Source: an optimization exercise on an open RTL-to-GDS flow (aim: small area, a short achievable clock period and few clock cycles per item). Production flows keep margins and buffers that such runs may drop. Function was checked by simulation only, so behaviour that the tests miss may differ from the original. The series may have gaps, and a smaller design here may also do less where the tests do not look.

==> flow/design.v <==
`timescale 1ns / 1ps
module SHA256_FSM(
    input clk,
    input rst,
    input next,
    input [5:0] t,
    output logic digest_we,
    output logic ah_update,
    output logic cnt_en,
    output logic cntr_reset,
    output logic w_reset,
    output logic core_ready
    );
    typedef enum {IDLE, ROUNDS, LAST_ROUND, BDONE} state;
    state PS, NS;
    always_ff @(posedge clk) begin
        if (rst) begin
            PS <= IDLE;
        end
        else begin
            PS <= NS;
        end
    end
    always_comb begin
        digest_we = 0;
        cntr_reset = 0;
        w_reset = 0;
        ah_update = 0;
        cnt_en = 0;
        core_ready = 0;
        case (PS)
            IDLE: begin
                core_ready = 1;
                if (next) begin
                    cnt_en = 1;
                    w_reset = 1;
                    NS = ROUNDS;  
                end
                else begin
                    cntr_reset = 1;  
                    w_reset = 1;
                    NS = IDLE;
                end
            end
            ROUNDS: begin
                cnt_en = 1;
                ah_update = 1;
                if (t == 63) NS = LAST_ROUND;
                else NS = ROUNDS;
            end
            LAST_ROUND: begin
                cnt_en = 1;
                ah_update = 1;
                NS = BDONE;
            end
            BDONE: begin
                digest_we = 1;
                cntr_reset = 1;  
                NS = IDLE;
            end
            default: begin
                NS = IDLE;
            end
        endcase
    end
endmodule
`timescale 1ns / 1ps
module CNTR(
    input clk,
    input reset,
    input cnt_en,
    output logic [5:0] cnt
    );
    always_ff @(posedge clk) begin
        if (reset) begin
            cnt <= 0;
        end
        else if (cnt_en) begin
            cnt <= cnt + 1;
        end
    end
endmodule
`timescale 1ns / 1ps
module DIGEST_REG(
    input clk,
    input WE,
    input RST,
    input [31:0] a,
    input [31:0] b,
    input [31:0] c,
    input [31:0] d,
    input [31:0] e,
    input [31:0] f,
    input [31:0] g,
    input [31:0] h,
    output [255:0] digest
    );
    localparam SHA256_H0_0 = 32'h6a09e667;
    localparam SHA256_H0_1 = 32'hbb67ae85;
    localparam SHA256_H0_2 = 32'h3c6ef372;
    localparam SHA256_H0_3 = 32'ha54ff53a;
    localparam SHA256_H0_4 = 32'h510e527f;
    localparam SHA256_H0_5 = 32'h9b05688c;
    localparam SHA256_H0_6 = 32'h1f83d9ab;
    localparam SHA256_H0_7 = 32'h5be0cd19;
    logic [255:0] digest_reg;
    always_ff @(posedge clk) begin
        if (RST) begin
            digest_reg <= {SHA256_H0_0, SHA256_H0_1, SHA256_H0_2, SHA256_H0_3, SHA256_H0_4, SHA256_H0_5, SHA256_H0_6, SHA256_H0_7};
        end
        else if (WE) begin
            digest_reg <= {(digest[255:224] + a), (digest[223:192] + b), (digest[191:160] + c), (digest[159:128] + d), (digest[127:96] + e), (digest[95:64] + f), (digest[63:32] + g), (digest[31:0] + h)};
        end
    end
    assign digest = digest_reg;
endmodule
`timescale 1ns / 1ps
module T1(
    input [31:0] e,
    input [31:0] f,
    input [31:0] g,
    input [31:0] h,
    input [31:0] k_t,
    input [31:0] w_t,
    output [31:0] T1
    );
    logic [31:0] sum1;
    logic [31:0] ch;
    assign sum1 = ({e[5:0], e[31:6]} ^ {e[10:0], e[31:11]} ^ {e[24:0], e[31:25]});
    assign ch = (e & f) ^ (~e & g);
    assign T1 = h + sum1 + ch + k_t + w_t;
endmodule
`timescale 1ns / 1ps
module T2(
    input [31:0] a,
    input [31:0] b,
    input [31:0] c,
    output [31:0] T2
    );
    logic [31:0] sum0;
    logic [31:0] maj;
    assign sum0 = ({a[1:0], a[31:2]} ^ {a[12:0], a[31:13]} ^ {a[21:0], a[31:22]});
    assign maj = (a & b) ^ (a & c) ^ (b & c);
    assign T2 = sum0 + maj;
endmodule
`timescale 1ns / 1ps
module ah_reg(
    input reset,
    input clk,
    input ah_update,
    input [255:0] digest,
    input [31:0] t1,
    input [31:0] t2,
    output logic [31:0] a,
    output logic [31:0] b,
    output logic [31:0] c,
    output logic [31:0] d,
    output logic [31:0] e,
    output logic [31:0] f,
    output logic [31:0] g,
    output logic [31:0] h
);
    localparam SHA256_H0_0 = 32'h6a09e667;
    localparam SHA256_H0_1 = 32'hbb67ae85;
    localparam SHA256_H0_2 = 32'h3c6ef372;
    localparam SHA256_H0_3 = 32'ha54ff53a;
    localparam SHA256_H0_4 = 32'h510e527f;
    localparam SHA256_H0_5 = 32'h9b05688c;
    localparam SHA256_H0_6 = 32'h1f83d9ab;
    localparam SHA256_H0_7 = 32'h5be0cd19;
    always_ff @(posedge clk) begin
        if (reset) begin
            a <= digest[255:224];
            b <= digest[223:192];
            c <= digest[191:160];
            d <= digest[159:128];
            e <= digest[127:96];
            f <= digest[95:64];
            g <= digest[63:32];
            h <= digest[31:0];
        end
        else if (ah_update) begin
            a <= t1 + t2;
            b <= a;
            c <= b;
            d <= c;
            e <= d + t1;
            f <= e;
            g <= f;
            h <= g;
        end
    end
endmodule
`timescale 1ns / 1ps
module k_constant_rom(
    input clk,
    input [5:0] t,
    output logic [31:0] k_out
    );
    logic [31:0] k_rom;
    always_comb begin
        case (t)
            6'd0: k_rom = 32'h428a2f98;
            6'd1: k_rom = 32'h71374491;
            6'd2: k_rom = 32'hb5c0fbcf;
            6'd3: k_rom = 32'he9b5dba5;
            6'd4: k_rom = 32'h3956c25b;
            6'd5: k_rom = 32'h59f111f1;
            6'd6: k_rom = 32'h923f82a4;
            6'd7: k_rom = 32'hab1c5ed5;
            6'd8: k_rom = 32'hd807aa98;
            6'd9: k_rom = 32'h12835b01;
            6'd10: k_rom = 32'h243185be;
            6'd11: k_rom = 32'h550c7dc3;
            6'd12: k_rom = 32'h72be5d74;
            6'd13: k_rom = 32'h80deb1fe;
            6'd14: k_rom = 32'h9bdc06a7;
            6'd15: k_rom = 32'hc19bf174;
            6'd16: k_rom = 32'he49b69c1;
            6'd17: k_rom = 32'hefbe4786;
            6'd18: k_rom = 32'h0fc19dc6;
            6'd19: k_rom = 32'h240ca1cc;
            6'd20: k_rom = 32'h2de92c6f;
            6'd21: k_rom = 32'h4a7484aa;
            6'd22: k_rom = 32'h5cb0a9dc;
            6'd23: k_rom = 32'h76f988da;
            6'd24: k_rom = 32'h983e5152;
            6'd25: k_rom = 32'ha831c66d;
            6'd26: k_rom = 32'hb00327c8;
            6'd27: k_rom = 32'hbf597fc7;
            6'd28: k_rom = 32'hc6e00bf3;
            6'd29: k_rom = 32'hd5a79147;
            6'd30: k_rom = 32'h06ca6351;
            6'd31: k_rom = 32'h14292967;
            6'd32: k_rom = 32'h27b70a85;
            6'd33: k_rom = 32'h2e1b2138;
            6'd34: k_rom = 32'h4d2c6dfc;
            6'd35: k_rom = 32'h53380d13;
            6'd36: k_rom = 32'h650a7354;
            6'd37: k_rom = 32'h766a0abb;
            6'd38: k_rom = 32'h81c2c92e;
            6'd39: k_rom = 32'h92722c85;
            6'd40: k_rom = 32'ha2bfe8a1;
            6'd41: k_rom = 32'ha81a664b;
            6'd42: k_rom = 32'hc24b8b70;
            6'd43: k_rom = 32'hc76c51a3;
            6'd44: k_rom = 32'hd192e819;
            6'd45: k_rom = 32'hd6990624;
            6'd46: k_rom = 32'hf40e3585;
            6'd47: k_rom = 32'h106aa070;
            6'd48: k_rom = 32'h19a4c116;
            6'd49: k_rom = 32'h1e376c08;
            6'd50: k_rom = 32'h2748774c;
            6'd51: k_rom = 32'h34b0bcb5;
            6'd52: k_rom = 32'h391c0cb3;
            6'd53: k_rom = 32'h4ed8aa4a;
            6'd54: k_rom = 32'h5b9cca4f;
            6'd55: k_rom = 32'h682e6ff3;
            6'd56: k_rom = 32'h748f82ee;
            6'd57: k_rom = 32'h78a5636f;
            6'd58: k_rom = 32'h84c87814;
            6'd59: k_rom = 32'h8cc70208;
            6'd60: k_rom = 32'h90befffa;
            6'd61: k_rom = 32'ha4506ceb;
            6'd62: k_rom = 32'hbef9a3f7;
            6'd63: k_rom = 32'hc67178f2;
            default: k_rom = 32'h0;
        endcase
    end
    always_ff @(posedge clk) begin
        k_out <= k_rom;
    end
endmodule
`timescale 1ns / 1ps
module w_reg(
    input clk,
    input reset,
    input [511:0] block,
    output [31:0] w_t
    );
    logic [31:0] w_reg [0:15];
    always_ff @(posedge clk) begin
        if (reset) begin
            w_reg[0] <= block[511 : 480];
            w_reg[1] <= block[479 : 448];
            w_reg[2] <= block[447 : 416];
            w_reg[3] <= block[415 : 384];
            w_reg[4] <= block[383 : 352];
            w_reg[5] <= block[351 : 320];
            w_reg[6] <= block[319 : 288];
            w_reg[7] <= block[287 : 256];
            w_reg[8] <= block[255 : 224];
            w_reg[9] <= block[223 : 192];
            w_reg[10] <= block[191 : 160];
            w_reg[11] <= block[159 : 128];
            w_reg[12] <= block[127 : 96];
            w_reg[13] <= block[95 : 64];
            w_reg[14] <= block[63 : 32];
            w_reg[15] <= block[31 : 0];     
        end
        else begin
            w_reg[0] <= w_reg[1];
            w_reg[1] <= w_reg[2];
            w_reg[2] <= w_reg[3];
            w_reg[3] <= w_reg[4];
            w_reg[4] <= w_reg[5];
            w_reg[5] <= w_reg[6];
            w_reg[6] <= w_reg[7];
            w_reg[7] <= w_reg[8];
            w_reg[8] <= w_reg[9];
            w_reg[9] <= w_reg[10];
            w_reg[10] <= w_reg[11];
            w_reg[11] <= w_reg[12];
            w_reg[12] <= w_reg[13];
            w_reg[13] <= w_reg[14];
            w_reg[14] <= w_reg[15];
            w_reg[15] <= ({w_reg[14][16:0], w_reg[14][31:17]} ^ {w_reg[14][18:0], w_reg[14][31:19]} ^ {10'b0, w_reg[14][31:10]}) + w_reg[9] + ({w_reg[1][6:0], w_reg[1][31:7]} ^ {w_reg[1][17:0], w_reg[1][31:18]} ^ {3'b0, w_reg[1][31:3]}) + w_reg[0];
        end
    end
    assign w_t = w_reg[0];
endmodule
`timescale 1ns / 1ps
module SHA256_core(
    input RST,
    input CLK,
    input next_b,
    input [511:0] block,
    output [255:0] digest,
    output core_ready
    );
    logic [31:0] a_bus;
    logic [31:0] b_bus;
    logic [31:0] c_bus;
    logic [31:0] d_bus;
    logic [31:0] e_bus;
    logic [31:0] f_bus;
    logic [31:0] g_bus;
    logic [31:0] h_bus;
    logic [255:0] digest_bus;
    logic [31:0] w_t;
    logic [31:0] k_t;
    logic [31:0] t1;
    logic [31:0] t2;
    logic digest_we;
    logic ah_update;
    logic cntr_reset;
    logic w_reset;
    logic cnt_en;
    logic [5:0] rounds_cntr;
    ah_reg AH0 (.clk(CLK), .reset(w_reset), .ah_update(ah_update), .digest(digest_bus), .t1(t1), .t2(t2), .a(a_bus), .b(b_bus), .c(c_bus), .d(d_bus), .e(e_bus), .f(f_bus), .g(g_bus), .h(h_bus));
    w_reg W0 (.clk(CLK), .reset(w_reset), .block(block), .w_t(w_t));
    SHA256_FSM CORE_FSM (.clk(CLK), .rst(RST), .next(next_b), .t(rounds_cntr), .digest_we(digest_we), .ah_update(ah_update), .cntr_reset(cntr_reset), .w_reset(w_reset), .cnt_en(cnt_en), .core_ready(core_ready));
    DIGEST_REG D_REG (.clk(CLK), .WE(digest_we), .RST(RST), .a(a_bus), .b(b_bus), .c(c_bus), .d(d_bus), .e(e_bus), .f(f_bus), .g(g_bus), .h(h_bus), .digest(digest_bus));
    k_constant_rom K_ROM (.clk(CLK), .t(rounds_cntr), .k_out(k_t));
    CNTR R_CNTR (.clk(CLK), .cnt_en(cnt_en), .reset(cntr_reset | RST), .cnt(rounds_cntr));
    T1 T1_L (.e(e_bus), .f(f_bus), .g(g_bus), .h(h_bus), .k_t(k_t), .w_t(w_t), .T1(t1));
    T2 T2_L (.a(a_bus), .b(b_bus), .c(c_bus), .T2(t2)); 
    assign digest = digest_bus;
endmodule  
==> flow/run.sh <==
#!/bin/bash
# synth_recipe.tcl (not shown) runs the flow's synth.tcl, then flattens the netlist and writes it again
# the make line also repeats each setting of config.mk as NAME=value (left out here)
make -C /OpenROAD-flow-scripts/flow DESIGN_CONFIG=/design/flow/config.mk WORK_HOME=/design/flow/orfs CLKGATE_MAP_FILE= SYNTH_SCRIPT=/design/flow/synth_recipe.tcl finish
==> flow/config.mk <==
export PLATFORM = sky130hd
export DESIGN_NAME = SHA256_core
export DESIGN_NICKNAME = SHA256_core
export VERILOG_FILES = /design/flow/design.v
export SDC_FILE = /design/flow/constraint.sdc
export NUM_CORES = 4
export LEC_CHECK = 0
export CAP_MARGIN = 20
export CORE_MARGIN = 2
export CORE_UTILIZATION = 40
export SLEW_MARGIN = 20
==> flow/constraint.sdc <==
create_clock -name core_clock -period 15.0 [get_ports {CLK}]
set_input_delay 3.0000 -clock core_clock [delete_from_list [all_inputs] [get_ports {CLK}]]
set_output_delay 3.0000 -clock core_clock [all_outputs]
set_load 0.01 [all_outputs]
run_1/registers.png
Bar = 100 um. Other sequential cells in the stronger grey, the rest of the logic in the fainter grey.
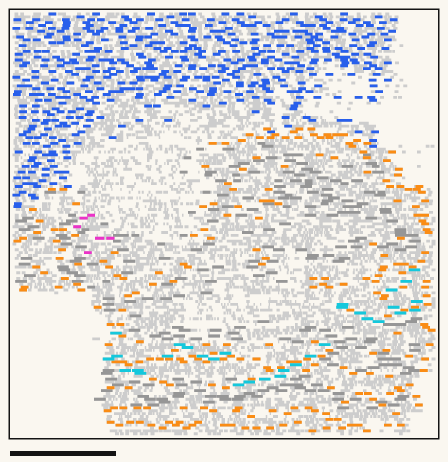
Key: cyan = AH0.d [sequential cells 32, where a band across the bottom]; blue = W0.w_reg [sequential cells 512]; orange = D_REG.digest_reg [sequential cells 256, where spread over the die]; magenta = R_CNTR.cnt [sequential cells 6, where west]
Another 258 sequential cells are not coloured.
sequential share of cell area: 30.5%
Final Util: 48.9%
Reg area: 23900 um^2

run_1/zoom.png
Bar = 10 um. Region (284, 284) to (324, 324) um. Cells in grey, sequential cells in the stronger grey; small squares are vias.
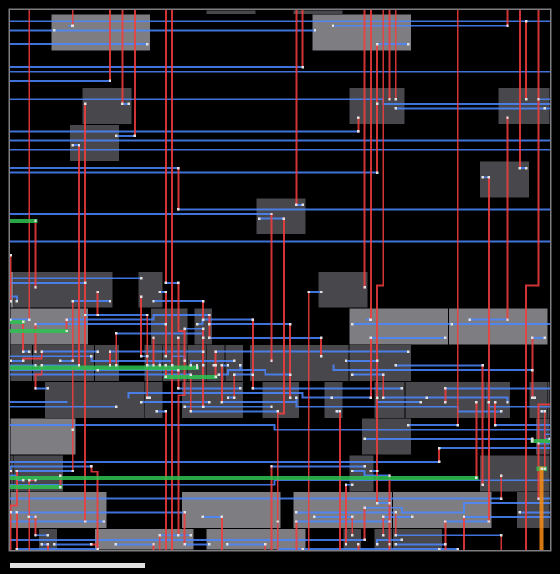
Key: red = met2; orange = met4; green = met3; blue = met1
51 logic cells have their middle in the window. Netlist names of flops here include D_REG.digest_reg (7), W0.w_reg (5). Sequential cells in the window: 12. Most frequent: dfxtp_1 (12), clkdlybuf4s50_1 (7).

==> qor.txt, run 1 <==
max incr delay on CP = 0.96 ns
RSZ-0062 raised after global routing = false
slowest CP cell = a2111oi_0
commonest non-fill, non-tap cell in the layout = dfxtp_1
dominant kind of cell by area = multi-input gates
n_diodes = 10
actual slew at the worst max-slew pin = 1.26 ns
endpoints failing setup = 0
die area = 164000 um^2
Synth top cells by count = 808 x dfxtp_1, 703 x mux2_2, 420 x nand2_1, 405 x o21ai_0, 403 x a21oi_1
GR peak layer = met2
Clock Tree Root = clkbuf_16
chip width = 405 um
Post-DP Area = 73900 um^2
GP Congestion = 0.949
hold buffers post-CTS = 0
core footprint = 160000 um^2
PostCTS Resize Cnt = 0
num sequential = 1064
Setup WS pre-CTS = 7.45 ns
Worst Setup EP = AH0.e[30]
clock transition at the registers of the reported paths = 0.06 ns
CTS buffer count = 130
f_max = 0.128 GHz
final slew viol count = 0
Final Hold Vio Count = 0
hold endpoint = W0.w_reg[11][9]
slew margin rel. = 15.6%
initial DRC count = 5244
Net Count, Synth = 7538
CTS tree = yes
most common cell in the netlist = dfxtp_1
Reg2Reg Capture Point = AH0.e[30]
number of clock buffers in the layout = 196
Initial Util = 40.2%
GR Util met1 = 42.6%
Final Skew = 0.0541 ns
wire per inst = 27.1 um
Final Critical Period = 7.79 ns
FF-to-FF Start = AH0.h[1]
Met2 Routed Length = 108 mm
DR top layer = met5
Synth Area in Compound Gates = 15.4%
reg2reg setup slack = 7.21 ns
CTS sink cnt = 1064
worst hold slack = 0.438 ns
Post-Synth XOR/XNOR Area = 7.48%
fin cells = 9285
CP arrival = 8.27 ns
pin count of the biggest net entering global routing = 163
dpl cells = 9037
# rows = 147
area share of fa/ha/maj cells after synthesis = 13.8%
Synth top area share = 25.2%
commonest cells after routing, fill and taps aside = 805 x dfxtp_1, 770 x clkdlybuf4s50_1, 703 x mux2_2
total grt overflow = 0
Layout non-clock buf frac = 10.4%
fin nets = 8188
flop and latch count out of synthesis = 1064
Synth area leaders = dfxtp_1 25%, mux2_2 12%, edfxtp_1 12%
n_taps = 2086
Via density = 5.62
Met1 Wirelength = 114 mm
status = timing/DRC/antenna clean
main combinational cell family by area after synthesis = compound AO/OA/AOI/OAI gates
Max clock buf depth = 3
HPWL Detailed = 200 mm
Testbench counts for the RTL of run 1, summed over its fixed seeds: cycles 8,456, blocks 128.
run_1/final_congestion.png
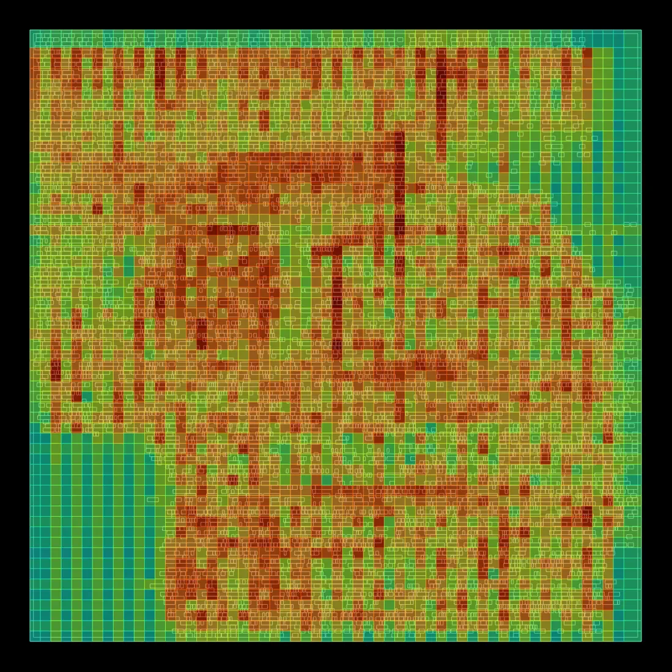
met2 Use GR: 43.7%
total track usage: 29.6%

--- run 2 (changed files replaced; the others as in run 1) ---
==> flow/design.v <==
module k_constant_rom(
    input [5:0] t,
    output [31:0] k
    );
    localparam logic [2047:0] KTAB = {
        32'hc67178f2, 32'hbef9a3f7, 32'ha4506ceb, 32'h90befffa, 32'h8cc70208, 32'h84c87814, 32'h78a5636f, 32'h748f82ee,
        32'h682e6ff3, 32'h5b9cca4f, 32'h4ed8aa4a, 32'h391c0cb3, 32'h34b0bcb5, 32'h2748774c, 32'h1e376c08, 32'h19a4c116,
        32'h106aa070, 32'hf40e3585, 32'hd6990624, 32'hd192e819, 32'hc76c51a3, 32'hc24b8b70, 32'ha81a664b, 32'ha2bfe8a1,
        32'h92722c85, 32'h81c2c92e, 32'h766a0abb, 32'h650a7354, 32'h53380d13, 32'h4d2c6dfc, 32'h2e1b2138, 32'h27b70a85,
        32'h14292967, 32'h06ca6351, 32'hd5a79147, 32'hc6e00bf3, 32'hbf597fc7, 32'hb00327c8, 32'ha831c66d, 32'h983e5152,
        32'h76f988da, 32'h5cb0a9dc, 32'h4a7484aa, 32'h2de92c6f, 32'h240ca1cc, 32'h0fc19dc6, 32'hefbe4786, 32'he49b69c1,
        32'hc19bf174, 32'h9bdc06a7, 32'h80deb1fe, 32'h72be5d74, 32'h550c7dc3, 32'h243185be, 32'h12835b01, 32'hd807aa98,
        32'hab1c5ed5, 32'h923f82a4, 32'h59f111f1, 32'h3956c25b, 32'he9b5dba5, 32'hb5c0fbcf, 32'h71374491, 32'h428a2f98
    };
    assign k = KTAB[{t, 5'd0} +: 32];
endmodule
module SHA256_core(
    input RST,
    input CLK,
    input next_b,
    input [511:0] block,
    output [255:0] digest,
    output core_ready
    );
    localparam logic [255:0] H_INIT = {32'h6a09e667, 32'hbb67ae85, 32'h3c6ef372, 32'ha54ff53a,
                                       32'h510e527f, 32'h9b05688c, 32'h1f83d9ab, 32'h5be0cd19};
    function automatic logic [31:0] ror(input logic [31:0] x, input int n);
        ror = (x >> n) | (x << (32 - n));
    endfunction
    logic rst_q;            
    logic rdy;              
    logic busy;             
    logic [6:0] cnt;        
    logic fin;              
    logic [31:0] ha [0:3];  
    logic [31:0] he [0:3];  
    logic [31:0] a, b, c, d, e, f, g, h;
    logic [31:0] w [0:15];
    logic [31:0] hk;        
    logic [31:0] k_t, kq;   
    k_constant_rom K_ROM (.t(cnt[5:0] + 6'd1), .k(k_t));
    logic [31:0] s1, ch, s0, mj;
    assign s1 = ror(e, 6) ^ ror(e, 11) ^ ror(e, 25);
    assign ch = (e & f) ^ (~e & g);
    assign s0 = ror(a, 2) ^ ror(a, 13) ^ ror(a, 22);
    assign mj = (a & b) ^ (a & c) ^ (b & c);
    logic [31:0] p1s, p1c, p2s, p2c, p3s, p3c, p4s, p4c, q2s, q2c, q3s, q3c;
    always_comb begin
        p1s = s1 ^ ch ^ hk;
        p1c = {((s1 & ch) | (s1 & hk) | (ch & hk)), 1'b0};
        p2s = s0 ^ mj ^ w[0];
        p2c = {((s0 & mj) | (s0 & w[0]) | (mj & w[0])), 1'b0};
        p3s = p1s ^ p1c ^ p2s;
        p3c = {((p1s & p1c) | (p1s & p2s) | (p1c & p2s)), 1'b0};
        p4s = p3s ^ p3c ^ p2c;
        p4c = {((p3s & p3c) | (p3s & p2c) | (p3c & p2c)), 1'b0};
        q2s = p1s ^ p1c ^ d;
        q2c = {((p1s & p1c) | (p1s & d) | (p1c & d)), 1'b0};
        q3s = q2s ^ q2c ^ w[0];
        q3c = {((q2s & q2c) | (q2s & w[0]) | (q2c & w[0])), 1'b0};
    end
    logic [31:0] a_new, e_new;
    assign a_new = p4s + p4c;
    assign e_new = q3s + q3c;
    logic [31:0] sg0, sg1, w_new;
    assign sg0 = ror(w[1], 7) ^ ror(w[1], 18) ^ (w[1] >> 3);
    assign sg1 = ror(w[14], 17) ^ ror(w[14], 19) ^ (w[14] >> 10);
    assign w_new = sg1 + w[9] + sg0 + w[0];
    logic [31:0] sum_a, sum_e;
    assign sum_a = ha[3] + a;
    assign sum_e = he[3] + e;
    always_ff @(posedge CLK) begin
        rst_q <= RST;
        if (RST) begin
            rdy <= 1'b0;
            busy <= 1'b0;
            cnt <= 7'd0;
            fin <= 1'b0;
        end else if (rst_q) begin
            rdy <= 1'b1;
            busy <= 1'b0;
            cnt <= 7'd0;
            fin <= 1'b0;
        end else if (busy) begin
            if (cnt == 7'd65) begin
                busy <= 1'b0;
                rdy <= 1'b1;
                cnt <= 7'd0;
            end else begin
                cnt <= cnt + 7'd1;
            end
            fin <= (cnt >= 7'd61) && (cnt != 7'd65);
        end else if (rdy) begin
            if (next_b) begin
                rdy <= 1'b0;
                busy <= 1'b1;
                cnt <= 7'd1;
            end
            fin <= 1'b0;
        end else begin
            rdy <= 1'b1;
            cnt <= 7'd0;
            fin <= 1'b0;
        end
    end
    always_ff @(posedge CLK) begin
        if (rst_q) begin
            {ha[0], ha[1], ha[2], ha[3], he[0], he[1], he[2], he[3]} <= H_INIT;
        end else if (fin) begin
            ha[0] <= sum_a;
            ha[1] <= ha[0];
            ha[2] <= ha[1];
            ha[3] <= ha[2];
            he[0] <= sum_e;
            he[1] <= he[0];
            he[2] <= he[1];
            he[3] <= he[2];
        end
    end
    always_ff @(posedge CLK) begin
        if (busy) begin
            a <= a_new;
            b <= a;
            c <= b;
            d <= c;
            e <= e_new;
            f <= e;
            g <= f;
            h <= g;
            for (int i = 0; i < 15; i++) w[i] <= w[i + 1];
            w[15] <= w_new;
        end else begin
            a <= ha[0];
            b <= ha[1];
            c <= ha[2];
            d <= ha[3];
            e <= he[0];
            f <= he[1];
            g <= he[2];
            h <= he[3];
            for (int i = 0; i < 16; i++) w[i] <= block[511 - 32*i -: 32];
        end
        kq <= k_t;
        hk <= (busy ? g : he[3]) + (busy ? kq : 32'h428a2f98);
    end
    assign digest = {ha[0], ha[1], ha[2], ha[3], he[0], he[1], he[2], he[3]};
    assign core_ready = rdy;
endmodule
==> run 2 against run 1 <==
Effect of this change:
- global-route usage shrank 0.30 points
- fmax rose by 29%
- flip-flop and latch count increased by 3
- die area fell by 14%
- via count is 19% lower
- final cell count is 15% lower
- design area decreased by 12%
- worst hold slack worse by 0.0066 ns
- critical path type unchanged
- utilization grew 1.2 points
==> qor.txt, run 2 <==
fin nets = 6887
reg2reg setup slack = 8.98 ns
final slew viol count = 0
FF-to-FF Start = e[27]
Met1 Wirelength = 92.4 mm
total track usage = 29.3%
Post-DP Area = 64500 um^2
actual slew at the worst max-slew pin = 1.09 ns
n_taps = 1794
Worst Setup EP = a[30]
GR Util met1 = 38.8%
number of clock buffers in the layout = 160
DR top layer = met5
Met2 Routed Length = 98.8 mm
wire per inst = 26.9 um
total grt overflow = 0
PostCTS Resize Cnt = 0
n_diodes = 17
Reg2Reg Capture Point = a[30]
status = timing/DRC/antenna clean
Post-Synth XOR/XNOR Area = 7.13%
GP Congestion = 0.967
f_max = 0.166 GHz
Layout non-clock buf frac = 11.8%
Synth top cells by count = 1067 x dfxtp_1, 750 x mux2_2, 332 x nand2_1, 325 x xnor2_1, 322 x nor2_1
dominant kind of cell by area = multi-input gates
Synth area leaders = dfxtp_1 39%, mux2_2 15%, fa_1 8.0%
max incr delay on CP = 0.59 ns
Max clock buf depth = 3
Final Hold Vio Count = 0
die area = 141000 um^2
slew margin rel. = 27.2%
endpoints failing setup = 0
Setup WS pre-CTS = 9.12 ns
Synth top area share = 38.7%
sequential share of cell area = 31.1%
Reg area = 21400 um^2
most common cell in the netlist = dfxtp_1
Net Count, Synth = 6231
Synth Area in Compound Gates = 10.3%
fin cells = 7860
pin count of the biggest net entering global routing = 112
CTS buffer count = 117
Final Skew = 0.0664 ns
CTS tree = yes
met2 Use GR = 48.1%
flop and latch count out of synthesis = 1067
Testbench counts for the RTL of run 2, summed over its fixed seeds: cycles 8,456, blocks 128.
run_2/drive_strength.png
Bar = 100 um.
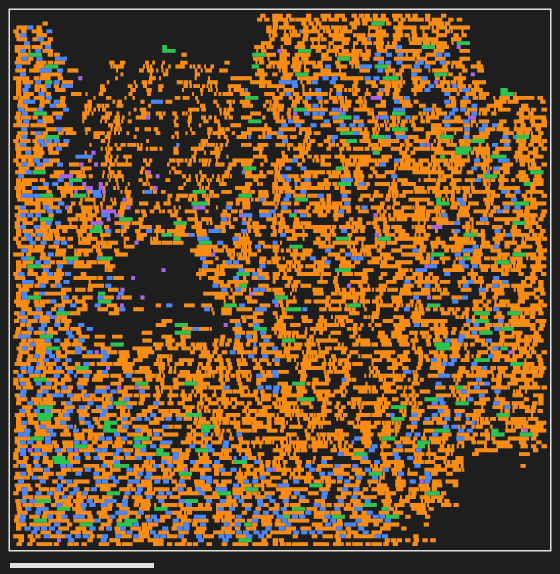
Key: orange = drive 1 or less [cells 5008, share 83%]; purple = drive 3 to 4 [cells 67, share 1.1%]; blue = drive 2 [cells 805, share 13%]; green = drive 6 and up [cells 169, share 2.8%]

run_2/final_congestion.png
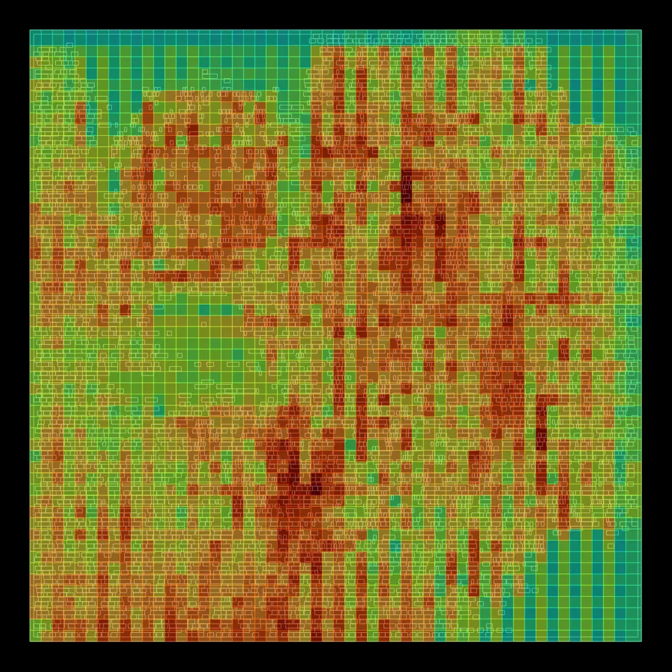
GR peak layer: met2
Final Util: 50.2%

==> run 3: changes to the inputs <==
--- a/flow/design.v
+++ b/flow/design.v
@@ -65,7 +65,14 @@
     logic [31:0] sg0, sg1, w_new;
     assign sg0 = ror(w[1], 7) ^ ror(w[1], 18) ^ (w[1] >> 3);
     assign sg1 = ror(w[14], 17) ^ ror(w[14], 19) ^ (w[14] >> 10);
-    assign w_new = sg1 + w[9] + sg0 + w[0];
+    logic [31:0] ws1s, ws1c, ws2s, ws2c;
+    always_comb begin
+        ws1s = sg1 ^ w[9] ^ w[0];
+        ws1c = {((sg1 & w[9]) | (sg1 & w[0]) | (w[9] & w[0])), 1'b0};
+        ws2s = ws1s ^ ws1c ^ sg0;
+        ws2c = {((ws1s & ws1c) | (ws1s & sg0) | (ws1c & sg0)), 1'b0};
+    end
+    assign w_new = ws2s + ws2c;
     logic [31:0] sum_a, sum_e;
     assign sum_a = ha[3] + a;
     assign sum_e = he[3] + e;
==> flow/flow/run.sh (new file) <==
#!/bin/bash
# Layout flow: the standard synthesis and layout (standard.sh), with
#  - port buffers of the smallest buffer cell (buf_1) instead of the default choice,
#  - timing repair run with an extra setup margin so that the achieved period is pushed
#    well below the (loose) 15 ns clock; the SDC itself is unchanged.
# Each make step's output goes to its own log file here; ORFS keeps per-tool logs under orfs/logs.
set -eo pipefail
MARGIN=$(cat flow/margin.txt)
bash standard.sh synth > log_synth.txt 2>&1
bash standard.sh BUFFER_PORTS_ARGS="-buffer_cell sky130_fd_sc_hd__buf_1" \
    SETUP_SLACK_MARGIN=$MARGIN finish > log_layout.txt 2>&1
==> flow/flow/margin.txt (new file) <==
11.2
==> flow/standard.sh (new file) <==
#!/bin/bash
# synth_recipe.tcl (not shown) runs the flow's synth.tcl, then flattens the netlist and writes it again
# the make line also repeats each setting of config.mk as NAME=value (left out here)
make -C /OpenROAD-flow-scripts/flow DESIGN_CONFIG=/design/flow/config.mk WORK_HOME=/design/flow/orfs CLKGATE_MAP_FILE= SYNTH_SCRIPT=/design/flow/synth_recipe.tcl "${@:-finish}"
--- a/flow/config.mk
+++ b/flow/config.mk
@@ -5,7 +5,9 @@
 export SDC_FILE = /design/flow/constraint.sdc
 export NUM_CORES = 4
 export LEC_CHECK = 0
+export ABC_AREA = 1
 export CAP_MARGIN = 20
 export CORE_MARGIN = 2
-export CORE_UTILIZATION = 40
+export CORE_UTILIZATION = 55
+export PLACE_DENSITY = 0.65
 export SLEW_MARGIN = 20
removed: flow/run.sh
==> run 3 against run 2 <==
Effect of this change:
- the run now fails in global routing (5_1_grt)
- synthesized area increased by 5.8%
- synthesized cell count increased by 56%
==> qor.txt, run 3 <==
Clock Tree Root = clkbuf_16
CTS buffer count = 107
worst endpoint type = output port
Net Count, Synth = 9184
CTS sink cnt = 1067
total track usage = 57.8%
cell taking the most area after synthesis = dfxtp_1
Mapped Cells = 8242
setup repair bufs after CTS = 381
Post-Synth XOR/XNOR Area = 5.24%
worst_ep grt = digest[216]
Max clock buf depth = 3
Setup WS pre-CTS = 9.82 ns
Synth Flop Type = dfxtp_1
# rows = 119
met2 Use GR = 76.4%
hold buffers post-CTS = 0
Fail Step = global routing (5_1_grt)
Warnings, synthesis = 4
Synth top area share = 36.6%
PostCTS Resize Cnt = 1762
Initial Util = 55.4%
Synth async-reset ratio = 0%
flop and latch count out of synthesis = 1067
post-synthesis simple-gate area fraction = 29.3%
CTS H-tree depth = 3
Avg Inst Size Synth = 7.08 um^2
mux share of post-synthesis cell area = 0.292%
Buffers on Ports = 771
Tool Error = [ERROR GRT-0232] Routing congestion too high. Check the congestion heatmap in the GUI.
GR Util met1 = 67.3%
die height = 330 um
number of synthesized flops with an enable pin = 0
Yosys cell types = 53
HPWL Detailed = 196 mm
GP Congestion = 1.05
total grt overflow = 5
sequential area share after synthesis = 36.6%
dpl cells = 10.1k
synthesized area = 58300 um^2
chip width = 330 um
Synth area leaders = dfxtp_1 37%, nand2_1 21%, fa_1 7.6%
main combinational cell family by area after synthesis = simple AND/OR/NAND/NOR gates
pin count of the biggest net entering global routing = 195
status = aborted with a tool error
most common cell in the netlist = nand2_1
Synth Area in Compound Gates = 9.03%
Synth top cells by count = 3249 x nand2_1, 1067 x dfxtp_1, 745 x inv_1, 473 x nor2_1, 425 x o21ai_0
area share of fa/ha/maj cells after synthesis = 12.2%
Post-DP Area = 61800 um^2
I/O pin cnt = 772
GR Layer Usage met3 = 31.1%
GR peak layer = met2
Testbench counts for the RTL of run 3, summed over its fixed seeds: cycles 8,456, blocks 128.
==> run 4: changes to the inputs <==
==> flow/flow/margin.txt (replaced) <==
10.5
run_4/drive_strength.png
Bar = 100 um.
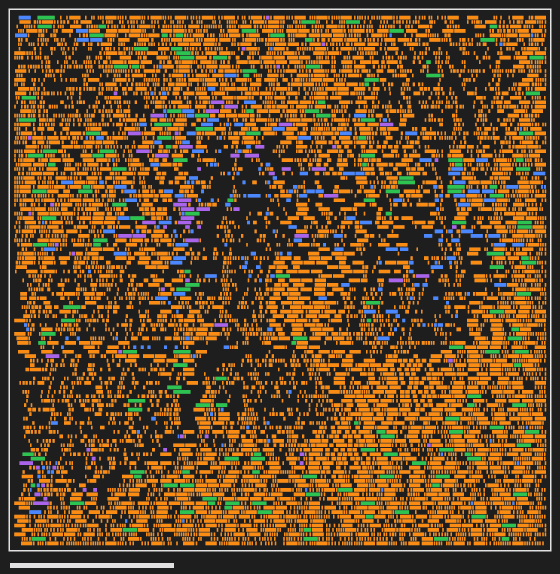
Key: orange = drive 1 or less [cells 8427, share 95%]; purple = drive 3 to 4 [cells 72, share 0.81%]; green = drive 6 and up [cells 172, share 1.9%]; blue = drive 2 [cells 228, share 2.6%]
post-route cell area: 66400 um^2
Layout Area Growth over Synthesis: 13.9%
bufs w/o clock: 808
setup ws final: 10.51 ns

run_4/final_congestion.png
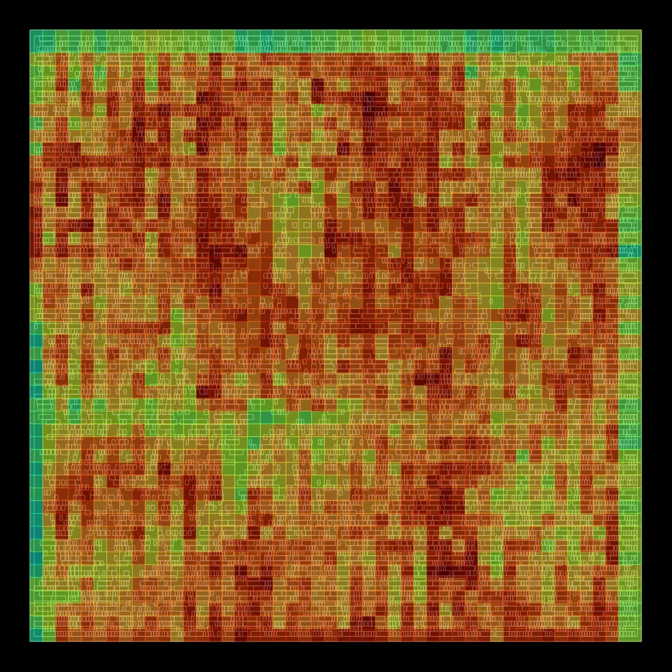
GR Layer Usage met3: 8.71%
met2 Use GR: 66.9%
wire per inst: 23.8 um
GR Util met1: 57.5%
total track usage: 43.7%

==> run 4 against run 3 <==
Effect of this change:
- the run now finishes clean
- synthesized area did not move
- synthesized cell count did not move
==> qor.txt, run 4 <==
reg2reg setup slack = 10.51 ns
Synth area leaders = dfxtp_1 37%, nand2_1 21%, fa_1 7.6%
n_diodes = 25
hold buffers post-CTS = 0
sequential share of cell area = 32.4%
pin count of the biggest net entering global routing = 261
Synth Flop Type = dfxtp_1
initial DRC count = 7647
final slew viol count = 0
Synth async-reset ratio = 0%
endpoints failing setup = 0
Post-DP Area = 61800 um^2
Setup WS pre-CTS = 9.82 ns
Clock Tree Root = clkbuf_16
commonest cells after routing, fill and taps aside = 3237 x nand2_1, 993 x dfxtp_1, 769 x buf_1
hold endpoint = w[12][25]
flop and latch count out of synthesis = 1067
DR top layer = met5
PostCTS Resize Cnt = 87
mux share of post-synthesis cell area = 0.292%
worst hold slack = 0.363 ns
GP Congestion = 1.06
Met2 Routed Length = 106 mm
Reg area = 21500 um^2
Mapped Cells = 8242
Initial Util = 55.4%
num sequential = 1067
Post-Synth XOR/XNOR Area = 5.24%
post-synthesis simple-gate area fraction = 29.3%
chip width = 330 um
Avg Inst Size Synth = 7.08 um^2
dpl cells = 10.1k
Synth top cells by count = 3249 x nand2_1, 1067 x dfxtp_1, 745 x inv_1, 473 x nor2_1, 425 x o21ai_0
total grt overflow = 0
CTS tree = yes
cell taking the most area after synthesis = dfxtp_1
area share of fa/ha/maj cells after synthesis = 12.2%
Net Count, Synth = 9184
Buffers on Ports = 771
Met1 Wirelength = 95.7 mm
Final Skew = 0.0754 ns
Reg2Reg Capture Point = e[28]
main combinational cell family by area after synthesis = simple AND/OR/NAND/NOR gates
number of clock buffers in the layout = 156
Worst Setup EP = digest[108]
HPWL Detailed = 195 mm
FF-to-FF Start = e[19]
dominant kind of cell by area = multi-input gates
setup repair bufs after CTS = 0
# rows = 119
Max clock buf depth = 3
status = timing/DRC/antenna clean
I/O pin cnt = 772
core footprint = 105000 um^2
Yosys cell types = 53
f_max = 0.222 GHz
CTS sink cnt = 1067
number of synthesized flops with an enable pin = 0
sequential area share after synthesis = 36.6%
CTS buffer count = 110
Final Util = 63.1%
actual slew at the worst max-slew pin = 1.15 ns
max incr delay on CP = 0.53 ns
slowest CP cell = dfxtp_1
die height = 330 um
==> run 5: changes to the inputs <==
--- a/flow/design.v
+++ b/flow/design.v
@@ -22,12 +22,11 @@
     output [255:0] digest,
     output core_ready
     );
-    localparam logic [255:0] H_INIT = {32'h6a09e667, 32'hbb67ae85, 32'h3c6ef372, 32'ha54ff53a,
-                                       32'h510e527f, 32'h9b05688c, 32'h1f83d9ab, 32'h5be0cd19};
     function automatic logic [31:0] ror(input logic [31:0] x, input int n);
         ror = (x >> n) | (x << (32 - n));
     endfunction
-    logic rst_q;            
+    logic rsh;              
+    logic [1:0] rk;         
     logic rdy;              
     logic busy;             
     logic [6:0] cnt;        
@@ -37,8 +36,8 @@
     logic [31:0] a, b, c, d, e, f, g, h;
     logic [31:0] w [0:15];
     logic [31:0] hk;        
-    logic [31:0] k_t, kq;   
-    k_constant_rom K_ROM (.t(cnt[5:0] + 6'd1), .k(k_t));
+    logic [31:0] k_t;
+    k_constant_rom K_ROM (.t(cnt[5:0]), .k(k_t));
     logic [31:0] s1, ch, s0, mj;
     assign s1 = ror(e, 6) ^ ror(e, 11) ^ ror(e, 25);
     assign ch = (e & f) ^ (~e & g);
@@ -72,22 +71,33 @@
         ws2s = ws1s ^ ws1c ^ sg0;
         ws2c = {((ws1s & ws1c) | (ws1s & sg0) | (ws1c & sg0)), 1'b0};
     end
-    assign w_new = ws2s + ws2c;
+    add32_bk W_ADD (.x(ws2s), .y(ws2c), .s(w_new));
     logic [31:0] sum_a, sum_e;
-    assign sum_a = ha[3] + a;
-    assign sum_e = he[3] + e;
+    add32_bk A_ADD (.x(ha[3]), .y(a), .s(sum_a));
+    add32_bk E_ADD (.x(he[3]), .y(e), .s(sum_e));
+    logic [31:0] h0a, h0e;
+    always_comb begin
+        case (rk)
+            2'd0: begin h0a = 32'ha54ff53a; h0e = 32'h5be0cd19; end
+            2'd1: begin h0a = 32'h3c6ef372; h0e = 32'h1f83d9ab; end
+            2'd2: begin h0a = 32'hbb67ae85; h0e = 32'h9b05688c; end
+            default: begin h0a = 32'h6a09e667; h0e = 32'h510e527f; end
+        endcase
+    end
     always_ff @(posedge CLK) begin
-        rst_q <= RST;
         if (RST) begin
             rdy <= 1'b0;
             busy <= 1'b0;
             cnt <= 7'd0;
             fin <= 1'b0;
-        end else if (rst_q) begin
-            rdy <= 1'b1;
-            busy <= 1'b0;
-            cnt <= 7'd0;
-            fin <= 1'b0;
+            rsh <= 1'b1;
+            rk <= 2'd0;
+        end else if (rsh) begin
+            rk <= rk + 2'd1;
+            if (rk == 2'd3) begin
+                rsh <= 1'b0;
+                rdy <= 1'b1;
+            end
         end else if (busy) begin
             if (cnt == 7'd65) begin
                 busy <= 1'b0;
@@ -103,27 +113,25 @@
                 busy <= 1'b1;
                 cnt <= 7'd1;
             end
-            fin <= 1'b0;
         end else begin
-            rdy <= 1'b1;
-            cnt <= 7'd0;
-            fin <= 1'b0;
+            rsh <= 1'b1;
+            rk <= 2'd0;
         end
     end
     always_ff @(posedge CLK) begin
-        if (rst_q) begin
-            {ha[0], ha[1], ha[2], ha[3], he[0], he[1], he[2], he[3]} <= H_INIT;
-        end else if (fin) begin
-            ha[0] <= sum_a;
+        if (fin || rsh) begin
+            ha[0] <= rsh ? h0a : sum_a;
             ha[1] <= ha[0];
             ha[2] <= ha[1];
             ha[3] <= ha[2];
-            he[0] <= sum_e;
+            he[0] <= rsh ? h0e : sum_e;
             he[1] <= he[0];
             he[2] <= he[1];
             he[3] <= he[2];
         end
     end
+    logic [31:0] hk_new;
+    add32_bk H_ADD (.x(busy ? g : he[3]), .y(k_t), .s(hk_new));
     always_ff @(posedge CLK) begin
         if (busy) begin
             a <= a_new;
@@ -147,9 +155,43 @@
             h <= he[3];
             for (int i = 0; i < 16; i++) w[i] <= block[511 - 32*i -: 32];
         end
-        kq <= k_t;
-        hk <= (busy ? g : he[3]) + (busy ? kq : 32'h428a2f98);
+        hk <= hk_new;
     end
     assign digest = {ha[0], ha[1], ha[2], ha[3], he[0], he[1], he[2], he[3]};
     assign core_ready = rdy;
 endmodule
+module add32_bk(
+    input [31:0] x,
+    input [31:0] y,
+    output [31:0] s
+    );
+    logic [31:0] g [0:9];
+    logic [31:0] p [0:9];
+    assign g[0] = x & y;
+    assign p[0] = x ^ y;
+    genvar l, i;
+    for (l = 1; l <= 5; l++) begin : up
+        for (i = 0; i < 32; i++) begin : b
+            if ((i % (1 << l)) == ((1 << l) - 1)) begin : n
+                assign g[l][i] = g[l-1][i] | (p[l-1][i] & g[l-1][i - (1 << (l-1))]);
+                assign p[l][i] = p[l-1][i] & p[l-1][i - (1 << (l-1))];
+            end else begin : t
+                assign g[l][i] = g[l-1][i];
+                assign p[l][i] = p[l-1][i];
+            end
+        end
+    end
+    for (l = 6; l <= 9; l++) begin : dn
+        localparam int D = 1 << (9 - l);
+        for (i = 0; i < 32; i++) begin : b
+            if (i >= 3*D - 1 && ((i - (3*D - 1)) % (2*D)) == 0) begin : n
+                assign g[l][i] = g[l-1][i] | (p[l-1][i] & g[l-1][i - D]);
+                assign p[l][i] = p[l-1][i] & p[l-1][i - D];
+            end else begin : t
+                assign g[l][i] = g[l-1][i];
+                assign p[l][i] = p[l-1][i];
+            end
+        end
+    end
+    assign s = p[0] ^ {g[9][30:0], 1'b0};
+endmodule
run_5/final_congestion.png
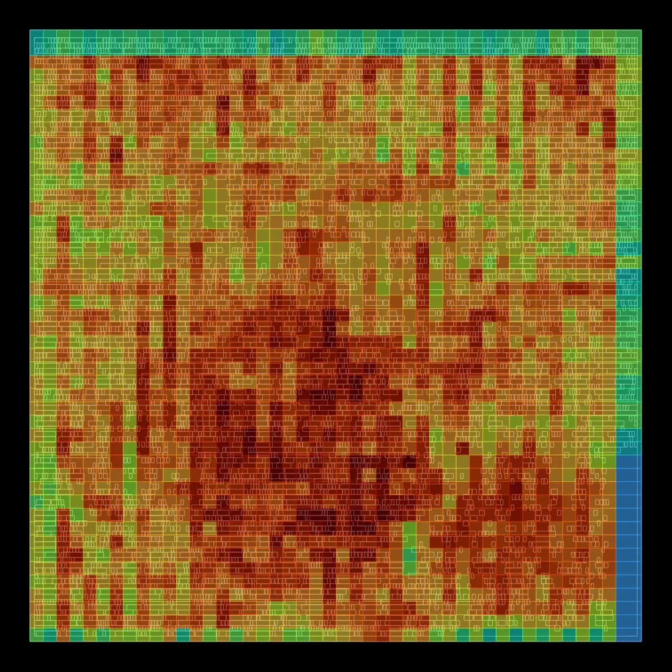
Final Util: 64.6%
GR Layer Usage met3: 12.1%

run_5/registers.png
Bar = 100 um. Other sequential cells in the stronger grey, the rest of the logic in the fainter grey.
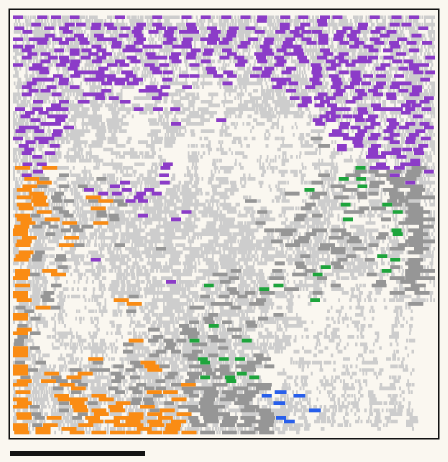
Key: blue = cnt [sequential cells 7]; orange = ha [sequential cells 128]; purple = w [sequential cells 512]; green = f [sequential cells 32]
Another 358 sequential cells are not coloured.
sequential share of cell area: 37.6%
Reg area: 23500 um^2

==> run 5 against run 4 <==
Effect of this change:
- still clean
- die area is 7.6% lower
- register-to-register slack worse by 0.02 ns
- global-route usage down 1.1 points
- via count decreased by 18%
- critical path depth stayed put
- synthesized cell count fell by 23%
- synthesized area fell by 7.7%
- count of clock-buffer cells in the layout decreased by 8
==> qor.txt, run 5 <==
Routed met3 length = 28.3 mm
cell taking the most area after synthesis = dfxtp_1
number of synthesized flops with an enable pin = 256
Synth Flop Type = dfxtp_1
GP Congestion = 1.11
dpl cells = 8175
# rows = 114
slowest CP cell = edfxtp_1
CTS H-tree depth = 3
Final Hold Vio Count = 0
Layout Area Growth over Synthesis = 16.2%
Mapped Cells = 6365
synthesized area = 53800 um^2
endpoints failing setup = 0
PostCTS Resize Cnt = 107
Final Skew = 0.0347 ns
n_taps = 1276
wire per inst = 26.2 um
worst hold slack = 0.419 ns
setup repair bufs after CTS = 12
reg2reg setup slack = 10.49 ns
f_max = 0.221 GHz
sequential area share after synthesis = 43.3%
fin nets = 8089
Buffers on Ports = 771
Synth area leaders = dfxtp_1 29%, nand2_1 18%, edfxtp_1 14%
Synth async-reset ratio = 0%
Reg2Reg Capture Point = e[31]
post-synthesis simple-gate area fraction = 22.3%
core footprint = 96900 um^2
final slew viol count = 0
FF-to-FF Start = e[29]
actual slew at the worst max-slew pin = 1.17 ns
Post-Synth XOR/XNOR Area = 5.27%
post-route cell area = 62600 um^2
fin cells = 8435
hold endpoint = w[5][4]
bufs w/o clock = 853
Max clock buf depth = 3
Via density = 5.72
status = timing/DRC/antenna clean
Synth top cells by count = 2611 x nand2_1, 781 x dfxtp_1, 523 x inv_1, 308 x fa_1, 256 x edfxtp_1
clock transition at the registers of the reported paths = 0.07 ns
Warnings, synthesis = 10
most common cell in the netlist = nand2_1
number of clock buffers in the layout = 148
main combinational cell family by area after synthesis = simple AND/OR/NAND/NOR gates
slew margin rel. = 21.3%
HPWL Detailed = 175 mm
area share of fa/ha/maj cells after synthesis = 16.6%
Synth Area in Compound Gates = 6.08%
DR top layer = met5
Worst Setup EP = digest[100]
initial DRC count = 6594
CTS sink cnt = 1037
Clock Tree Root = clkbuf_16
RSZ-0062 raised after global routing = true
commonest non-fill, non-tap cell in the layout = nand2_1
pin count of the biggest net entering global routing = 218
total track usage = 42.6%
chip width = 317 um
die area = 100000 um^2
Layout non-clock buf frac = 5.90%
Initial Util = 55.6%
CP arrival = 1.52 ns
Avg Inst Size Synth = 8.45 um^2
commonest cells after routing, fill and taps aside = 2585 x nand2_1, 770 x buf_1, 690 x dfxtp_1
clock latency on the worst-skew pair = 0.73 ns
CTS tree = yes
GR Util met1 = 58.8%
met2 Use GR = 60.9%
total grt overflow = 0
die height = 317 um
num sequential = 1037
Setup WS pre-CTS = 9.64 ns
Testbench counts for the RTL of run 5, summed over its fixed seeds: cycles 8,456, blocks 128.
==> run 6: changes to the inputs <==
--- a/flow/design.v
+++ b/flow/design.v
@@ -36,8 +36,8 @@
     logic [31:0] a, b, c, d, e, f, g, h;
     logic [31:0] w [0:15];
     logic [31:0] hk;        
-    logic [31:0] k_t;
-    k_constant_rom K_ROM (.t(cnt[5:0]), .k(k_t));
+    logic [31:0] k_t, kq;   
+    k_constant_rom K_ROM (.t(cnt[5:0] + 6'd1), .k(k_t));
     logic [31:0] s1, ch, s0, mj;
     assign s1 = ror(e, 6) ^ ror(e, 11) ^ ror(e, 25);
     assign ch = (e & f) ^ (~e & g);
@@ -131,7 +131,7 @@
         end
     end
     logic [31:0] hk_new;
-    add32_bk H_ADD (.x(busy ? g : he[3]), .y(k_t), .s(hk_new));
+    add32_bk H_ADD (.x(busy ? g : he[3]), .y(busy ? kq : 32'h428a2f98), .s(hk_new));
     always_ff @(posedge CLK) begin
         if (busy) begin
             a <= a_new;
@@ -155,6 +155,7 @@
             h <= he[3];
             for (int i = 0; i < 16; i++) w[i] <= block[511 - 32*i -: 32];
         end
+        kq <= k_t;
         hk <= hk_new;
     end
     assign digest = {ha[0], ha[1], ha[2], ha[3], he[0], he[1], he[2], he[3]};
==> flow/flow/margin.txt (replaced) <==
10.6
==> run 6 against run 5 <==
Effect of this change:
- first-iteration DRC count shrank 11%
- worst hold slack gained 0.0030 ns
==> qor.txt, run 6 <==
Mapped Cells = 6492
Final Hold Vio Count = 0
f_max = 0.224 GHz
I/O pin cnt = 772
fin nets = 8275
synthesized area = 54600 um^2
GR peak layer = met2
area share of fa/ha/maj cells after synthesis = 16.3%
reg2reg setup slack = 10.62 ns
CP arrival = 1.46 ns
HPWL Detailed = 161 mm
Final Util = 65.0%
Final Skew = 0.0592 ns
met2 Use GR = 59.6%
Via density = 5.50
hold endpoint = w[12][26]
Synth area leaders = dfxtp_1 30%, nand2_1 18%, edfxtp_1 14%
Met2 Routed Length = 88.9 mm
die area = 102000 um^2
Max clock buf depth = 3
fin cells = 8644
worst hold slack = 0.422 ns
n_diodes = 16
dominant kind of cell by area = multi-input gates
commonest non-fill, non-tap cell in the layout = nand2_1
Yosys cell types = 48
FF-to-FF Start = e[16]
slew margin rel. = 22.2%
Synth top cells by count = 2641 x nand2_1, 813 x dfxtp_1, 548 x inv_1, 308 x fa_1, 265 x o21ai_0
mux share of post-synthesis cell area = 0.294%
Net Count, Synth = 7519
Initial Util = 55.4%
dpl cells = 8299
PostCTS Resize Cnt = 128
clock latency on the worst-skew pair = 0.74 ns
core footprint = 98400 um^2
worst min-delay path startpoint = w[13][26]
Routed met3 length = 23.5 mm
flop and latch count out of synthesis = 1069
sequential area share after synthesis = 43.9%
main combinational cell family by area after synthesis = simple AND/OR/NAND/NOR gates
total track usage = 40.0%
GP Congestion = 1.05
Final Critical Period = 4.46 ns
Post-Synth XOR/XNOR Area = 5.32%
cell taking the most area after synthesis = dfxtp_1
most common cell in the netlist = nand2_1
CTS H-tree depth = 3
Clock Tree Root = clkbuf_16
CTS buffer count = 106
number of synthesized flops with an enable pin = 256
Reg2Reg Capture Point = a[31]
Worst Setup EP = digest[97]
actual slew at the worst max-slew pin = 1.17 ns
Avg Inst Size Synth = 8.40 um^2
Reg area = 24200 um^2
DR top layer = met5
setup repair bufs after CTS = 91
Post-DP Area = 58300 um^2
status = timing/DRC/antenna clean
CTS tree = yes
max incr delay on CP = 0.54 ns
Layout non-clock buf frac = 6.53%
CTS sink cnt = 1069
number of clock buffers in the layout = 148
Met1 Wirelength = 86.8 mm
pin count of the biggest net entering global routing = 260
sequential share of cell area = 37.8%
Warnings, synthesis = 10
endpoints failing setup = 0
num sequential = 1069
Testbench counts for the RTL of run 6, summed over its fixed seeds: cycles 8,456, blocks 128.
run_6/zoom.png
Bar = 10 um. Region (219, 219) to (259, 259) um. Cells in grey, sequential cells in the stronger grey; small squares are vias.
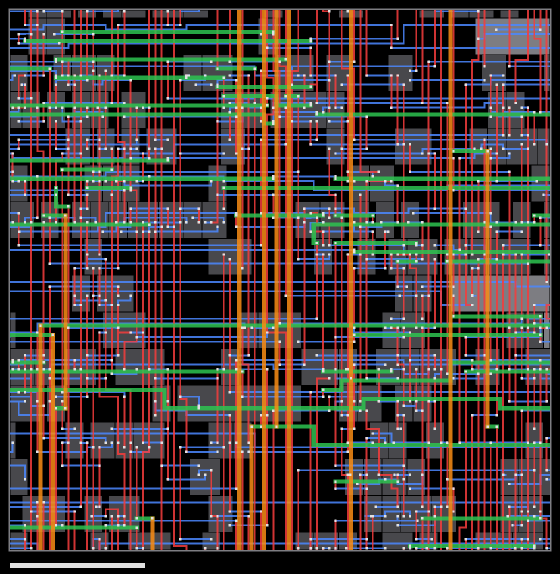
Key: green = met3; orange = met4; blue = met1; red = met2
Netlist names of flops here include a (1), d (1). Most frequent: nand2_1 (36), nor2_1 (18), inv_1 (18). Sequential cells in the window: 2. 128 logic cells have their middle in the window.

run_6/drive_strength.png
Bar = 100 um.
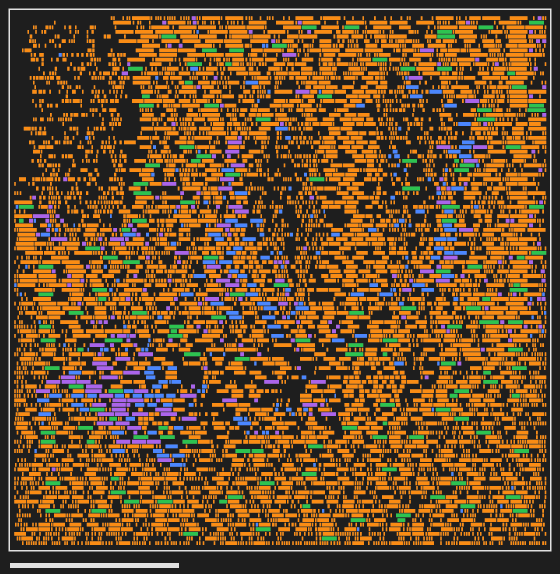
Key: blue = drive 2 [cells 227, share 3.1%]; orange = drive 1 or less [cells 6729, share 92%]; green = drive 6 and up [cells 147, share 2.0%]; purple = drive 3 to 4 [cells 238, share 3.2%]
post-route cell area: 64000 um^2
bufs w/o clock: 924
Layout Area Growth over Synthesis: 17.4%
setup ws final: 10.54 ns

==> run 7: changes to the inputs <==
--- a/flow/config.mk
+++ b/flow/config.mk
@@ -8,6 +8,8 @@
 export ABC_AREA = 1
 export CAP_MARGIN = 20
 export CORE_MARGIN = 2
-export CORE_UTILIZATION = 55
-export PLACE_DENSITY = 0.65
+export CORE_UTILIZATION = 62
+export CTS_CLUSTER_DIAMETER = 80
+export CTS_CLUSTER_SIZE = 30
+export PLACE_DENSITY = 0.7
 export SLEW_MARGIN = 20
run_7/final_congestion.png
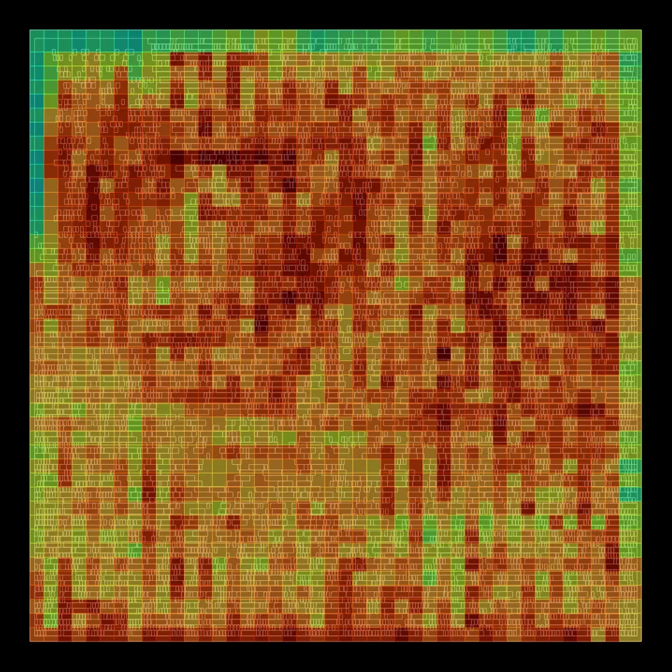
total track usage: 44.7%
wire per inst: 24.7 um
Final Util: 70.9%
GR Util met1: 60.1%
met2 Use GR: 64.8%

run_7/zoom.png
Bar = 10 um. Region (205, 205) to (245, 245) um. Cells in grey, sequential cells in the stronger grey; small squares are vias.
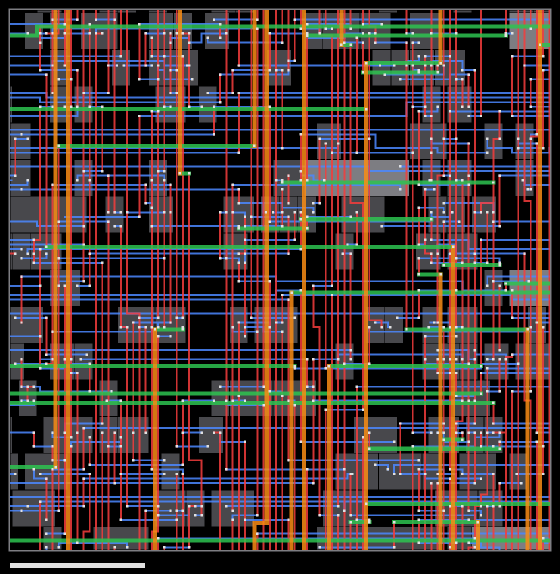
Key: red = met2; blue = met1; orange = met4; green = met3
Most frequent: nand2_1 (27), inv_1 (13). Netlist names of flops here include a (2). Sequential cells in the window: 2. 108 logic cells have their middle in the window.

==> run 7 against run 6 <==
Effect of this change:
- still clean on timing, DRC and antenna
- fmax about the same
- sequential share of layout area up 1.4 points
- setup slack better by 0.00070 ns
- register-to-register slack about the same
- synthesized cell count unchanged
- synthesized area unchanged
- critical path type unchanged
- critical endpoint unchanged
==> qor.txt, run 7 <==
status = timing/DRC/antenna clean
Clock Tree Root = clkbuf_16
Met1 Wirelength = 77.7 mm
max incr delay on CP = 0.57 ns
I/O pin cnt = 772
Reg area = 24200 um^2
RSZ-0062 raised after global routing = true
commonest cells after routing, fill and taps aside = 2621 x nand2_1, 749 x buf_1, 731 x dfxtp_1
flop and latch count out of synthesis = 1069
commonest non-fill, non-tap cell in the layout = nand2_1
sequential share of cell area = 39.2%
Synth Flop Type = dfxtp_1
CTS H-tree depth = 2
Reg2Reg Capture Point = w[15][31]
n_taps = 1155
Synth Area in Compound Gates = 6.03%
num sequential = 1069
pin count of the biggest net entering global routing = 252
Synth top area share = 29.8%
post-synthesis simple-gate area fraction = 22.4%
Buffers on Ports = 771
Routed met3 length = 27.6 mm
hold buffers post-CTS = 0
most common cell in the netlist = nand2_1
dpl cells = 8169
Post-DP Area = 58100 um^2
synthesized area = 54600 um^2
Setup WS pre-CTS = 9.71 ns
clock latency on the worst-skew pair = 0.68 ns
initial DRC count = 6557
Final Skew = 0.0497 ns
dominant kind of cell by area = multi-input gates
actual slew at the worst max-slew pin = 1.27 ns
Initial Util = 62.7%
f_max = 0.224 GHz
GR Layer Usage met3 = 12.3%
number of synthesized flops with an enable pin = 256
# rows = 108
Mapped Cells = 6492
hold endpoint = w[2][1]
CTS sink cnt = 1069
Max clock buf depth = 3
post-route clock period utilization = 29.7%
mux share of post-synthesis cell area = 0.294%
worst min-delay path startpoint = w[3][1]
HPWL Detailed = 160 mm
GP Congestion = 1.07
bufs w/o clock = 885
Via density = 5.77
setup ws final = 10.54 ns
PostCTS Resize Cnt = 143
DR top layer = met5
GR peak layer = met2
n_diodes = 22
CTS tree = yes
Met2 Routed Length = 86.5 mm
Worst Setup EP = digest[97]
Final Critical Period = 4.46 ns
Final Hold Vio Count = 0
Yosys cell types = 48
Warnings, synthesis = 10
die height = 301 um
Synth top cells by count = 2641 x nand2_1, 813 x dfxtp_1, 548 x inv_1, 308 x fa_1, 265 x o21ai_0
total grt overflow = 0
fin nets = 8178
FF-to-FF Start = w[14][17]
Layout Area Growth over Synthesis = 13.0%
CP arrival = 1.46 ns
clock transition at the registers of the reported paths = 0.12 ns
post-route cell area = 61700 um^2
main combinational cell family by area after synthesis = simple AND/OR/NAND/NOR gates
Net Count, Synth = 7519
Synth area leaders = dfxtp_1 30%, nand2_1 18%, edfxtp_1 14%
slowest CP cell = edfxtp_1
die area = 90400 um^2
chip width = 301 um
Avg Inst Size Synth = 8.40 um^2
endpoints failing setup = 0
CTS buffer count = 49
Synth async-reset ratio = 0%
slew margin rel. = 15.3%
reg2reg setup slack = 10.63 ns
==> run 8: changes to the inputs <==
==> flow/flow/margin.txt (replaced) <==
10.75
--- a/flow/config.mk
+++ b/flow/config.mk
@@ -9,7 +9,7 @@
 export CAP_MARGIN = 20
 export CORE_MARGIN = 2
 export CORE_UTILIZATION = 62
-export CTS_CLUSTER_DIAMETER = 80
+export CTS_CLUSTER_DIAMETER = 70
 export CTS_CLUSTER_SIZE = 30
 export PLACE_DENSITY = 0.7
 export SLEW_MARGIN = 20
run_8/cell_classes.png
Bar = 100 um.
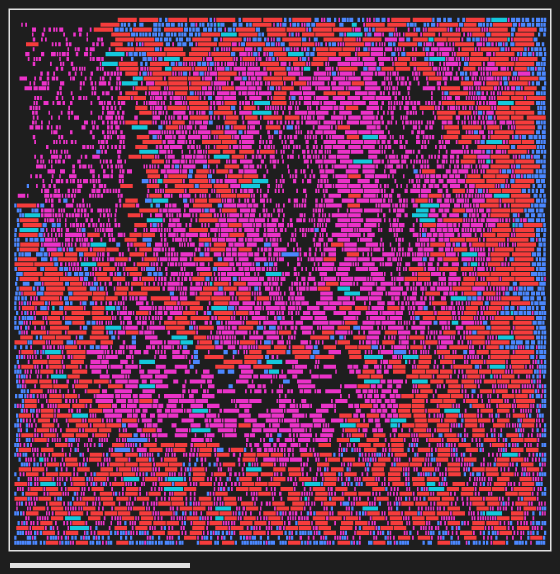
Key: cyan = clock drivers and dummy loads [cells 98]; magenta = all other logic [cells 5146]; blue = other buffers and delay cells [cells 1161]; red = flops [cells 1069]

==> run 8 against run 7 <==
Effect of this change:
- still clean
- utilization grew 4.1 points
- via count grew 4.8%
- design area grew 5.8%
- worst hold slack lost 0.0042 ns
- wire length grew 5.2%
- setup slack lost 0.20 ns
- fmax shrank 4.3%
- critical path type unchanged
- largest cell class unchanged
==> qor.txt, run 8 <==
status = timing/DRC/antenna clean
sequential share of cell area = 37.1%
Synth top area share = 29.8%
GR Layer Usage met3 = 12.1%
Routed met3 length = 31.3 mm
total track usage = 45.1%
Net Count, Synth = 7519
endpoints failing setup = 0
Reg2Reg Capture Point = w[15][31]
total grt overflow = 0
DR top layer = met5
met2 Use GR = 65.6%
Via density = 5.84
setup repair bufs after CTS = 270
post-route cell area = 65300 um^2
n_taps = 1155
final slew viol count = 0
Yosys cell types = 48
Final Critical Period = 4.65 ns
main combinational cell family by area after synthesis = simple AND/OR/NAND/NOR gates
core footprint = 87000 um^2
die area = 90400 um^2
commonest non-fill, non-tap cell in the layout = nand2_1
hold endpoint = w[10][27]
synthesized area = 54600 um^2
PostCTS Resize Cnt = 305
Final Hold Vio Count = 0
clock transition at the registers of the reported paths = 0.12 ns
Synth top cells by count = 2641 x nand2_1, 813 x dfxtp_1, 548 x inv_1, 308 x fa_1, 265 x o21ai_0
f_max = 0.215 GHz
Synth area leaders = dfxtp_1 30%, nand2_1 18%, edfxtp_1 14%
Met2 Routed Length = 90.6 mm
GP Congestion = 1.07
Post-Synth XOR/XNOR Area = 5.32%
CTS H-tree depth = 2
Avg Inst Size Synth = 8.40 um^2
run_8/registers.png
Bar = 100 um. Other sequential cells in the stronger grey, the rest of the logic in the fainter grey.
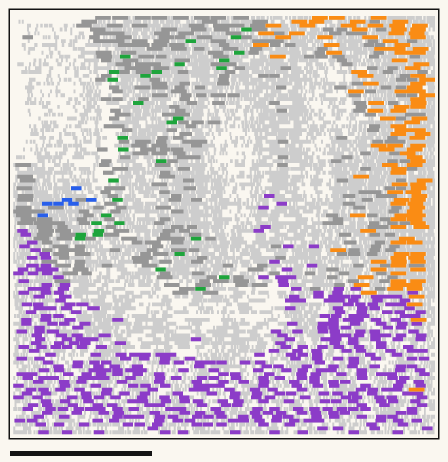
Key: orange = ha [sequential cells 128]; purple = w [sequential cells 512]; green = f [sequential cells 32]; blue = cnt [sequential cells 7, where west]
Another 390 sequential cells are not coloured.

==> run 9: changes to the inputs <==
==> flow/flow/margin.txt (replaced) <==
10.6
--- a/flow/config.mk
+++ b/flow/config.mk
@@ -9,7 +9,7 @@
 export CAP_MARGIN = 20
 export CORE_MARGIN = 2
 export CORE_UTILIZATION = 62
-export CTS_CLUSTER_DIAMETER = 70
+export CTS_CLUSTER_DIAMETER = 60
 export CTS_CLUSTER_SIZE = 30
 export PLACE_DENSITY = 0.7
 export SLEW_MARGIN = 20
run_9/drive_strength.png
Bar = 100 um.
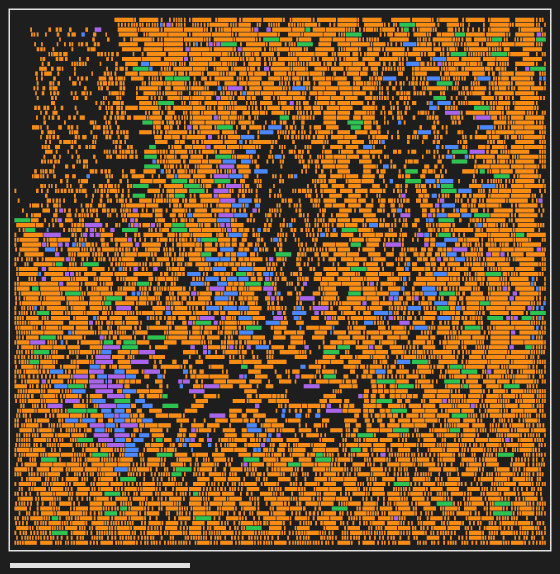
Key: orange = drive 1 or less [cells 6719, share 93%]; green = drive 6 and up [cells 140, share 1.9%]; purple = drive 3 to 4 [cells 170, share 2.3%]; blue = drive 2 [cells 209, share 2.9%]

run_9/zoom.png
Bar = 10 um. Region (205, 205) to (245, 245) um. Cells in grey, sequential cells in the stronger grey; small squares are vias.
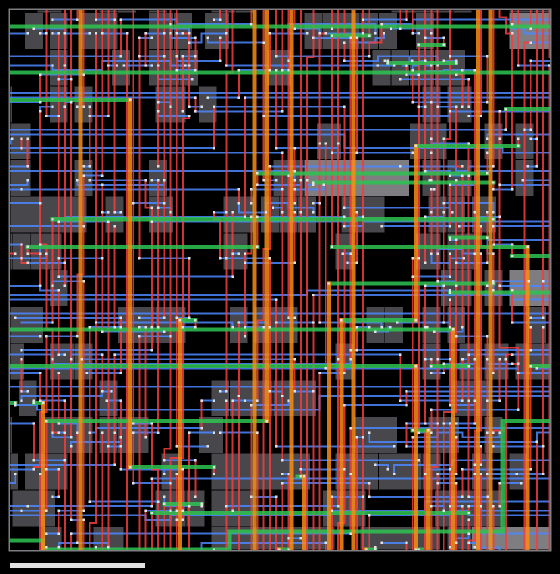
Key: orange = met4; blue = met1; green = met3; red = met2
Most frequent: nand2_1 (26), nor2_1 (14), inv_1 (14). Netlist names of flops here include a (2). 110 logic cells have their middle in the window. Sequential cells in the window: 2.

==> run 9 against run 8 <==
Effect of this change:
- synthesized cell count unchanged
- critical path type unchanged
- clock skew up 0.0031 ns
- register-to-register slack worse by 0.02 ns
- highest routed layer unchanged
- critical endpoint is now digest[97]
- die area unchanged
==> qor.txt, run 9 <==
fin cells = 8411
sequential share of cell area = 38.5%
GR peak layer = met2
Avg Inst Size Synth = 8.40 um^2
f_max = 0.226 GHz
fin nets = 8202
cell taking the most area after synthesis = dfxtp_1
GR Util met1 = 59.8%
Synth top area share = 29.8%
worst min-delay path startpoint = w[6][21]
actual slew at the worst max-slew pin = 1.19 ns
core footprint = 87000 um^2
mux share of post-synthesis cell area = 0.294%
total grt overflow = 0
Synth Area in Compound Gates = 6.03%
Synth top cells by count = 2641 x nand2_1, 813 x dfxtp_1, 548 x inv_1, 308 x fa_1, 265 x o21ai_0
most common cell in the netlist = nand2_1
die area = 90400 um^2
CTS buffer count = 75
Layout non-clock buf frac = 6.18%
total track usage = 45.1%
Synth area leaders = dfxtp_1 30%, nand2_1 18%, edfxtp_1 14%
final slew viol count = 0
post-route cell area = 62800 um^2
post-route clock period utilization = 29.6%
Via density = 5.79
I/O pin cnt = 772
Synth async-reset ratio = 0%
CTS tree = yes
worst hold slack = 0.411 ns
number of clock buffers in the layout = 84
initial DRC count = 6632
clock latency on the worst-skew pair = 0.68 ns
Routed met3 length = 28.4 mm
hold buffers post-CTS = 0
Final Hold Vio Count = 0
n_taps = 1155
Post-Synth XOR/XNOR Area = 5.32%
number of synthesized flops with an enable pin = 256
hold endpoint = w[5][21]
max incr delay on CP = 0.56 ns
Reg area = 24100 um^2
GP Congestion = 1.07
die height = 301 um
CTS H-tree depth = 3
dpl cells = 8169
Net Count, Synth = 7519
synthesized area = 54600 um^2
Met1 Wirelength = 77.3 mm
RSZ-0062 raised after global routing = true
Final Critical Period = 4.43 ns
endpoints failing setup = 0
Buffers on Ports = 771
GR Layer Usage met3 = 12.9%
setup ws final = 10.57 ns
Post-DP Area = 58100 um^2
status = timing/DRC/antenna clean
HPWL Detailed = 160 mm
wire per inst = 24.7 um
flop and latch count out of synthesis = 1069
# rows = 108
Worst Setup EP = digest[97]
setup repair bufs after CTS = 38
main combinational cell family by area after synthesis = simple AND/OR/NAND/NOR gates
Mapped Cells = 6492
DR top layer = met5
pin count of the biggest net entering global routing = 252
CP arrival = 1.43 ns
Layout Area Growth over Synthesis = 15.0%
slew margin rel. = 20.5%
chip width = 301 um
FF-to-FF Start = e[27]
bufs w/o clock = 883
post-synthesis simple-gate area fraction = 22.4%
==> run 10: changes to the inputs <==
--- a/flow/config.mk
+++ b/flow/config.mk
@@ -8,8 +8,8 @@
 export ABC_AREA = 1
 export CAP_MARGIN = 20
 export CORE_MARGIN = 2
-export CORE_UTILIZATION = 62
-export CTS_CLUSTER_DIAMETER = 60
+export CORE_UTILIZATION = 70
+export CTS_CLUSTER_DIAMETER = 70
 export CTS_CLUSTER_SIZE = 30
-export PLACE_DENSITY = 0.7
+export PLACE_DENSITY = 0.78
 export SLEW_MARGIN = 20
run_10/cell_classes.png
Bar = 100 um.
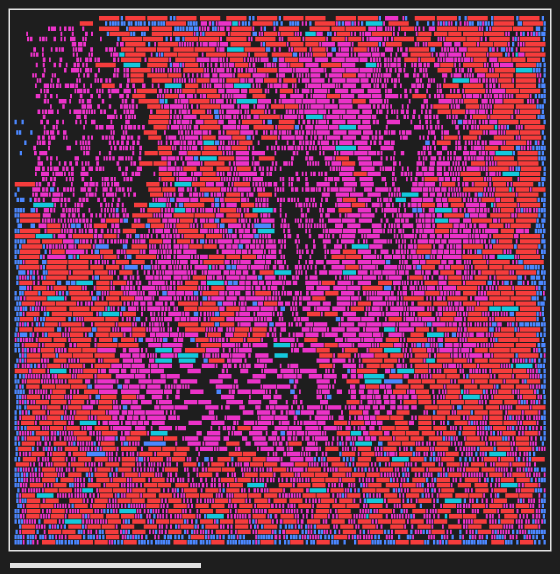
Key: cyan = clock drivers and dummy loads [cells 85]; red = flops [cells 1069]; blue = other buffers and delay cells [cells 914]; magenta = all other logic [cells 5147]

==> run 10 against run 9 <==
Effect of this change:
- still clean on timing, DRC and antenna
- setup slack got worse by 0.20 ns
- register-to-register slack lost 0.23 ns
- utilization grew 8.1 points
- first-iteration DRC count grew 47%
- non-clock buffer count is 31 higher
- count of clock-buffer cells in the layout down 23
- highest routed layer unchanged
==> qor.txt, run 10 <==
Reg2Reg Capture Point = e[21]
sequential area share after synthesis = 43.9%
Final Util = 80.3%
n_taps = 1040
wire per inst = 27.0 um
setup ws final = 10.37 ns
bufs w/o clock = 914
Net Count, Synth = 7519
dominant kind of cell by area = multi-input gates
reg2reg setup slack = 10.37 ns
post-route cell area = 62100 um^2
FF-to-FF Start = e[27]
die height = 283 um
commonest cells after routing, fill and taps aside = 2620 x nand2_1, 745 x buf_1, 725 x dfxtp_1
Clock Tree Root = clkbuf_16
Synth area leaders = dfxtp_1 30%, nand2_1 18%, edfxtp_1 14%
mux share of post-synthesis cell area = 0.294%
Synth Flop Type = dfxtp_1
Synth top area share = 29.8%
total grt overflow = 0
Synth async-reset ratio = 0%
Synth Area in Compound Gates = 6.03%
status = timing/DRC/antenna clean
worst hold slack = 0.428 ns
# rows = 102
fin cells = 8292
endpoints failing setup = 0
Layout non-clock buf frac = 6.66%
core footprint = 77300 um^2
die area = 80200 um^2
Buffers on Ports = 771
Final Critical Period = 4.63 ns
Avg Inst Size Synth = 8.40 um^2
sequential share of cell area = 38.9%
Layout Area Growth over Synthesis = 13.8%
slowest CP cell = fa_2
n_diodes = 37
setup repair bufs after CTS = 43
Synth top cells by count = 2641 x nand2_1, 813 x dfxtp_1, 548 x inv_1, 308 x fa_1, 265 x o21ai_0
most common cell in the netlist = nand2_1
f_max = 0.216 GHz
Post-Synth XOR/XNOR Area = 5.32%
CTS sink cnt = 1069
Via density = 6.34
CP arrival = 5.21 ns
DR top layer = met5
Met1 Wirelength = 72.4 mm
GP Congestion = 1.12
RSZ-0062 raised after global routing = true
number of clock buffers in the layout = 61
CTS buffer count = 50
main combinational cell family by area after synthesis = simple AND/OR/NAND/NOR gates
num sequential = 1069
Reg area = 24200 um^2
flop and latch count out of synthesis = 1069
Routed met3 length = 38.5 mm
Mapped Cells = 6492
cell taking the most area after synthesis = dfxtp_1
run_10/zoom.png
Bar = 10 um. Region (192, 192) to (232, 232) um. Cells in grey, sequential cells in the stronger grey; small squares are vias.
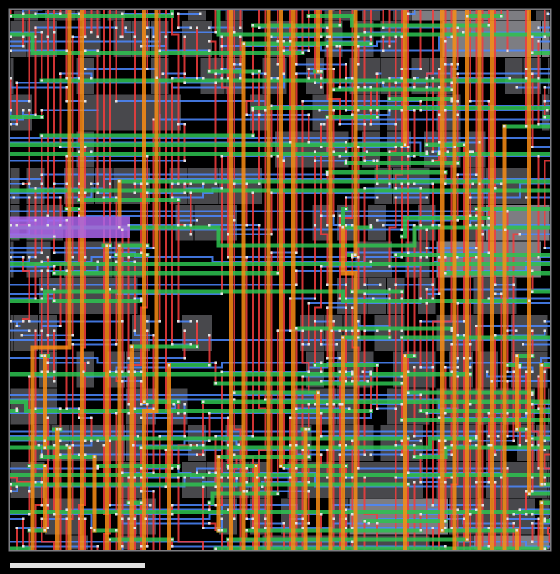
Key: red = met2; purple = met5; blue = met1; green = met3; orange = met4
Most frequent: nand2_1 (39), inv_1 (23). 136 logic cells have their middle in the window. Netlist names of flops here include a (3), b (1). Sequential cells in the window: 4.

run_10/registers.png
Bar = 100 um. Other sequential cells in the stronger grey, the rest of the logic in the fainter grey.
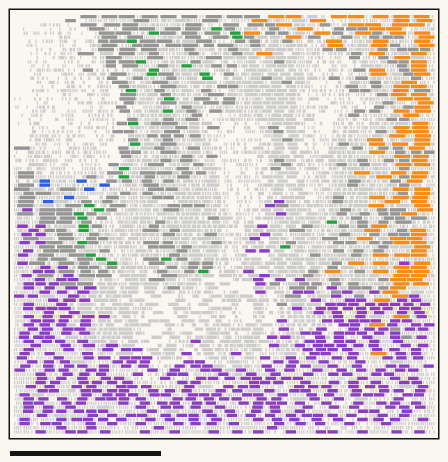

==> run 11: changes to the inputs <==
--- a/flow/design.v
+++ b/flow/design.v
@@ -35,28 +35,29 @@
     logic [31:0] he [0:3];  
     logic [31:0] a, b, c, d, e, f, g, h;
     logic [31:0] w [0:15];
-    logic [31:0] hk;        
     logic [31:0] k_t, kq;   
-    k_constant_rom K_ROM (.t(cnt[5:0] + 6'd1), .k(k_t));
+    k_constant_rom K_ROM (.t(cnt[5:0]), .k(k_t));
     logic [31:0] s1, ch, s0, mj;
     assign s1 = ror(e, 6) ^ ror(e, 11) ^ ror(e, 25);
     assign ch = (e & f) ^ (~e & g);
     assign s0 = ror(a, 2) ^ ror(a, 13) ^ ror(a, 22);
     assign mj = (a & b) ^ (a & c) ^ (b & c);
-    logic [31:0] p1s, p1c, p2s, p2c, p3s, p3c, p4s, p4c, q2s, q2c, q3s, q3c;
+    logic [31:0] ks, kc, p1s, p1c, p2s, p2c, p3s, p3c, p4s, p4c, q2s, q2c, q3s, q3c;
     always_comb begin
-        p1s = s1 ^ ch ^ hk;
-        p1c = {((s1 & ch) | (s1 & hk) | (ch & hk)), 1'b0};
-        p2s = s0 ^ mj ^ w[0];
-        p2c = {((s0 & mj) | (s0 & w[0]) | (mj & w[0])), 1'b0};
+        ks = h ^ kq ^ w[0];
+        kc = {((h & kq) | (h & w[0]) | (kq & w[0])), 1'b0};
+        p1s = s1 ^ ch ^ ks;
+        p1c = {((s1 & ch) | (s1 & ks) | (ch & ks)), 1'b0};
+        p2s = s0 ^ mj ^ kc;
+        p2c = {((s0 & mj) | (s0 & kc) | (mj & kc)), 1'b0};
         p3s = p1s ^ p1c ^ p2s;
         p3c = {((p1s & p1c) | (p1s & p2s) | (p1c & p2s)), 1'b0};
         p4s = p3s ^ p3c ^ p2c;
         p4c = {((p3s & p3c) | (p3s & p2c) | (p3c & p2c)), 1'b0};
-        q2s = p1s ^ p1c ^ d;
-        q2c = {((p1s & p1c) | (p1s & d) | (p1c & d)), 1'b0};
-        q3s = q2s ^ q2c ^ w[0];
-        q3c = {((q2s & q2c) | (q2s & w[0]) | (q2c & w[0])), 1'b0};
+        q2s = p1s ^ p1c ^ kc;
+        q2c = {((p1s & p1c) | (p1s & kc) | (p1c & kc)), 1'b0};
+        q3s = q2s ^ q2c ^ d;
+        q3c = {((q2s & q2c) | (q2s & d) | (q2c & d)), 1'b0};
     end
     logic [31:0] a_new, e_new;
     assign a_new = p4s + p4c;
@@ -130,8 +131,6 @@
             he[3] <= he[2];
         end
     end
-    logic [31:0] hk_new;
-    add32_bk H_ADD (.x(busy ? g : he[3]), .y(busy ? kq : 32'h428a2f98), .s(hk_new));
     always_ff @(posedge CLK) begin
         if (busy) begin
             a <= a_new;
@@ -156,7 +155,6 @@
             for (int i = 0; i < 16; i++) w[i] <= block[511 - 32*i -: 32];
         end
         kq <= k_t;
-        hk <= hk_new;
     end
     assign digest = {ha[0], ha[1], ha[2], ha[3], he[0], he[1], he[2], he[3]};
     assign core_ready = rdy;
--- a/flow/config.mk
+++ b/flow/config.mk
@@ -8,8 +8,8 @@
 export ABC_AREA = 1
 export CAP_MARGIN = 20
 export CORE_MARGIN = 2
-export CORE_UTILIZATION = 70
-export CTS_CLUSTER_DIAMETER = 70
+export CORE_UTILIZATION = 62
+export CTS_CLUSTER_DIAMETER = 80
 export CTS_CLUSTER_SIZE = 30
-export PLACE_DENSITY = 0.78
+export PLACE_DENSITY = 0.7
 export SLEW_MARGIN = 20
run_11/registers.png
Bar = 100 um. Other sequential cells in the stronger grey, the rest of the logic in the fainter grey.
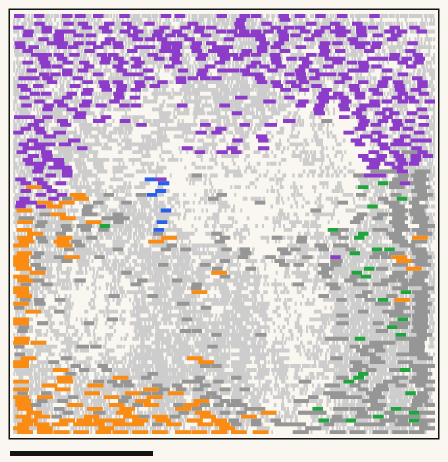
Key: orange = ha [sequential cells 128]; purple = w [sequential cells 512]; blue = cnt [sequential cells 7]; green = f [sequential cells 32]

==> run 11 against run 10 <==
Effect of this change:
- synthesized cell count is 2.0% lower
- via count is 8.4% lower
- critical path depth is 5 lower
- utilization is 9.4 points lower
- die area is 12% higher
- critical endpoint is now a[28]
==> qor.txt, run 11 <==
Synth Area in Compound Gates = 6.53%
sequential area share after synthesis = 44.3%
fin nets = 8032
clock latency on the worst-skew pair = 0.69 ns
endpoints failing setup = 0
number of synthesized flops with an enable pin = 256
met2 Use GR = 64.2%
num sequential = 1069
pin count of the biggest net entering global routing = 249
sequential share of cell area = 39.4%
reg2reg setup slack = 10.45 ns
# rows = 108
Post-Synth XOR/XNOR Area = 5.10%
CTS buffer count = 50
Synth area leaders = dfxtp_1 30%, nand2_1 18%, edfxtp_1 14%
core footprint = 86600 um^2
post-synthesis simple-gate area fraction = 21.6%
HPWL Detailed = 167 mm
CP arrival = 5.18 ns
commonest cells after routing, fill and taps aside = 2558 x nand2_1, 766 x buf_1, 692 x dfxtp_1
Final Skew = 0.0459 ns
number of clock buffers in the layout = 65
status = timing/DRC/antenna clean
cell taking the most area after synthesis = dfxtp_1
mux share of post-synthesis cell area = 0.148%
Initial Util = 62.4%
Via density = 5.86
Mapped Cells = 6365
Net Count, Synth = 7381
most common cell in the netlist = nand2_1
Met2 Routed Length = 87.2 mm
f_max = 0.220 GHz
hold endpoint = w[2][4]
Yosys cell types = 60
bufs w/o clock = 859
worst min-delay path startpoint = w[3][4]
Reg2Reg Capture Point = a[28]
n_diodes = 15
post-route clock period utilization = 30.4%
Met1 Wirelength = 81.6 mm
Setup WS pre-CTS = 9.83 ns
hold buffers post-CTS = 0
Reg area = 24200 um^2
flop and latch count out of synthesis = 1069
total grt overflow = 0
setup ws final = 10.45 ns
I/O pin cnt = 772
Testbench counts for the RTL of run 11, summed over its fixed seeds: cycles 8,456, blocks 128.
run_11/final_congestion.png
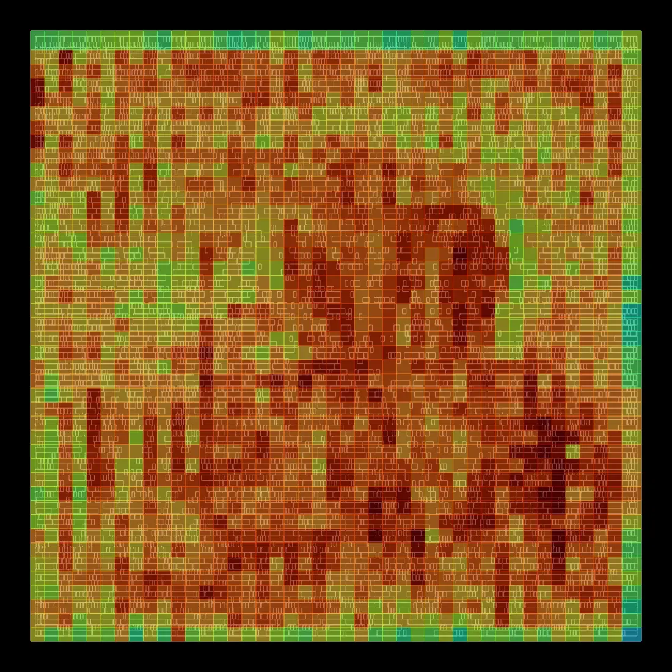
GR Layer Usage met3: 15.3%
GR peak layer: met1
GR Util met1: 64.9%
wire per inst: 25.8 um
Final Util: 70.9%

run_11/drive_strength.png
Bar = 100 um.
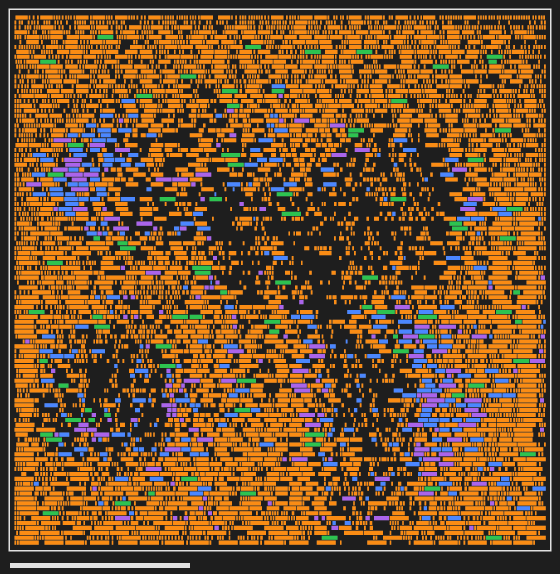

==> run 12: changes to the inputs <==
--- a/flow/design.v
+++ b/flow/design.v
@@ -72,7 +72,7 @@
         ws2s = ws1s ^ ws1c ^ sg0;
         ws2c = {((ws1s & ws1c) | (ws1s & sg0) | (ws1c & sg0)), 1'b0};
     end
-    add32_bk W_ADD (.x(ws2s), .y(ws2c), .s(w_new));
+    assign w_new = ws2s + ws2c;
     logic [31:0] sum_a, sum_e;
     add32_bk A_ADD (.x(ha[3]), .y(a), .s(sum_a));
     add32_bk E_ADD (.x(he[3]), .y(e), .s(sum_e));
run_12/drive_strength.png
Bar = 100 um.
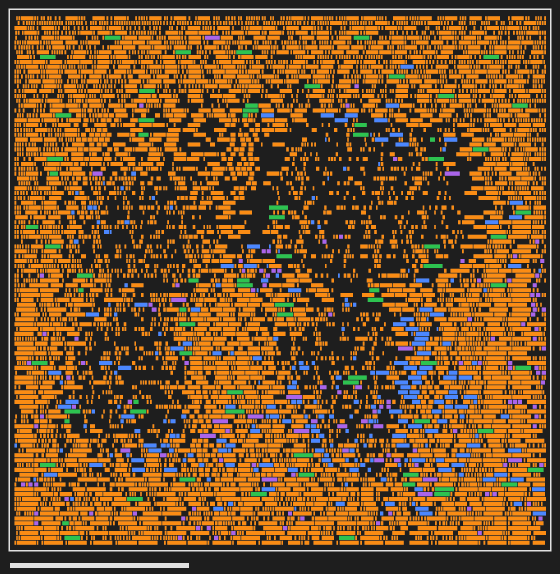
Key: green = drive 6 and up [cells 74, share 0.99%]; blue = drive 2 [cells 250, share 3.4%]; orange = drive 1 or less [cells 7002, share 94%]; purple = drive 3 to 4 [cells 131, share 1.8%]

==> run 12 against run 11 <==
Effect of this change:
- via count grew 4.0%
- first-iteration DRC count shrank 3.0%
- utilization down 1.2 points
- worst hold slack lost 0.0046 ns
- design area is 0.35% higher
- global-route usage is 0.82 points lower
- clock skew grew 0.034 ns
- final cell count is 5.1% higher
==> qor.txt, run 12 <==
post-synthesis simple-gate area fraction = 23.6%
area share of fa/ha/maj cells after synthesis = 14.2%
Net Count, Synth = 7737
Routed met3 length = 31.9 mm
Buffers on Ports = 771
CTS sink cnt = 1069
max incr delay on CP = 0.52 ns
GP Congestion = 1.09
commonest non-fill, non-tap cell in the layout = nand2_1
endpoints failing setup = 0
setup repair bufs after CTS = 54
hold buffers post-CTS = 0
PostCTS Resize Cnt = 41
flop and latch count out of synthesis = 1069
post-route cell area = 61600 um^2
Synth Area in Compound Gates = 6.49%
Clock Tree Root = clkbuf_16
Final Util = 69.7%
hold endpoint = w[6][13]
post-route clock period utilization = 29.6%
Final Critical Period = 4.44 ns
worst min-delay path startpoint = w[7][13]
dominant kind of cell by area = multi-input gates
Reg2Reg Capture Point = e[31]
Synth area leaders = dfxtp_1 29%, nand2_1 19%, edfxtp_1 14%
sequential area share after synthesis = 43.4%
mux share of post-synthesis cell area = 0.399%
I/O pin cnt = 772
Reg area = 24100 um^2
slew margin rel. = 21.6%
setup ws final = 10.56 ns
Yosys cell types = 63
Layout non-clock buf frac = 6.06%
CTS H-tree depth = 2
n_diodes = 12
die height = 302 um
CTS buffer count = 50
Avg Inst Size Synth = 8.16 um^2
HPWL Detailed = 166 mm
sequential share of cell area = 39.1%
fin cells = 8634
Post-DP Area = 58700 um^2
Via density = 5.80
total grt overflow = 0
Post-Synth XOR/XNOR Area = 5.25%
status = timing/DRC/antenna clean
n_taps = 1165
cell taking the most area after synthesis = dfxtp_1
Testbench counts for the RTL of run 12, summed over its fixed seeds: cycles 8,456, blocks 128.
run_12/zoom.png
Bar = 10 um. Region (207, 207) to (247, 247) um. Cells in grey, sequential cells in the stronger grey; small squares are vias.
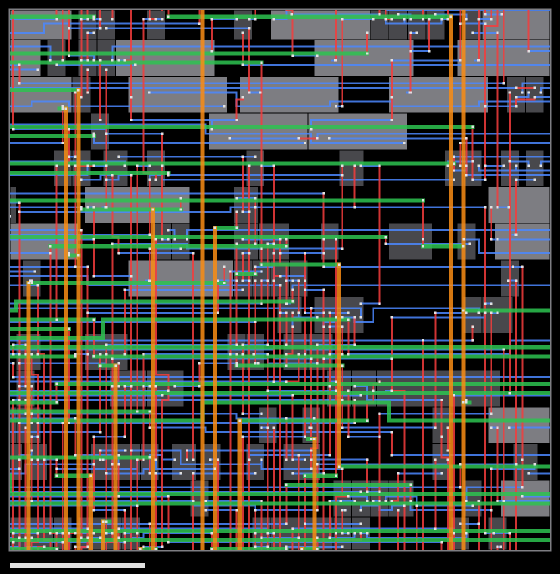
Key: blue = met1; red = met2; green = met3; orange = met4
Sequential cells in the window: 18. Most frequent: nand2_1 (39), dfxtp_1 (13), nor2_1 (10). 105 logic cells have their middle in the window. Netlist names of flops here include w (18).

==> run 13: changes to the inputs <==
--- a/flow/config.mk
+++ b/flow/config.mk
@@ -9,7 +9,7 @@
 export CAP_MARGIN = 20
 export CORE_MARGIN = 2
 export CORE_UTILIZATION = 62
-export CTS_CLUSTER_DIAMETER = 80
+export CTS_CLUSTER_DIAMETER = 60
 export CTS_CLUSTER_SIZE = 30
 export PLACE_DENSITY = 0.7
 export SLEW_MARGIN = 20
==> run 13 against run 12 <==
Effect of this change:
- still clean
- synthesized area unchanged
- first-iteration DRC count increased by 7.1%
- clock skew decreased by 0.013 ns
- critical path depth increased by 22
- critical endpoint is now e[31]
- highest routed layer unchanged
==> qor.txt, run 13 <==
status = timing/DRC/antenna clean
worst min-delay path startpoint = w[7][23]
Max clock buf depth = 3
synthesized area = 55200 um^2
number of synthesized flops with an enable pin = 256
CP arrival = 5.01 ns
hold endpoint = w[6][23]
most common cell in the netlist = nand2_1
n_taps = 1165
initial DRC count = 7918
Net Count, Synth = 7737
Final Skew = 0.0663 ns
fin nets = 8406
I/O pin cnt = 772
Mapped Cells = 6764
total track usage = 45.1%
PostCTS Resize Cnt = 39
Warnings, synthesis = 10
clock latency on the worst-skew pair = 0.73 ns
area share of fa/ha/maj cells after synthesis = 14.2%
Post-Synth XOR/XNOR Area = 5.25%
actual slew at the worst max-slew pin = 1.19 ns
commonest cells after routing, fill and taps aside = 2723 x nand2_1, 765 x buf_1, 735 x dfxtp_1
commonest non-fill, non-tap cell in the layout = nand2_1
Worst Setup EP = e[31]
Final Critical Period = 4.43 ns
worst hold slack = 0.406 ns
final slew viol count = 0
slowest CP cell = fa_1
sequential area share after synthesis = 43.4%
Yosys cell types = 63
Synth area leaders = dfxtp_1 29%, nand2_1 19%, edfxtp_1 14%
CTS H-tree depth = 3
clock transition at the registers of the reported paths = 0.11 ns
Synth top cells by count = 2734 x nand2_1, 813 x dfxtp_1, 667 x inv_1, 277 x fa_1, 256 x edfxtp_1
setup ws final = 10.57 ns
total grt overflow = 0
Post-DP Area = 58700 um^2
setup repair bufs after CTS = 34
slew margin rel. = 20.4%
die height = 302 um
Routed met3 length = 32.2 mm
DR top layer = met5
mux share of post-synthesis cell area = 0.399%
CTS buffer count = 73
CTS tree = yes
Avg Inst Size Synth = 8.16 um^2
chip width = 302 um
Setup WS pre-CTS = 10.14 ns
main combinational cell family by area after synthesis = simple AND/OR/NAND/NOR gates
CTS sink cnt = 1069
Initial Util = 62.5%
n_diodes = 19
Layout non-clock buf frac = 5.74%
post-synthesis simple-gate area fraction = 23.6%
Synth Flop Type = dfxtp_1
Clock Tree Root = clkbuf_16
dpl cells = 8465
GP Congestion = 1.09
FF-to-FF Start = e[19]
GR peak layer = met2
Met1 Wirelength = 82.0 mm
f_max = 0.226 GHz
reg2reg setup slack = 10.57 ns
dominant kind of cell by area = multi-input gates
hold buffers post-CTS = 0
Buffers on Ports = 771
Synth top area share = 29.5%
run_13/final_congestion.png
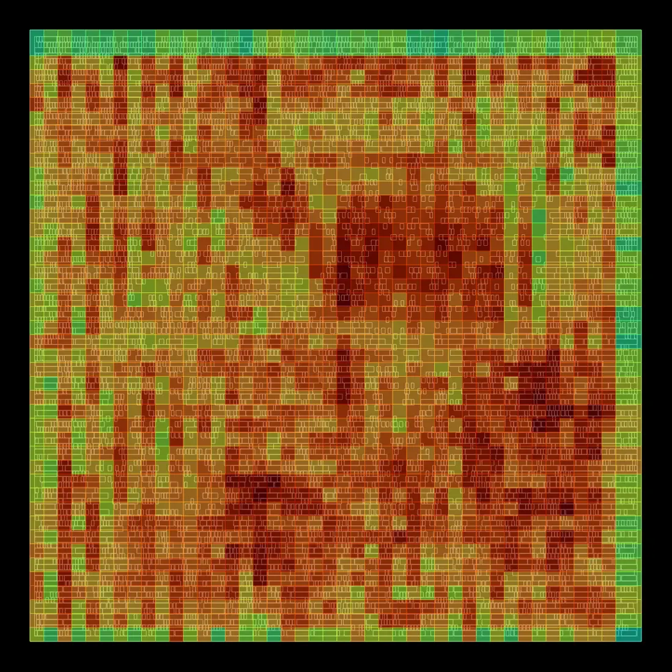
met2 Use GR: 63.3%
Final Util: 71.0%
GR Layer Usage met3: 16.1%

run_13/drive_strength.png
Bar = 100 um.
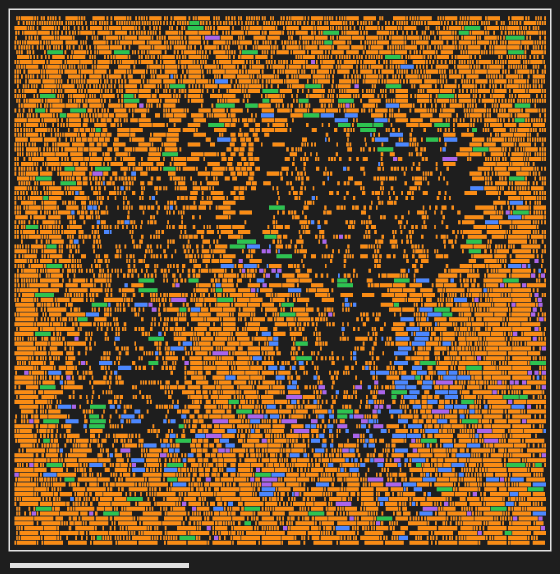
Key: green = drive 6 and up [cells 129, share 1.7%]; blue = drive 2 [cells 267, share 3.6%]; orange = drive 1 or less [cells 6963, share 93%]; purple = drive 3 to 4 [cells 131, share 1.7%]
post-route cell area: 62800 um^2
bufs w/o clock: 861
Layout Area Growth over Synthesis: 13.7%


==> layout pictures side by side <==
Sequential cells grouped by signal name.
Bar = 100 um. Other sequential cells in the stronger grey, the rest of the logic in the fainter grey.
image #1
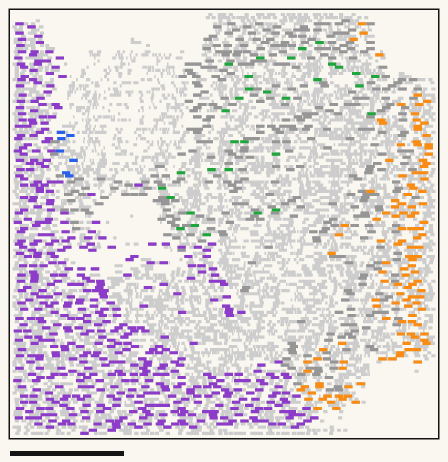
image #2
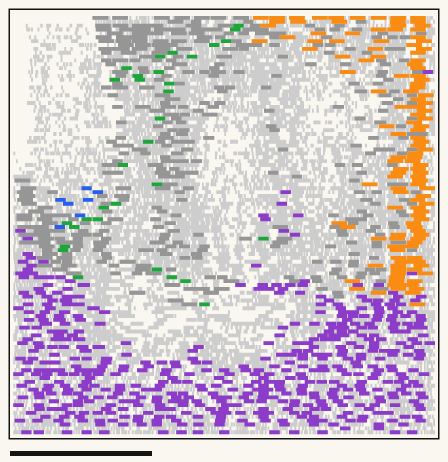
image #3
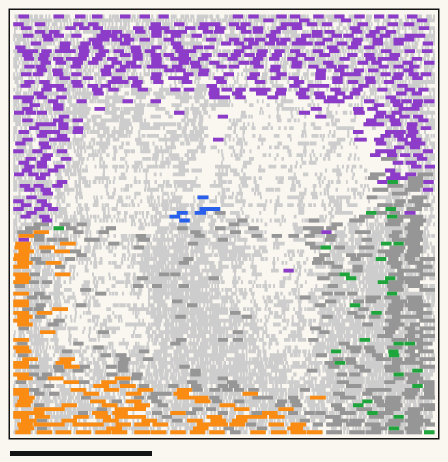
image #4
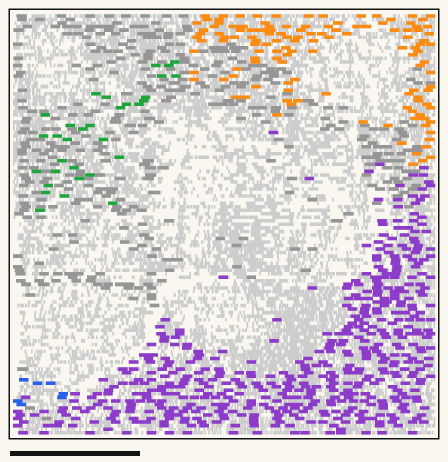
image #1 -> run 2
image #4 -> run 4
image #2 -> run 9
image #3 -> run 12
Of these, most cells: image #4
Of these, largest die: image #1

Key to image #2:
Key: orange = ha [sequential cells 128]; purple = w [sequential cells 512]; blue = cnt [sequential cells 7, where west]; green = f [sequential cells 32]


==> gallery <==
Close-up of the layout.
shot_01.png
Bar = 10 um. Region (207, 207) to (247, 247) um. Cells in grey, sequential cells in the stronger grey; small squares are vias.
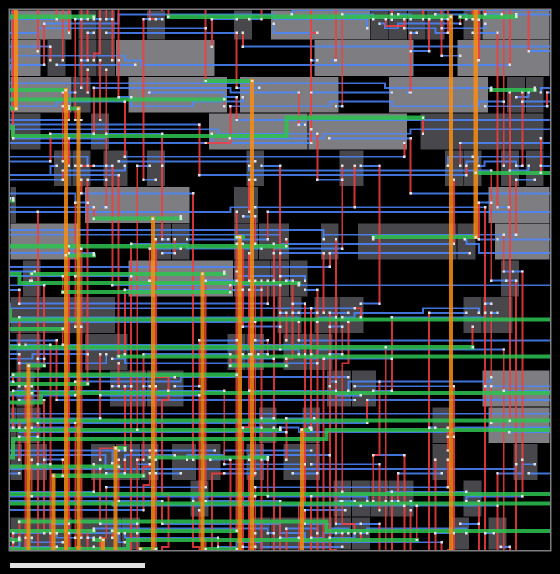
shot_02.png
Bar = 10 um. Region (218, 218) to (258, 258) um. Cells in grey, sequential cells in the stronger grey; small squares are vias.
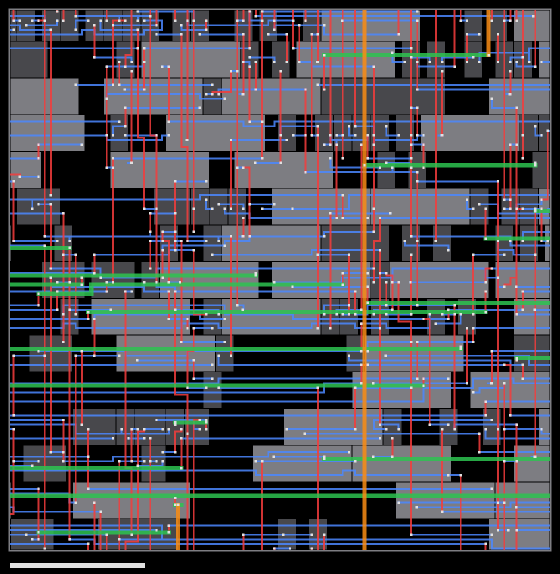
shot_03.png
Bar = 10 um. Region (261, 261) to (301, 301) um. Cells in grey, sequential cells in the stronger grey; small squares are vias.
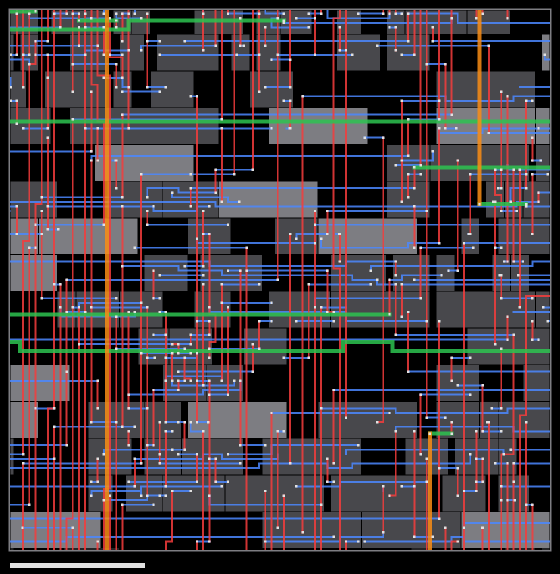
shot_04.png
Bar = 10 um. Region (227, 227) to (267, 267) um. Cells in grey, sequential cells in the stronger grey; small squares are vias.
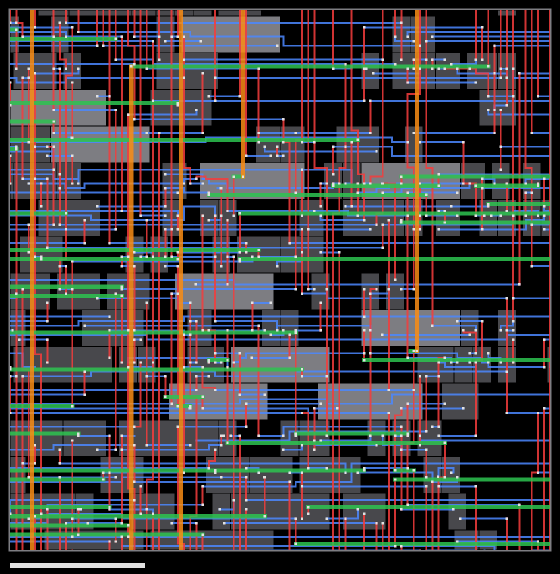
shot_05.png
Bar = 10 um. Region (204, 204) to (244, 244) um. Cells in grey, sequential cells in the stronger grey; small squares are vias.
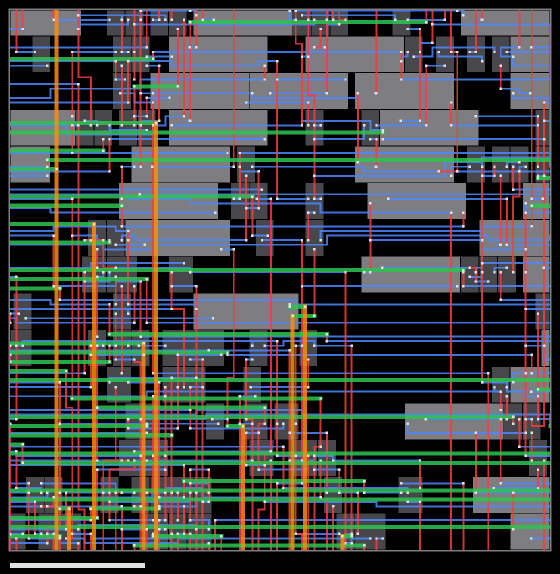
shot_06.png
Bar = 10 um. Region (205, 205) to (245, 245) um. Cells in grey, sequential cells in the stronger grey; small squares are vias.
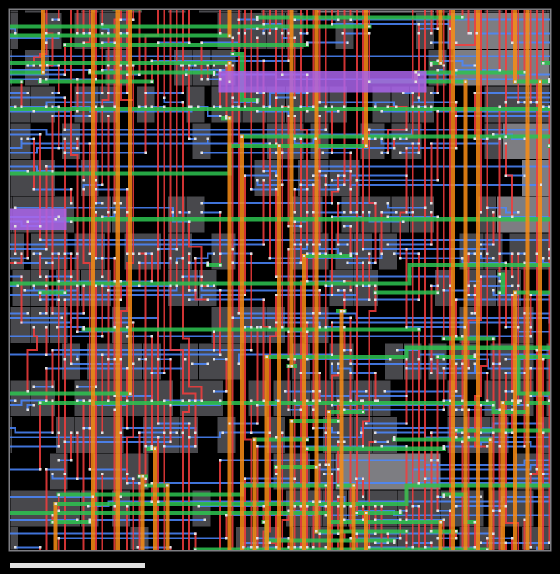
The one with the largest die is shot_03.png.
shot_01.png comes from run 13.
shot_06.png comes from run 8.
shot_05.png comes from run 11.
shot_04.png comes from run 4.
shot_03.png comes from run 2.
shot_02.png comes from run 5.

Key to shot_04.png:
Key: blue = met1; red = met2; green = met3; orange = met4
Sequential cells in the window: 10. 104 logic cells have their middle in the window. Netlist names of flops here include a (4), b (2), c (2). Most frequent: nand2_1 (32), xor2_1 (10), inv_1 (8).

## port drivers added, routing unchanged
Ports are ideal in the flow. The routed layouts listed here were re-timed in OpenROAD.
Step 1 (the two cells are an assumption about what drives the block):
set clk [get_ports {CLK}]
set_driving_cell -lib_cell sky130_fd_sc_hd__clkbuf_16 $clk
set_driving_cell -lib_cell sky130_fd_sc_hd__buf_2 [delete_from_list [all_inputs] $clk]
Step 2 also shifts input and output timing later by t, the mid clock arrival at the registers, as if the neighbouring blocks saw the same clock.
Slacks: no drivers / after step 1 / after step 2; pairs: no drivers / after step 1.
| run | t, ns | setup slack, ns | pins driven straight from the clock port |
|---|---|---|---|
| run 1 | 0.867 | 7.215 / 7.215 / 7.215 | 1 |
| run 2 | 0.834 | 8.977 / 8.977 / 8.977 | 1 |
| run 4 | 0.801 | 10.505 / 10.423 / 10.513 | 1 |
| run 5 | 0.790 | 10.476 / 10.395 / 10.487 | 1 |
| run 6 | 0.783 | 10.543 / 10.472 / 10.621 | 1 |
| run 7 | 0.730 | 10.543 / 10.470 / 10.628 | 1 |
| run 8 | 0.756 | 10.345 / 10.273 / 10.593 | 1 |
| run 9 | 0.730 | 10.567 / 10.499 / 10.599 | 1 |
| run 10 | 0.773 | 10.372 / 10.372 / 10.372 | 1 |
| run 11 | 0.724 | 10.445 / 10.445 / 10.445 | 1 |
| run 12 | 0.780 | 10.556 / 10.481 / 10.591 | 1 |
| run 13 | 0.776 | 10.573 / 10.499 / 10.573 | 1 |
After both steps setup and hold are still met in every run listed.
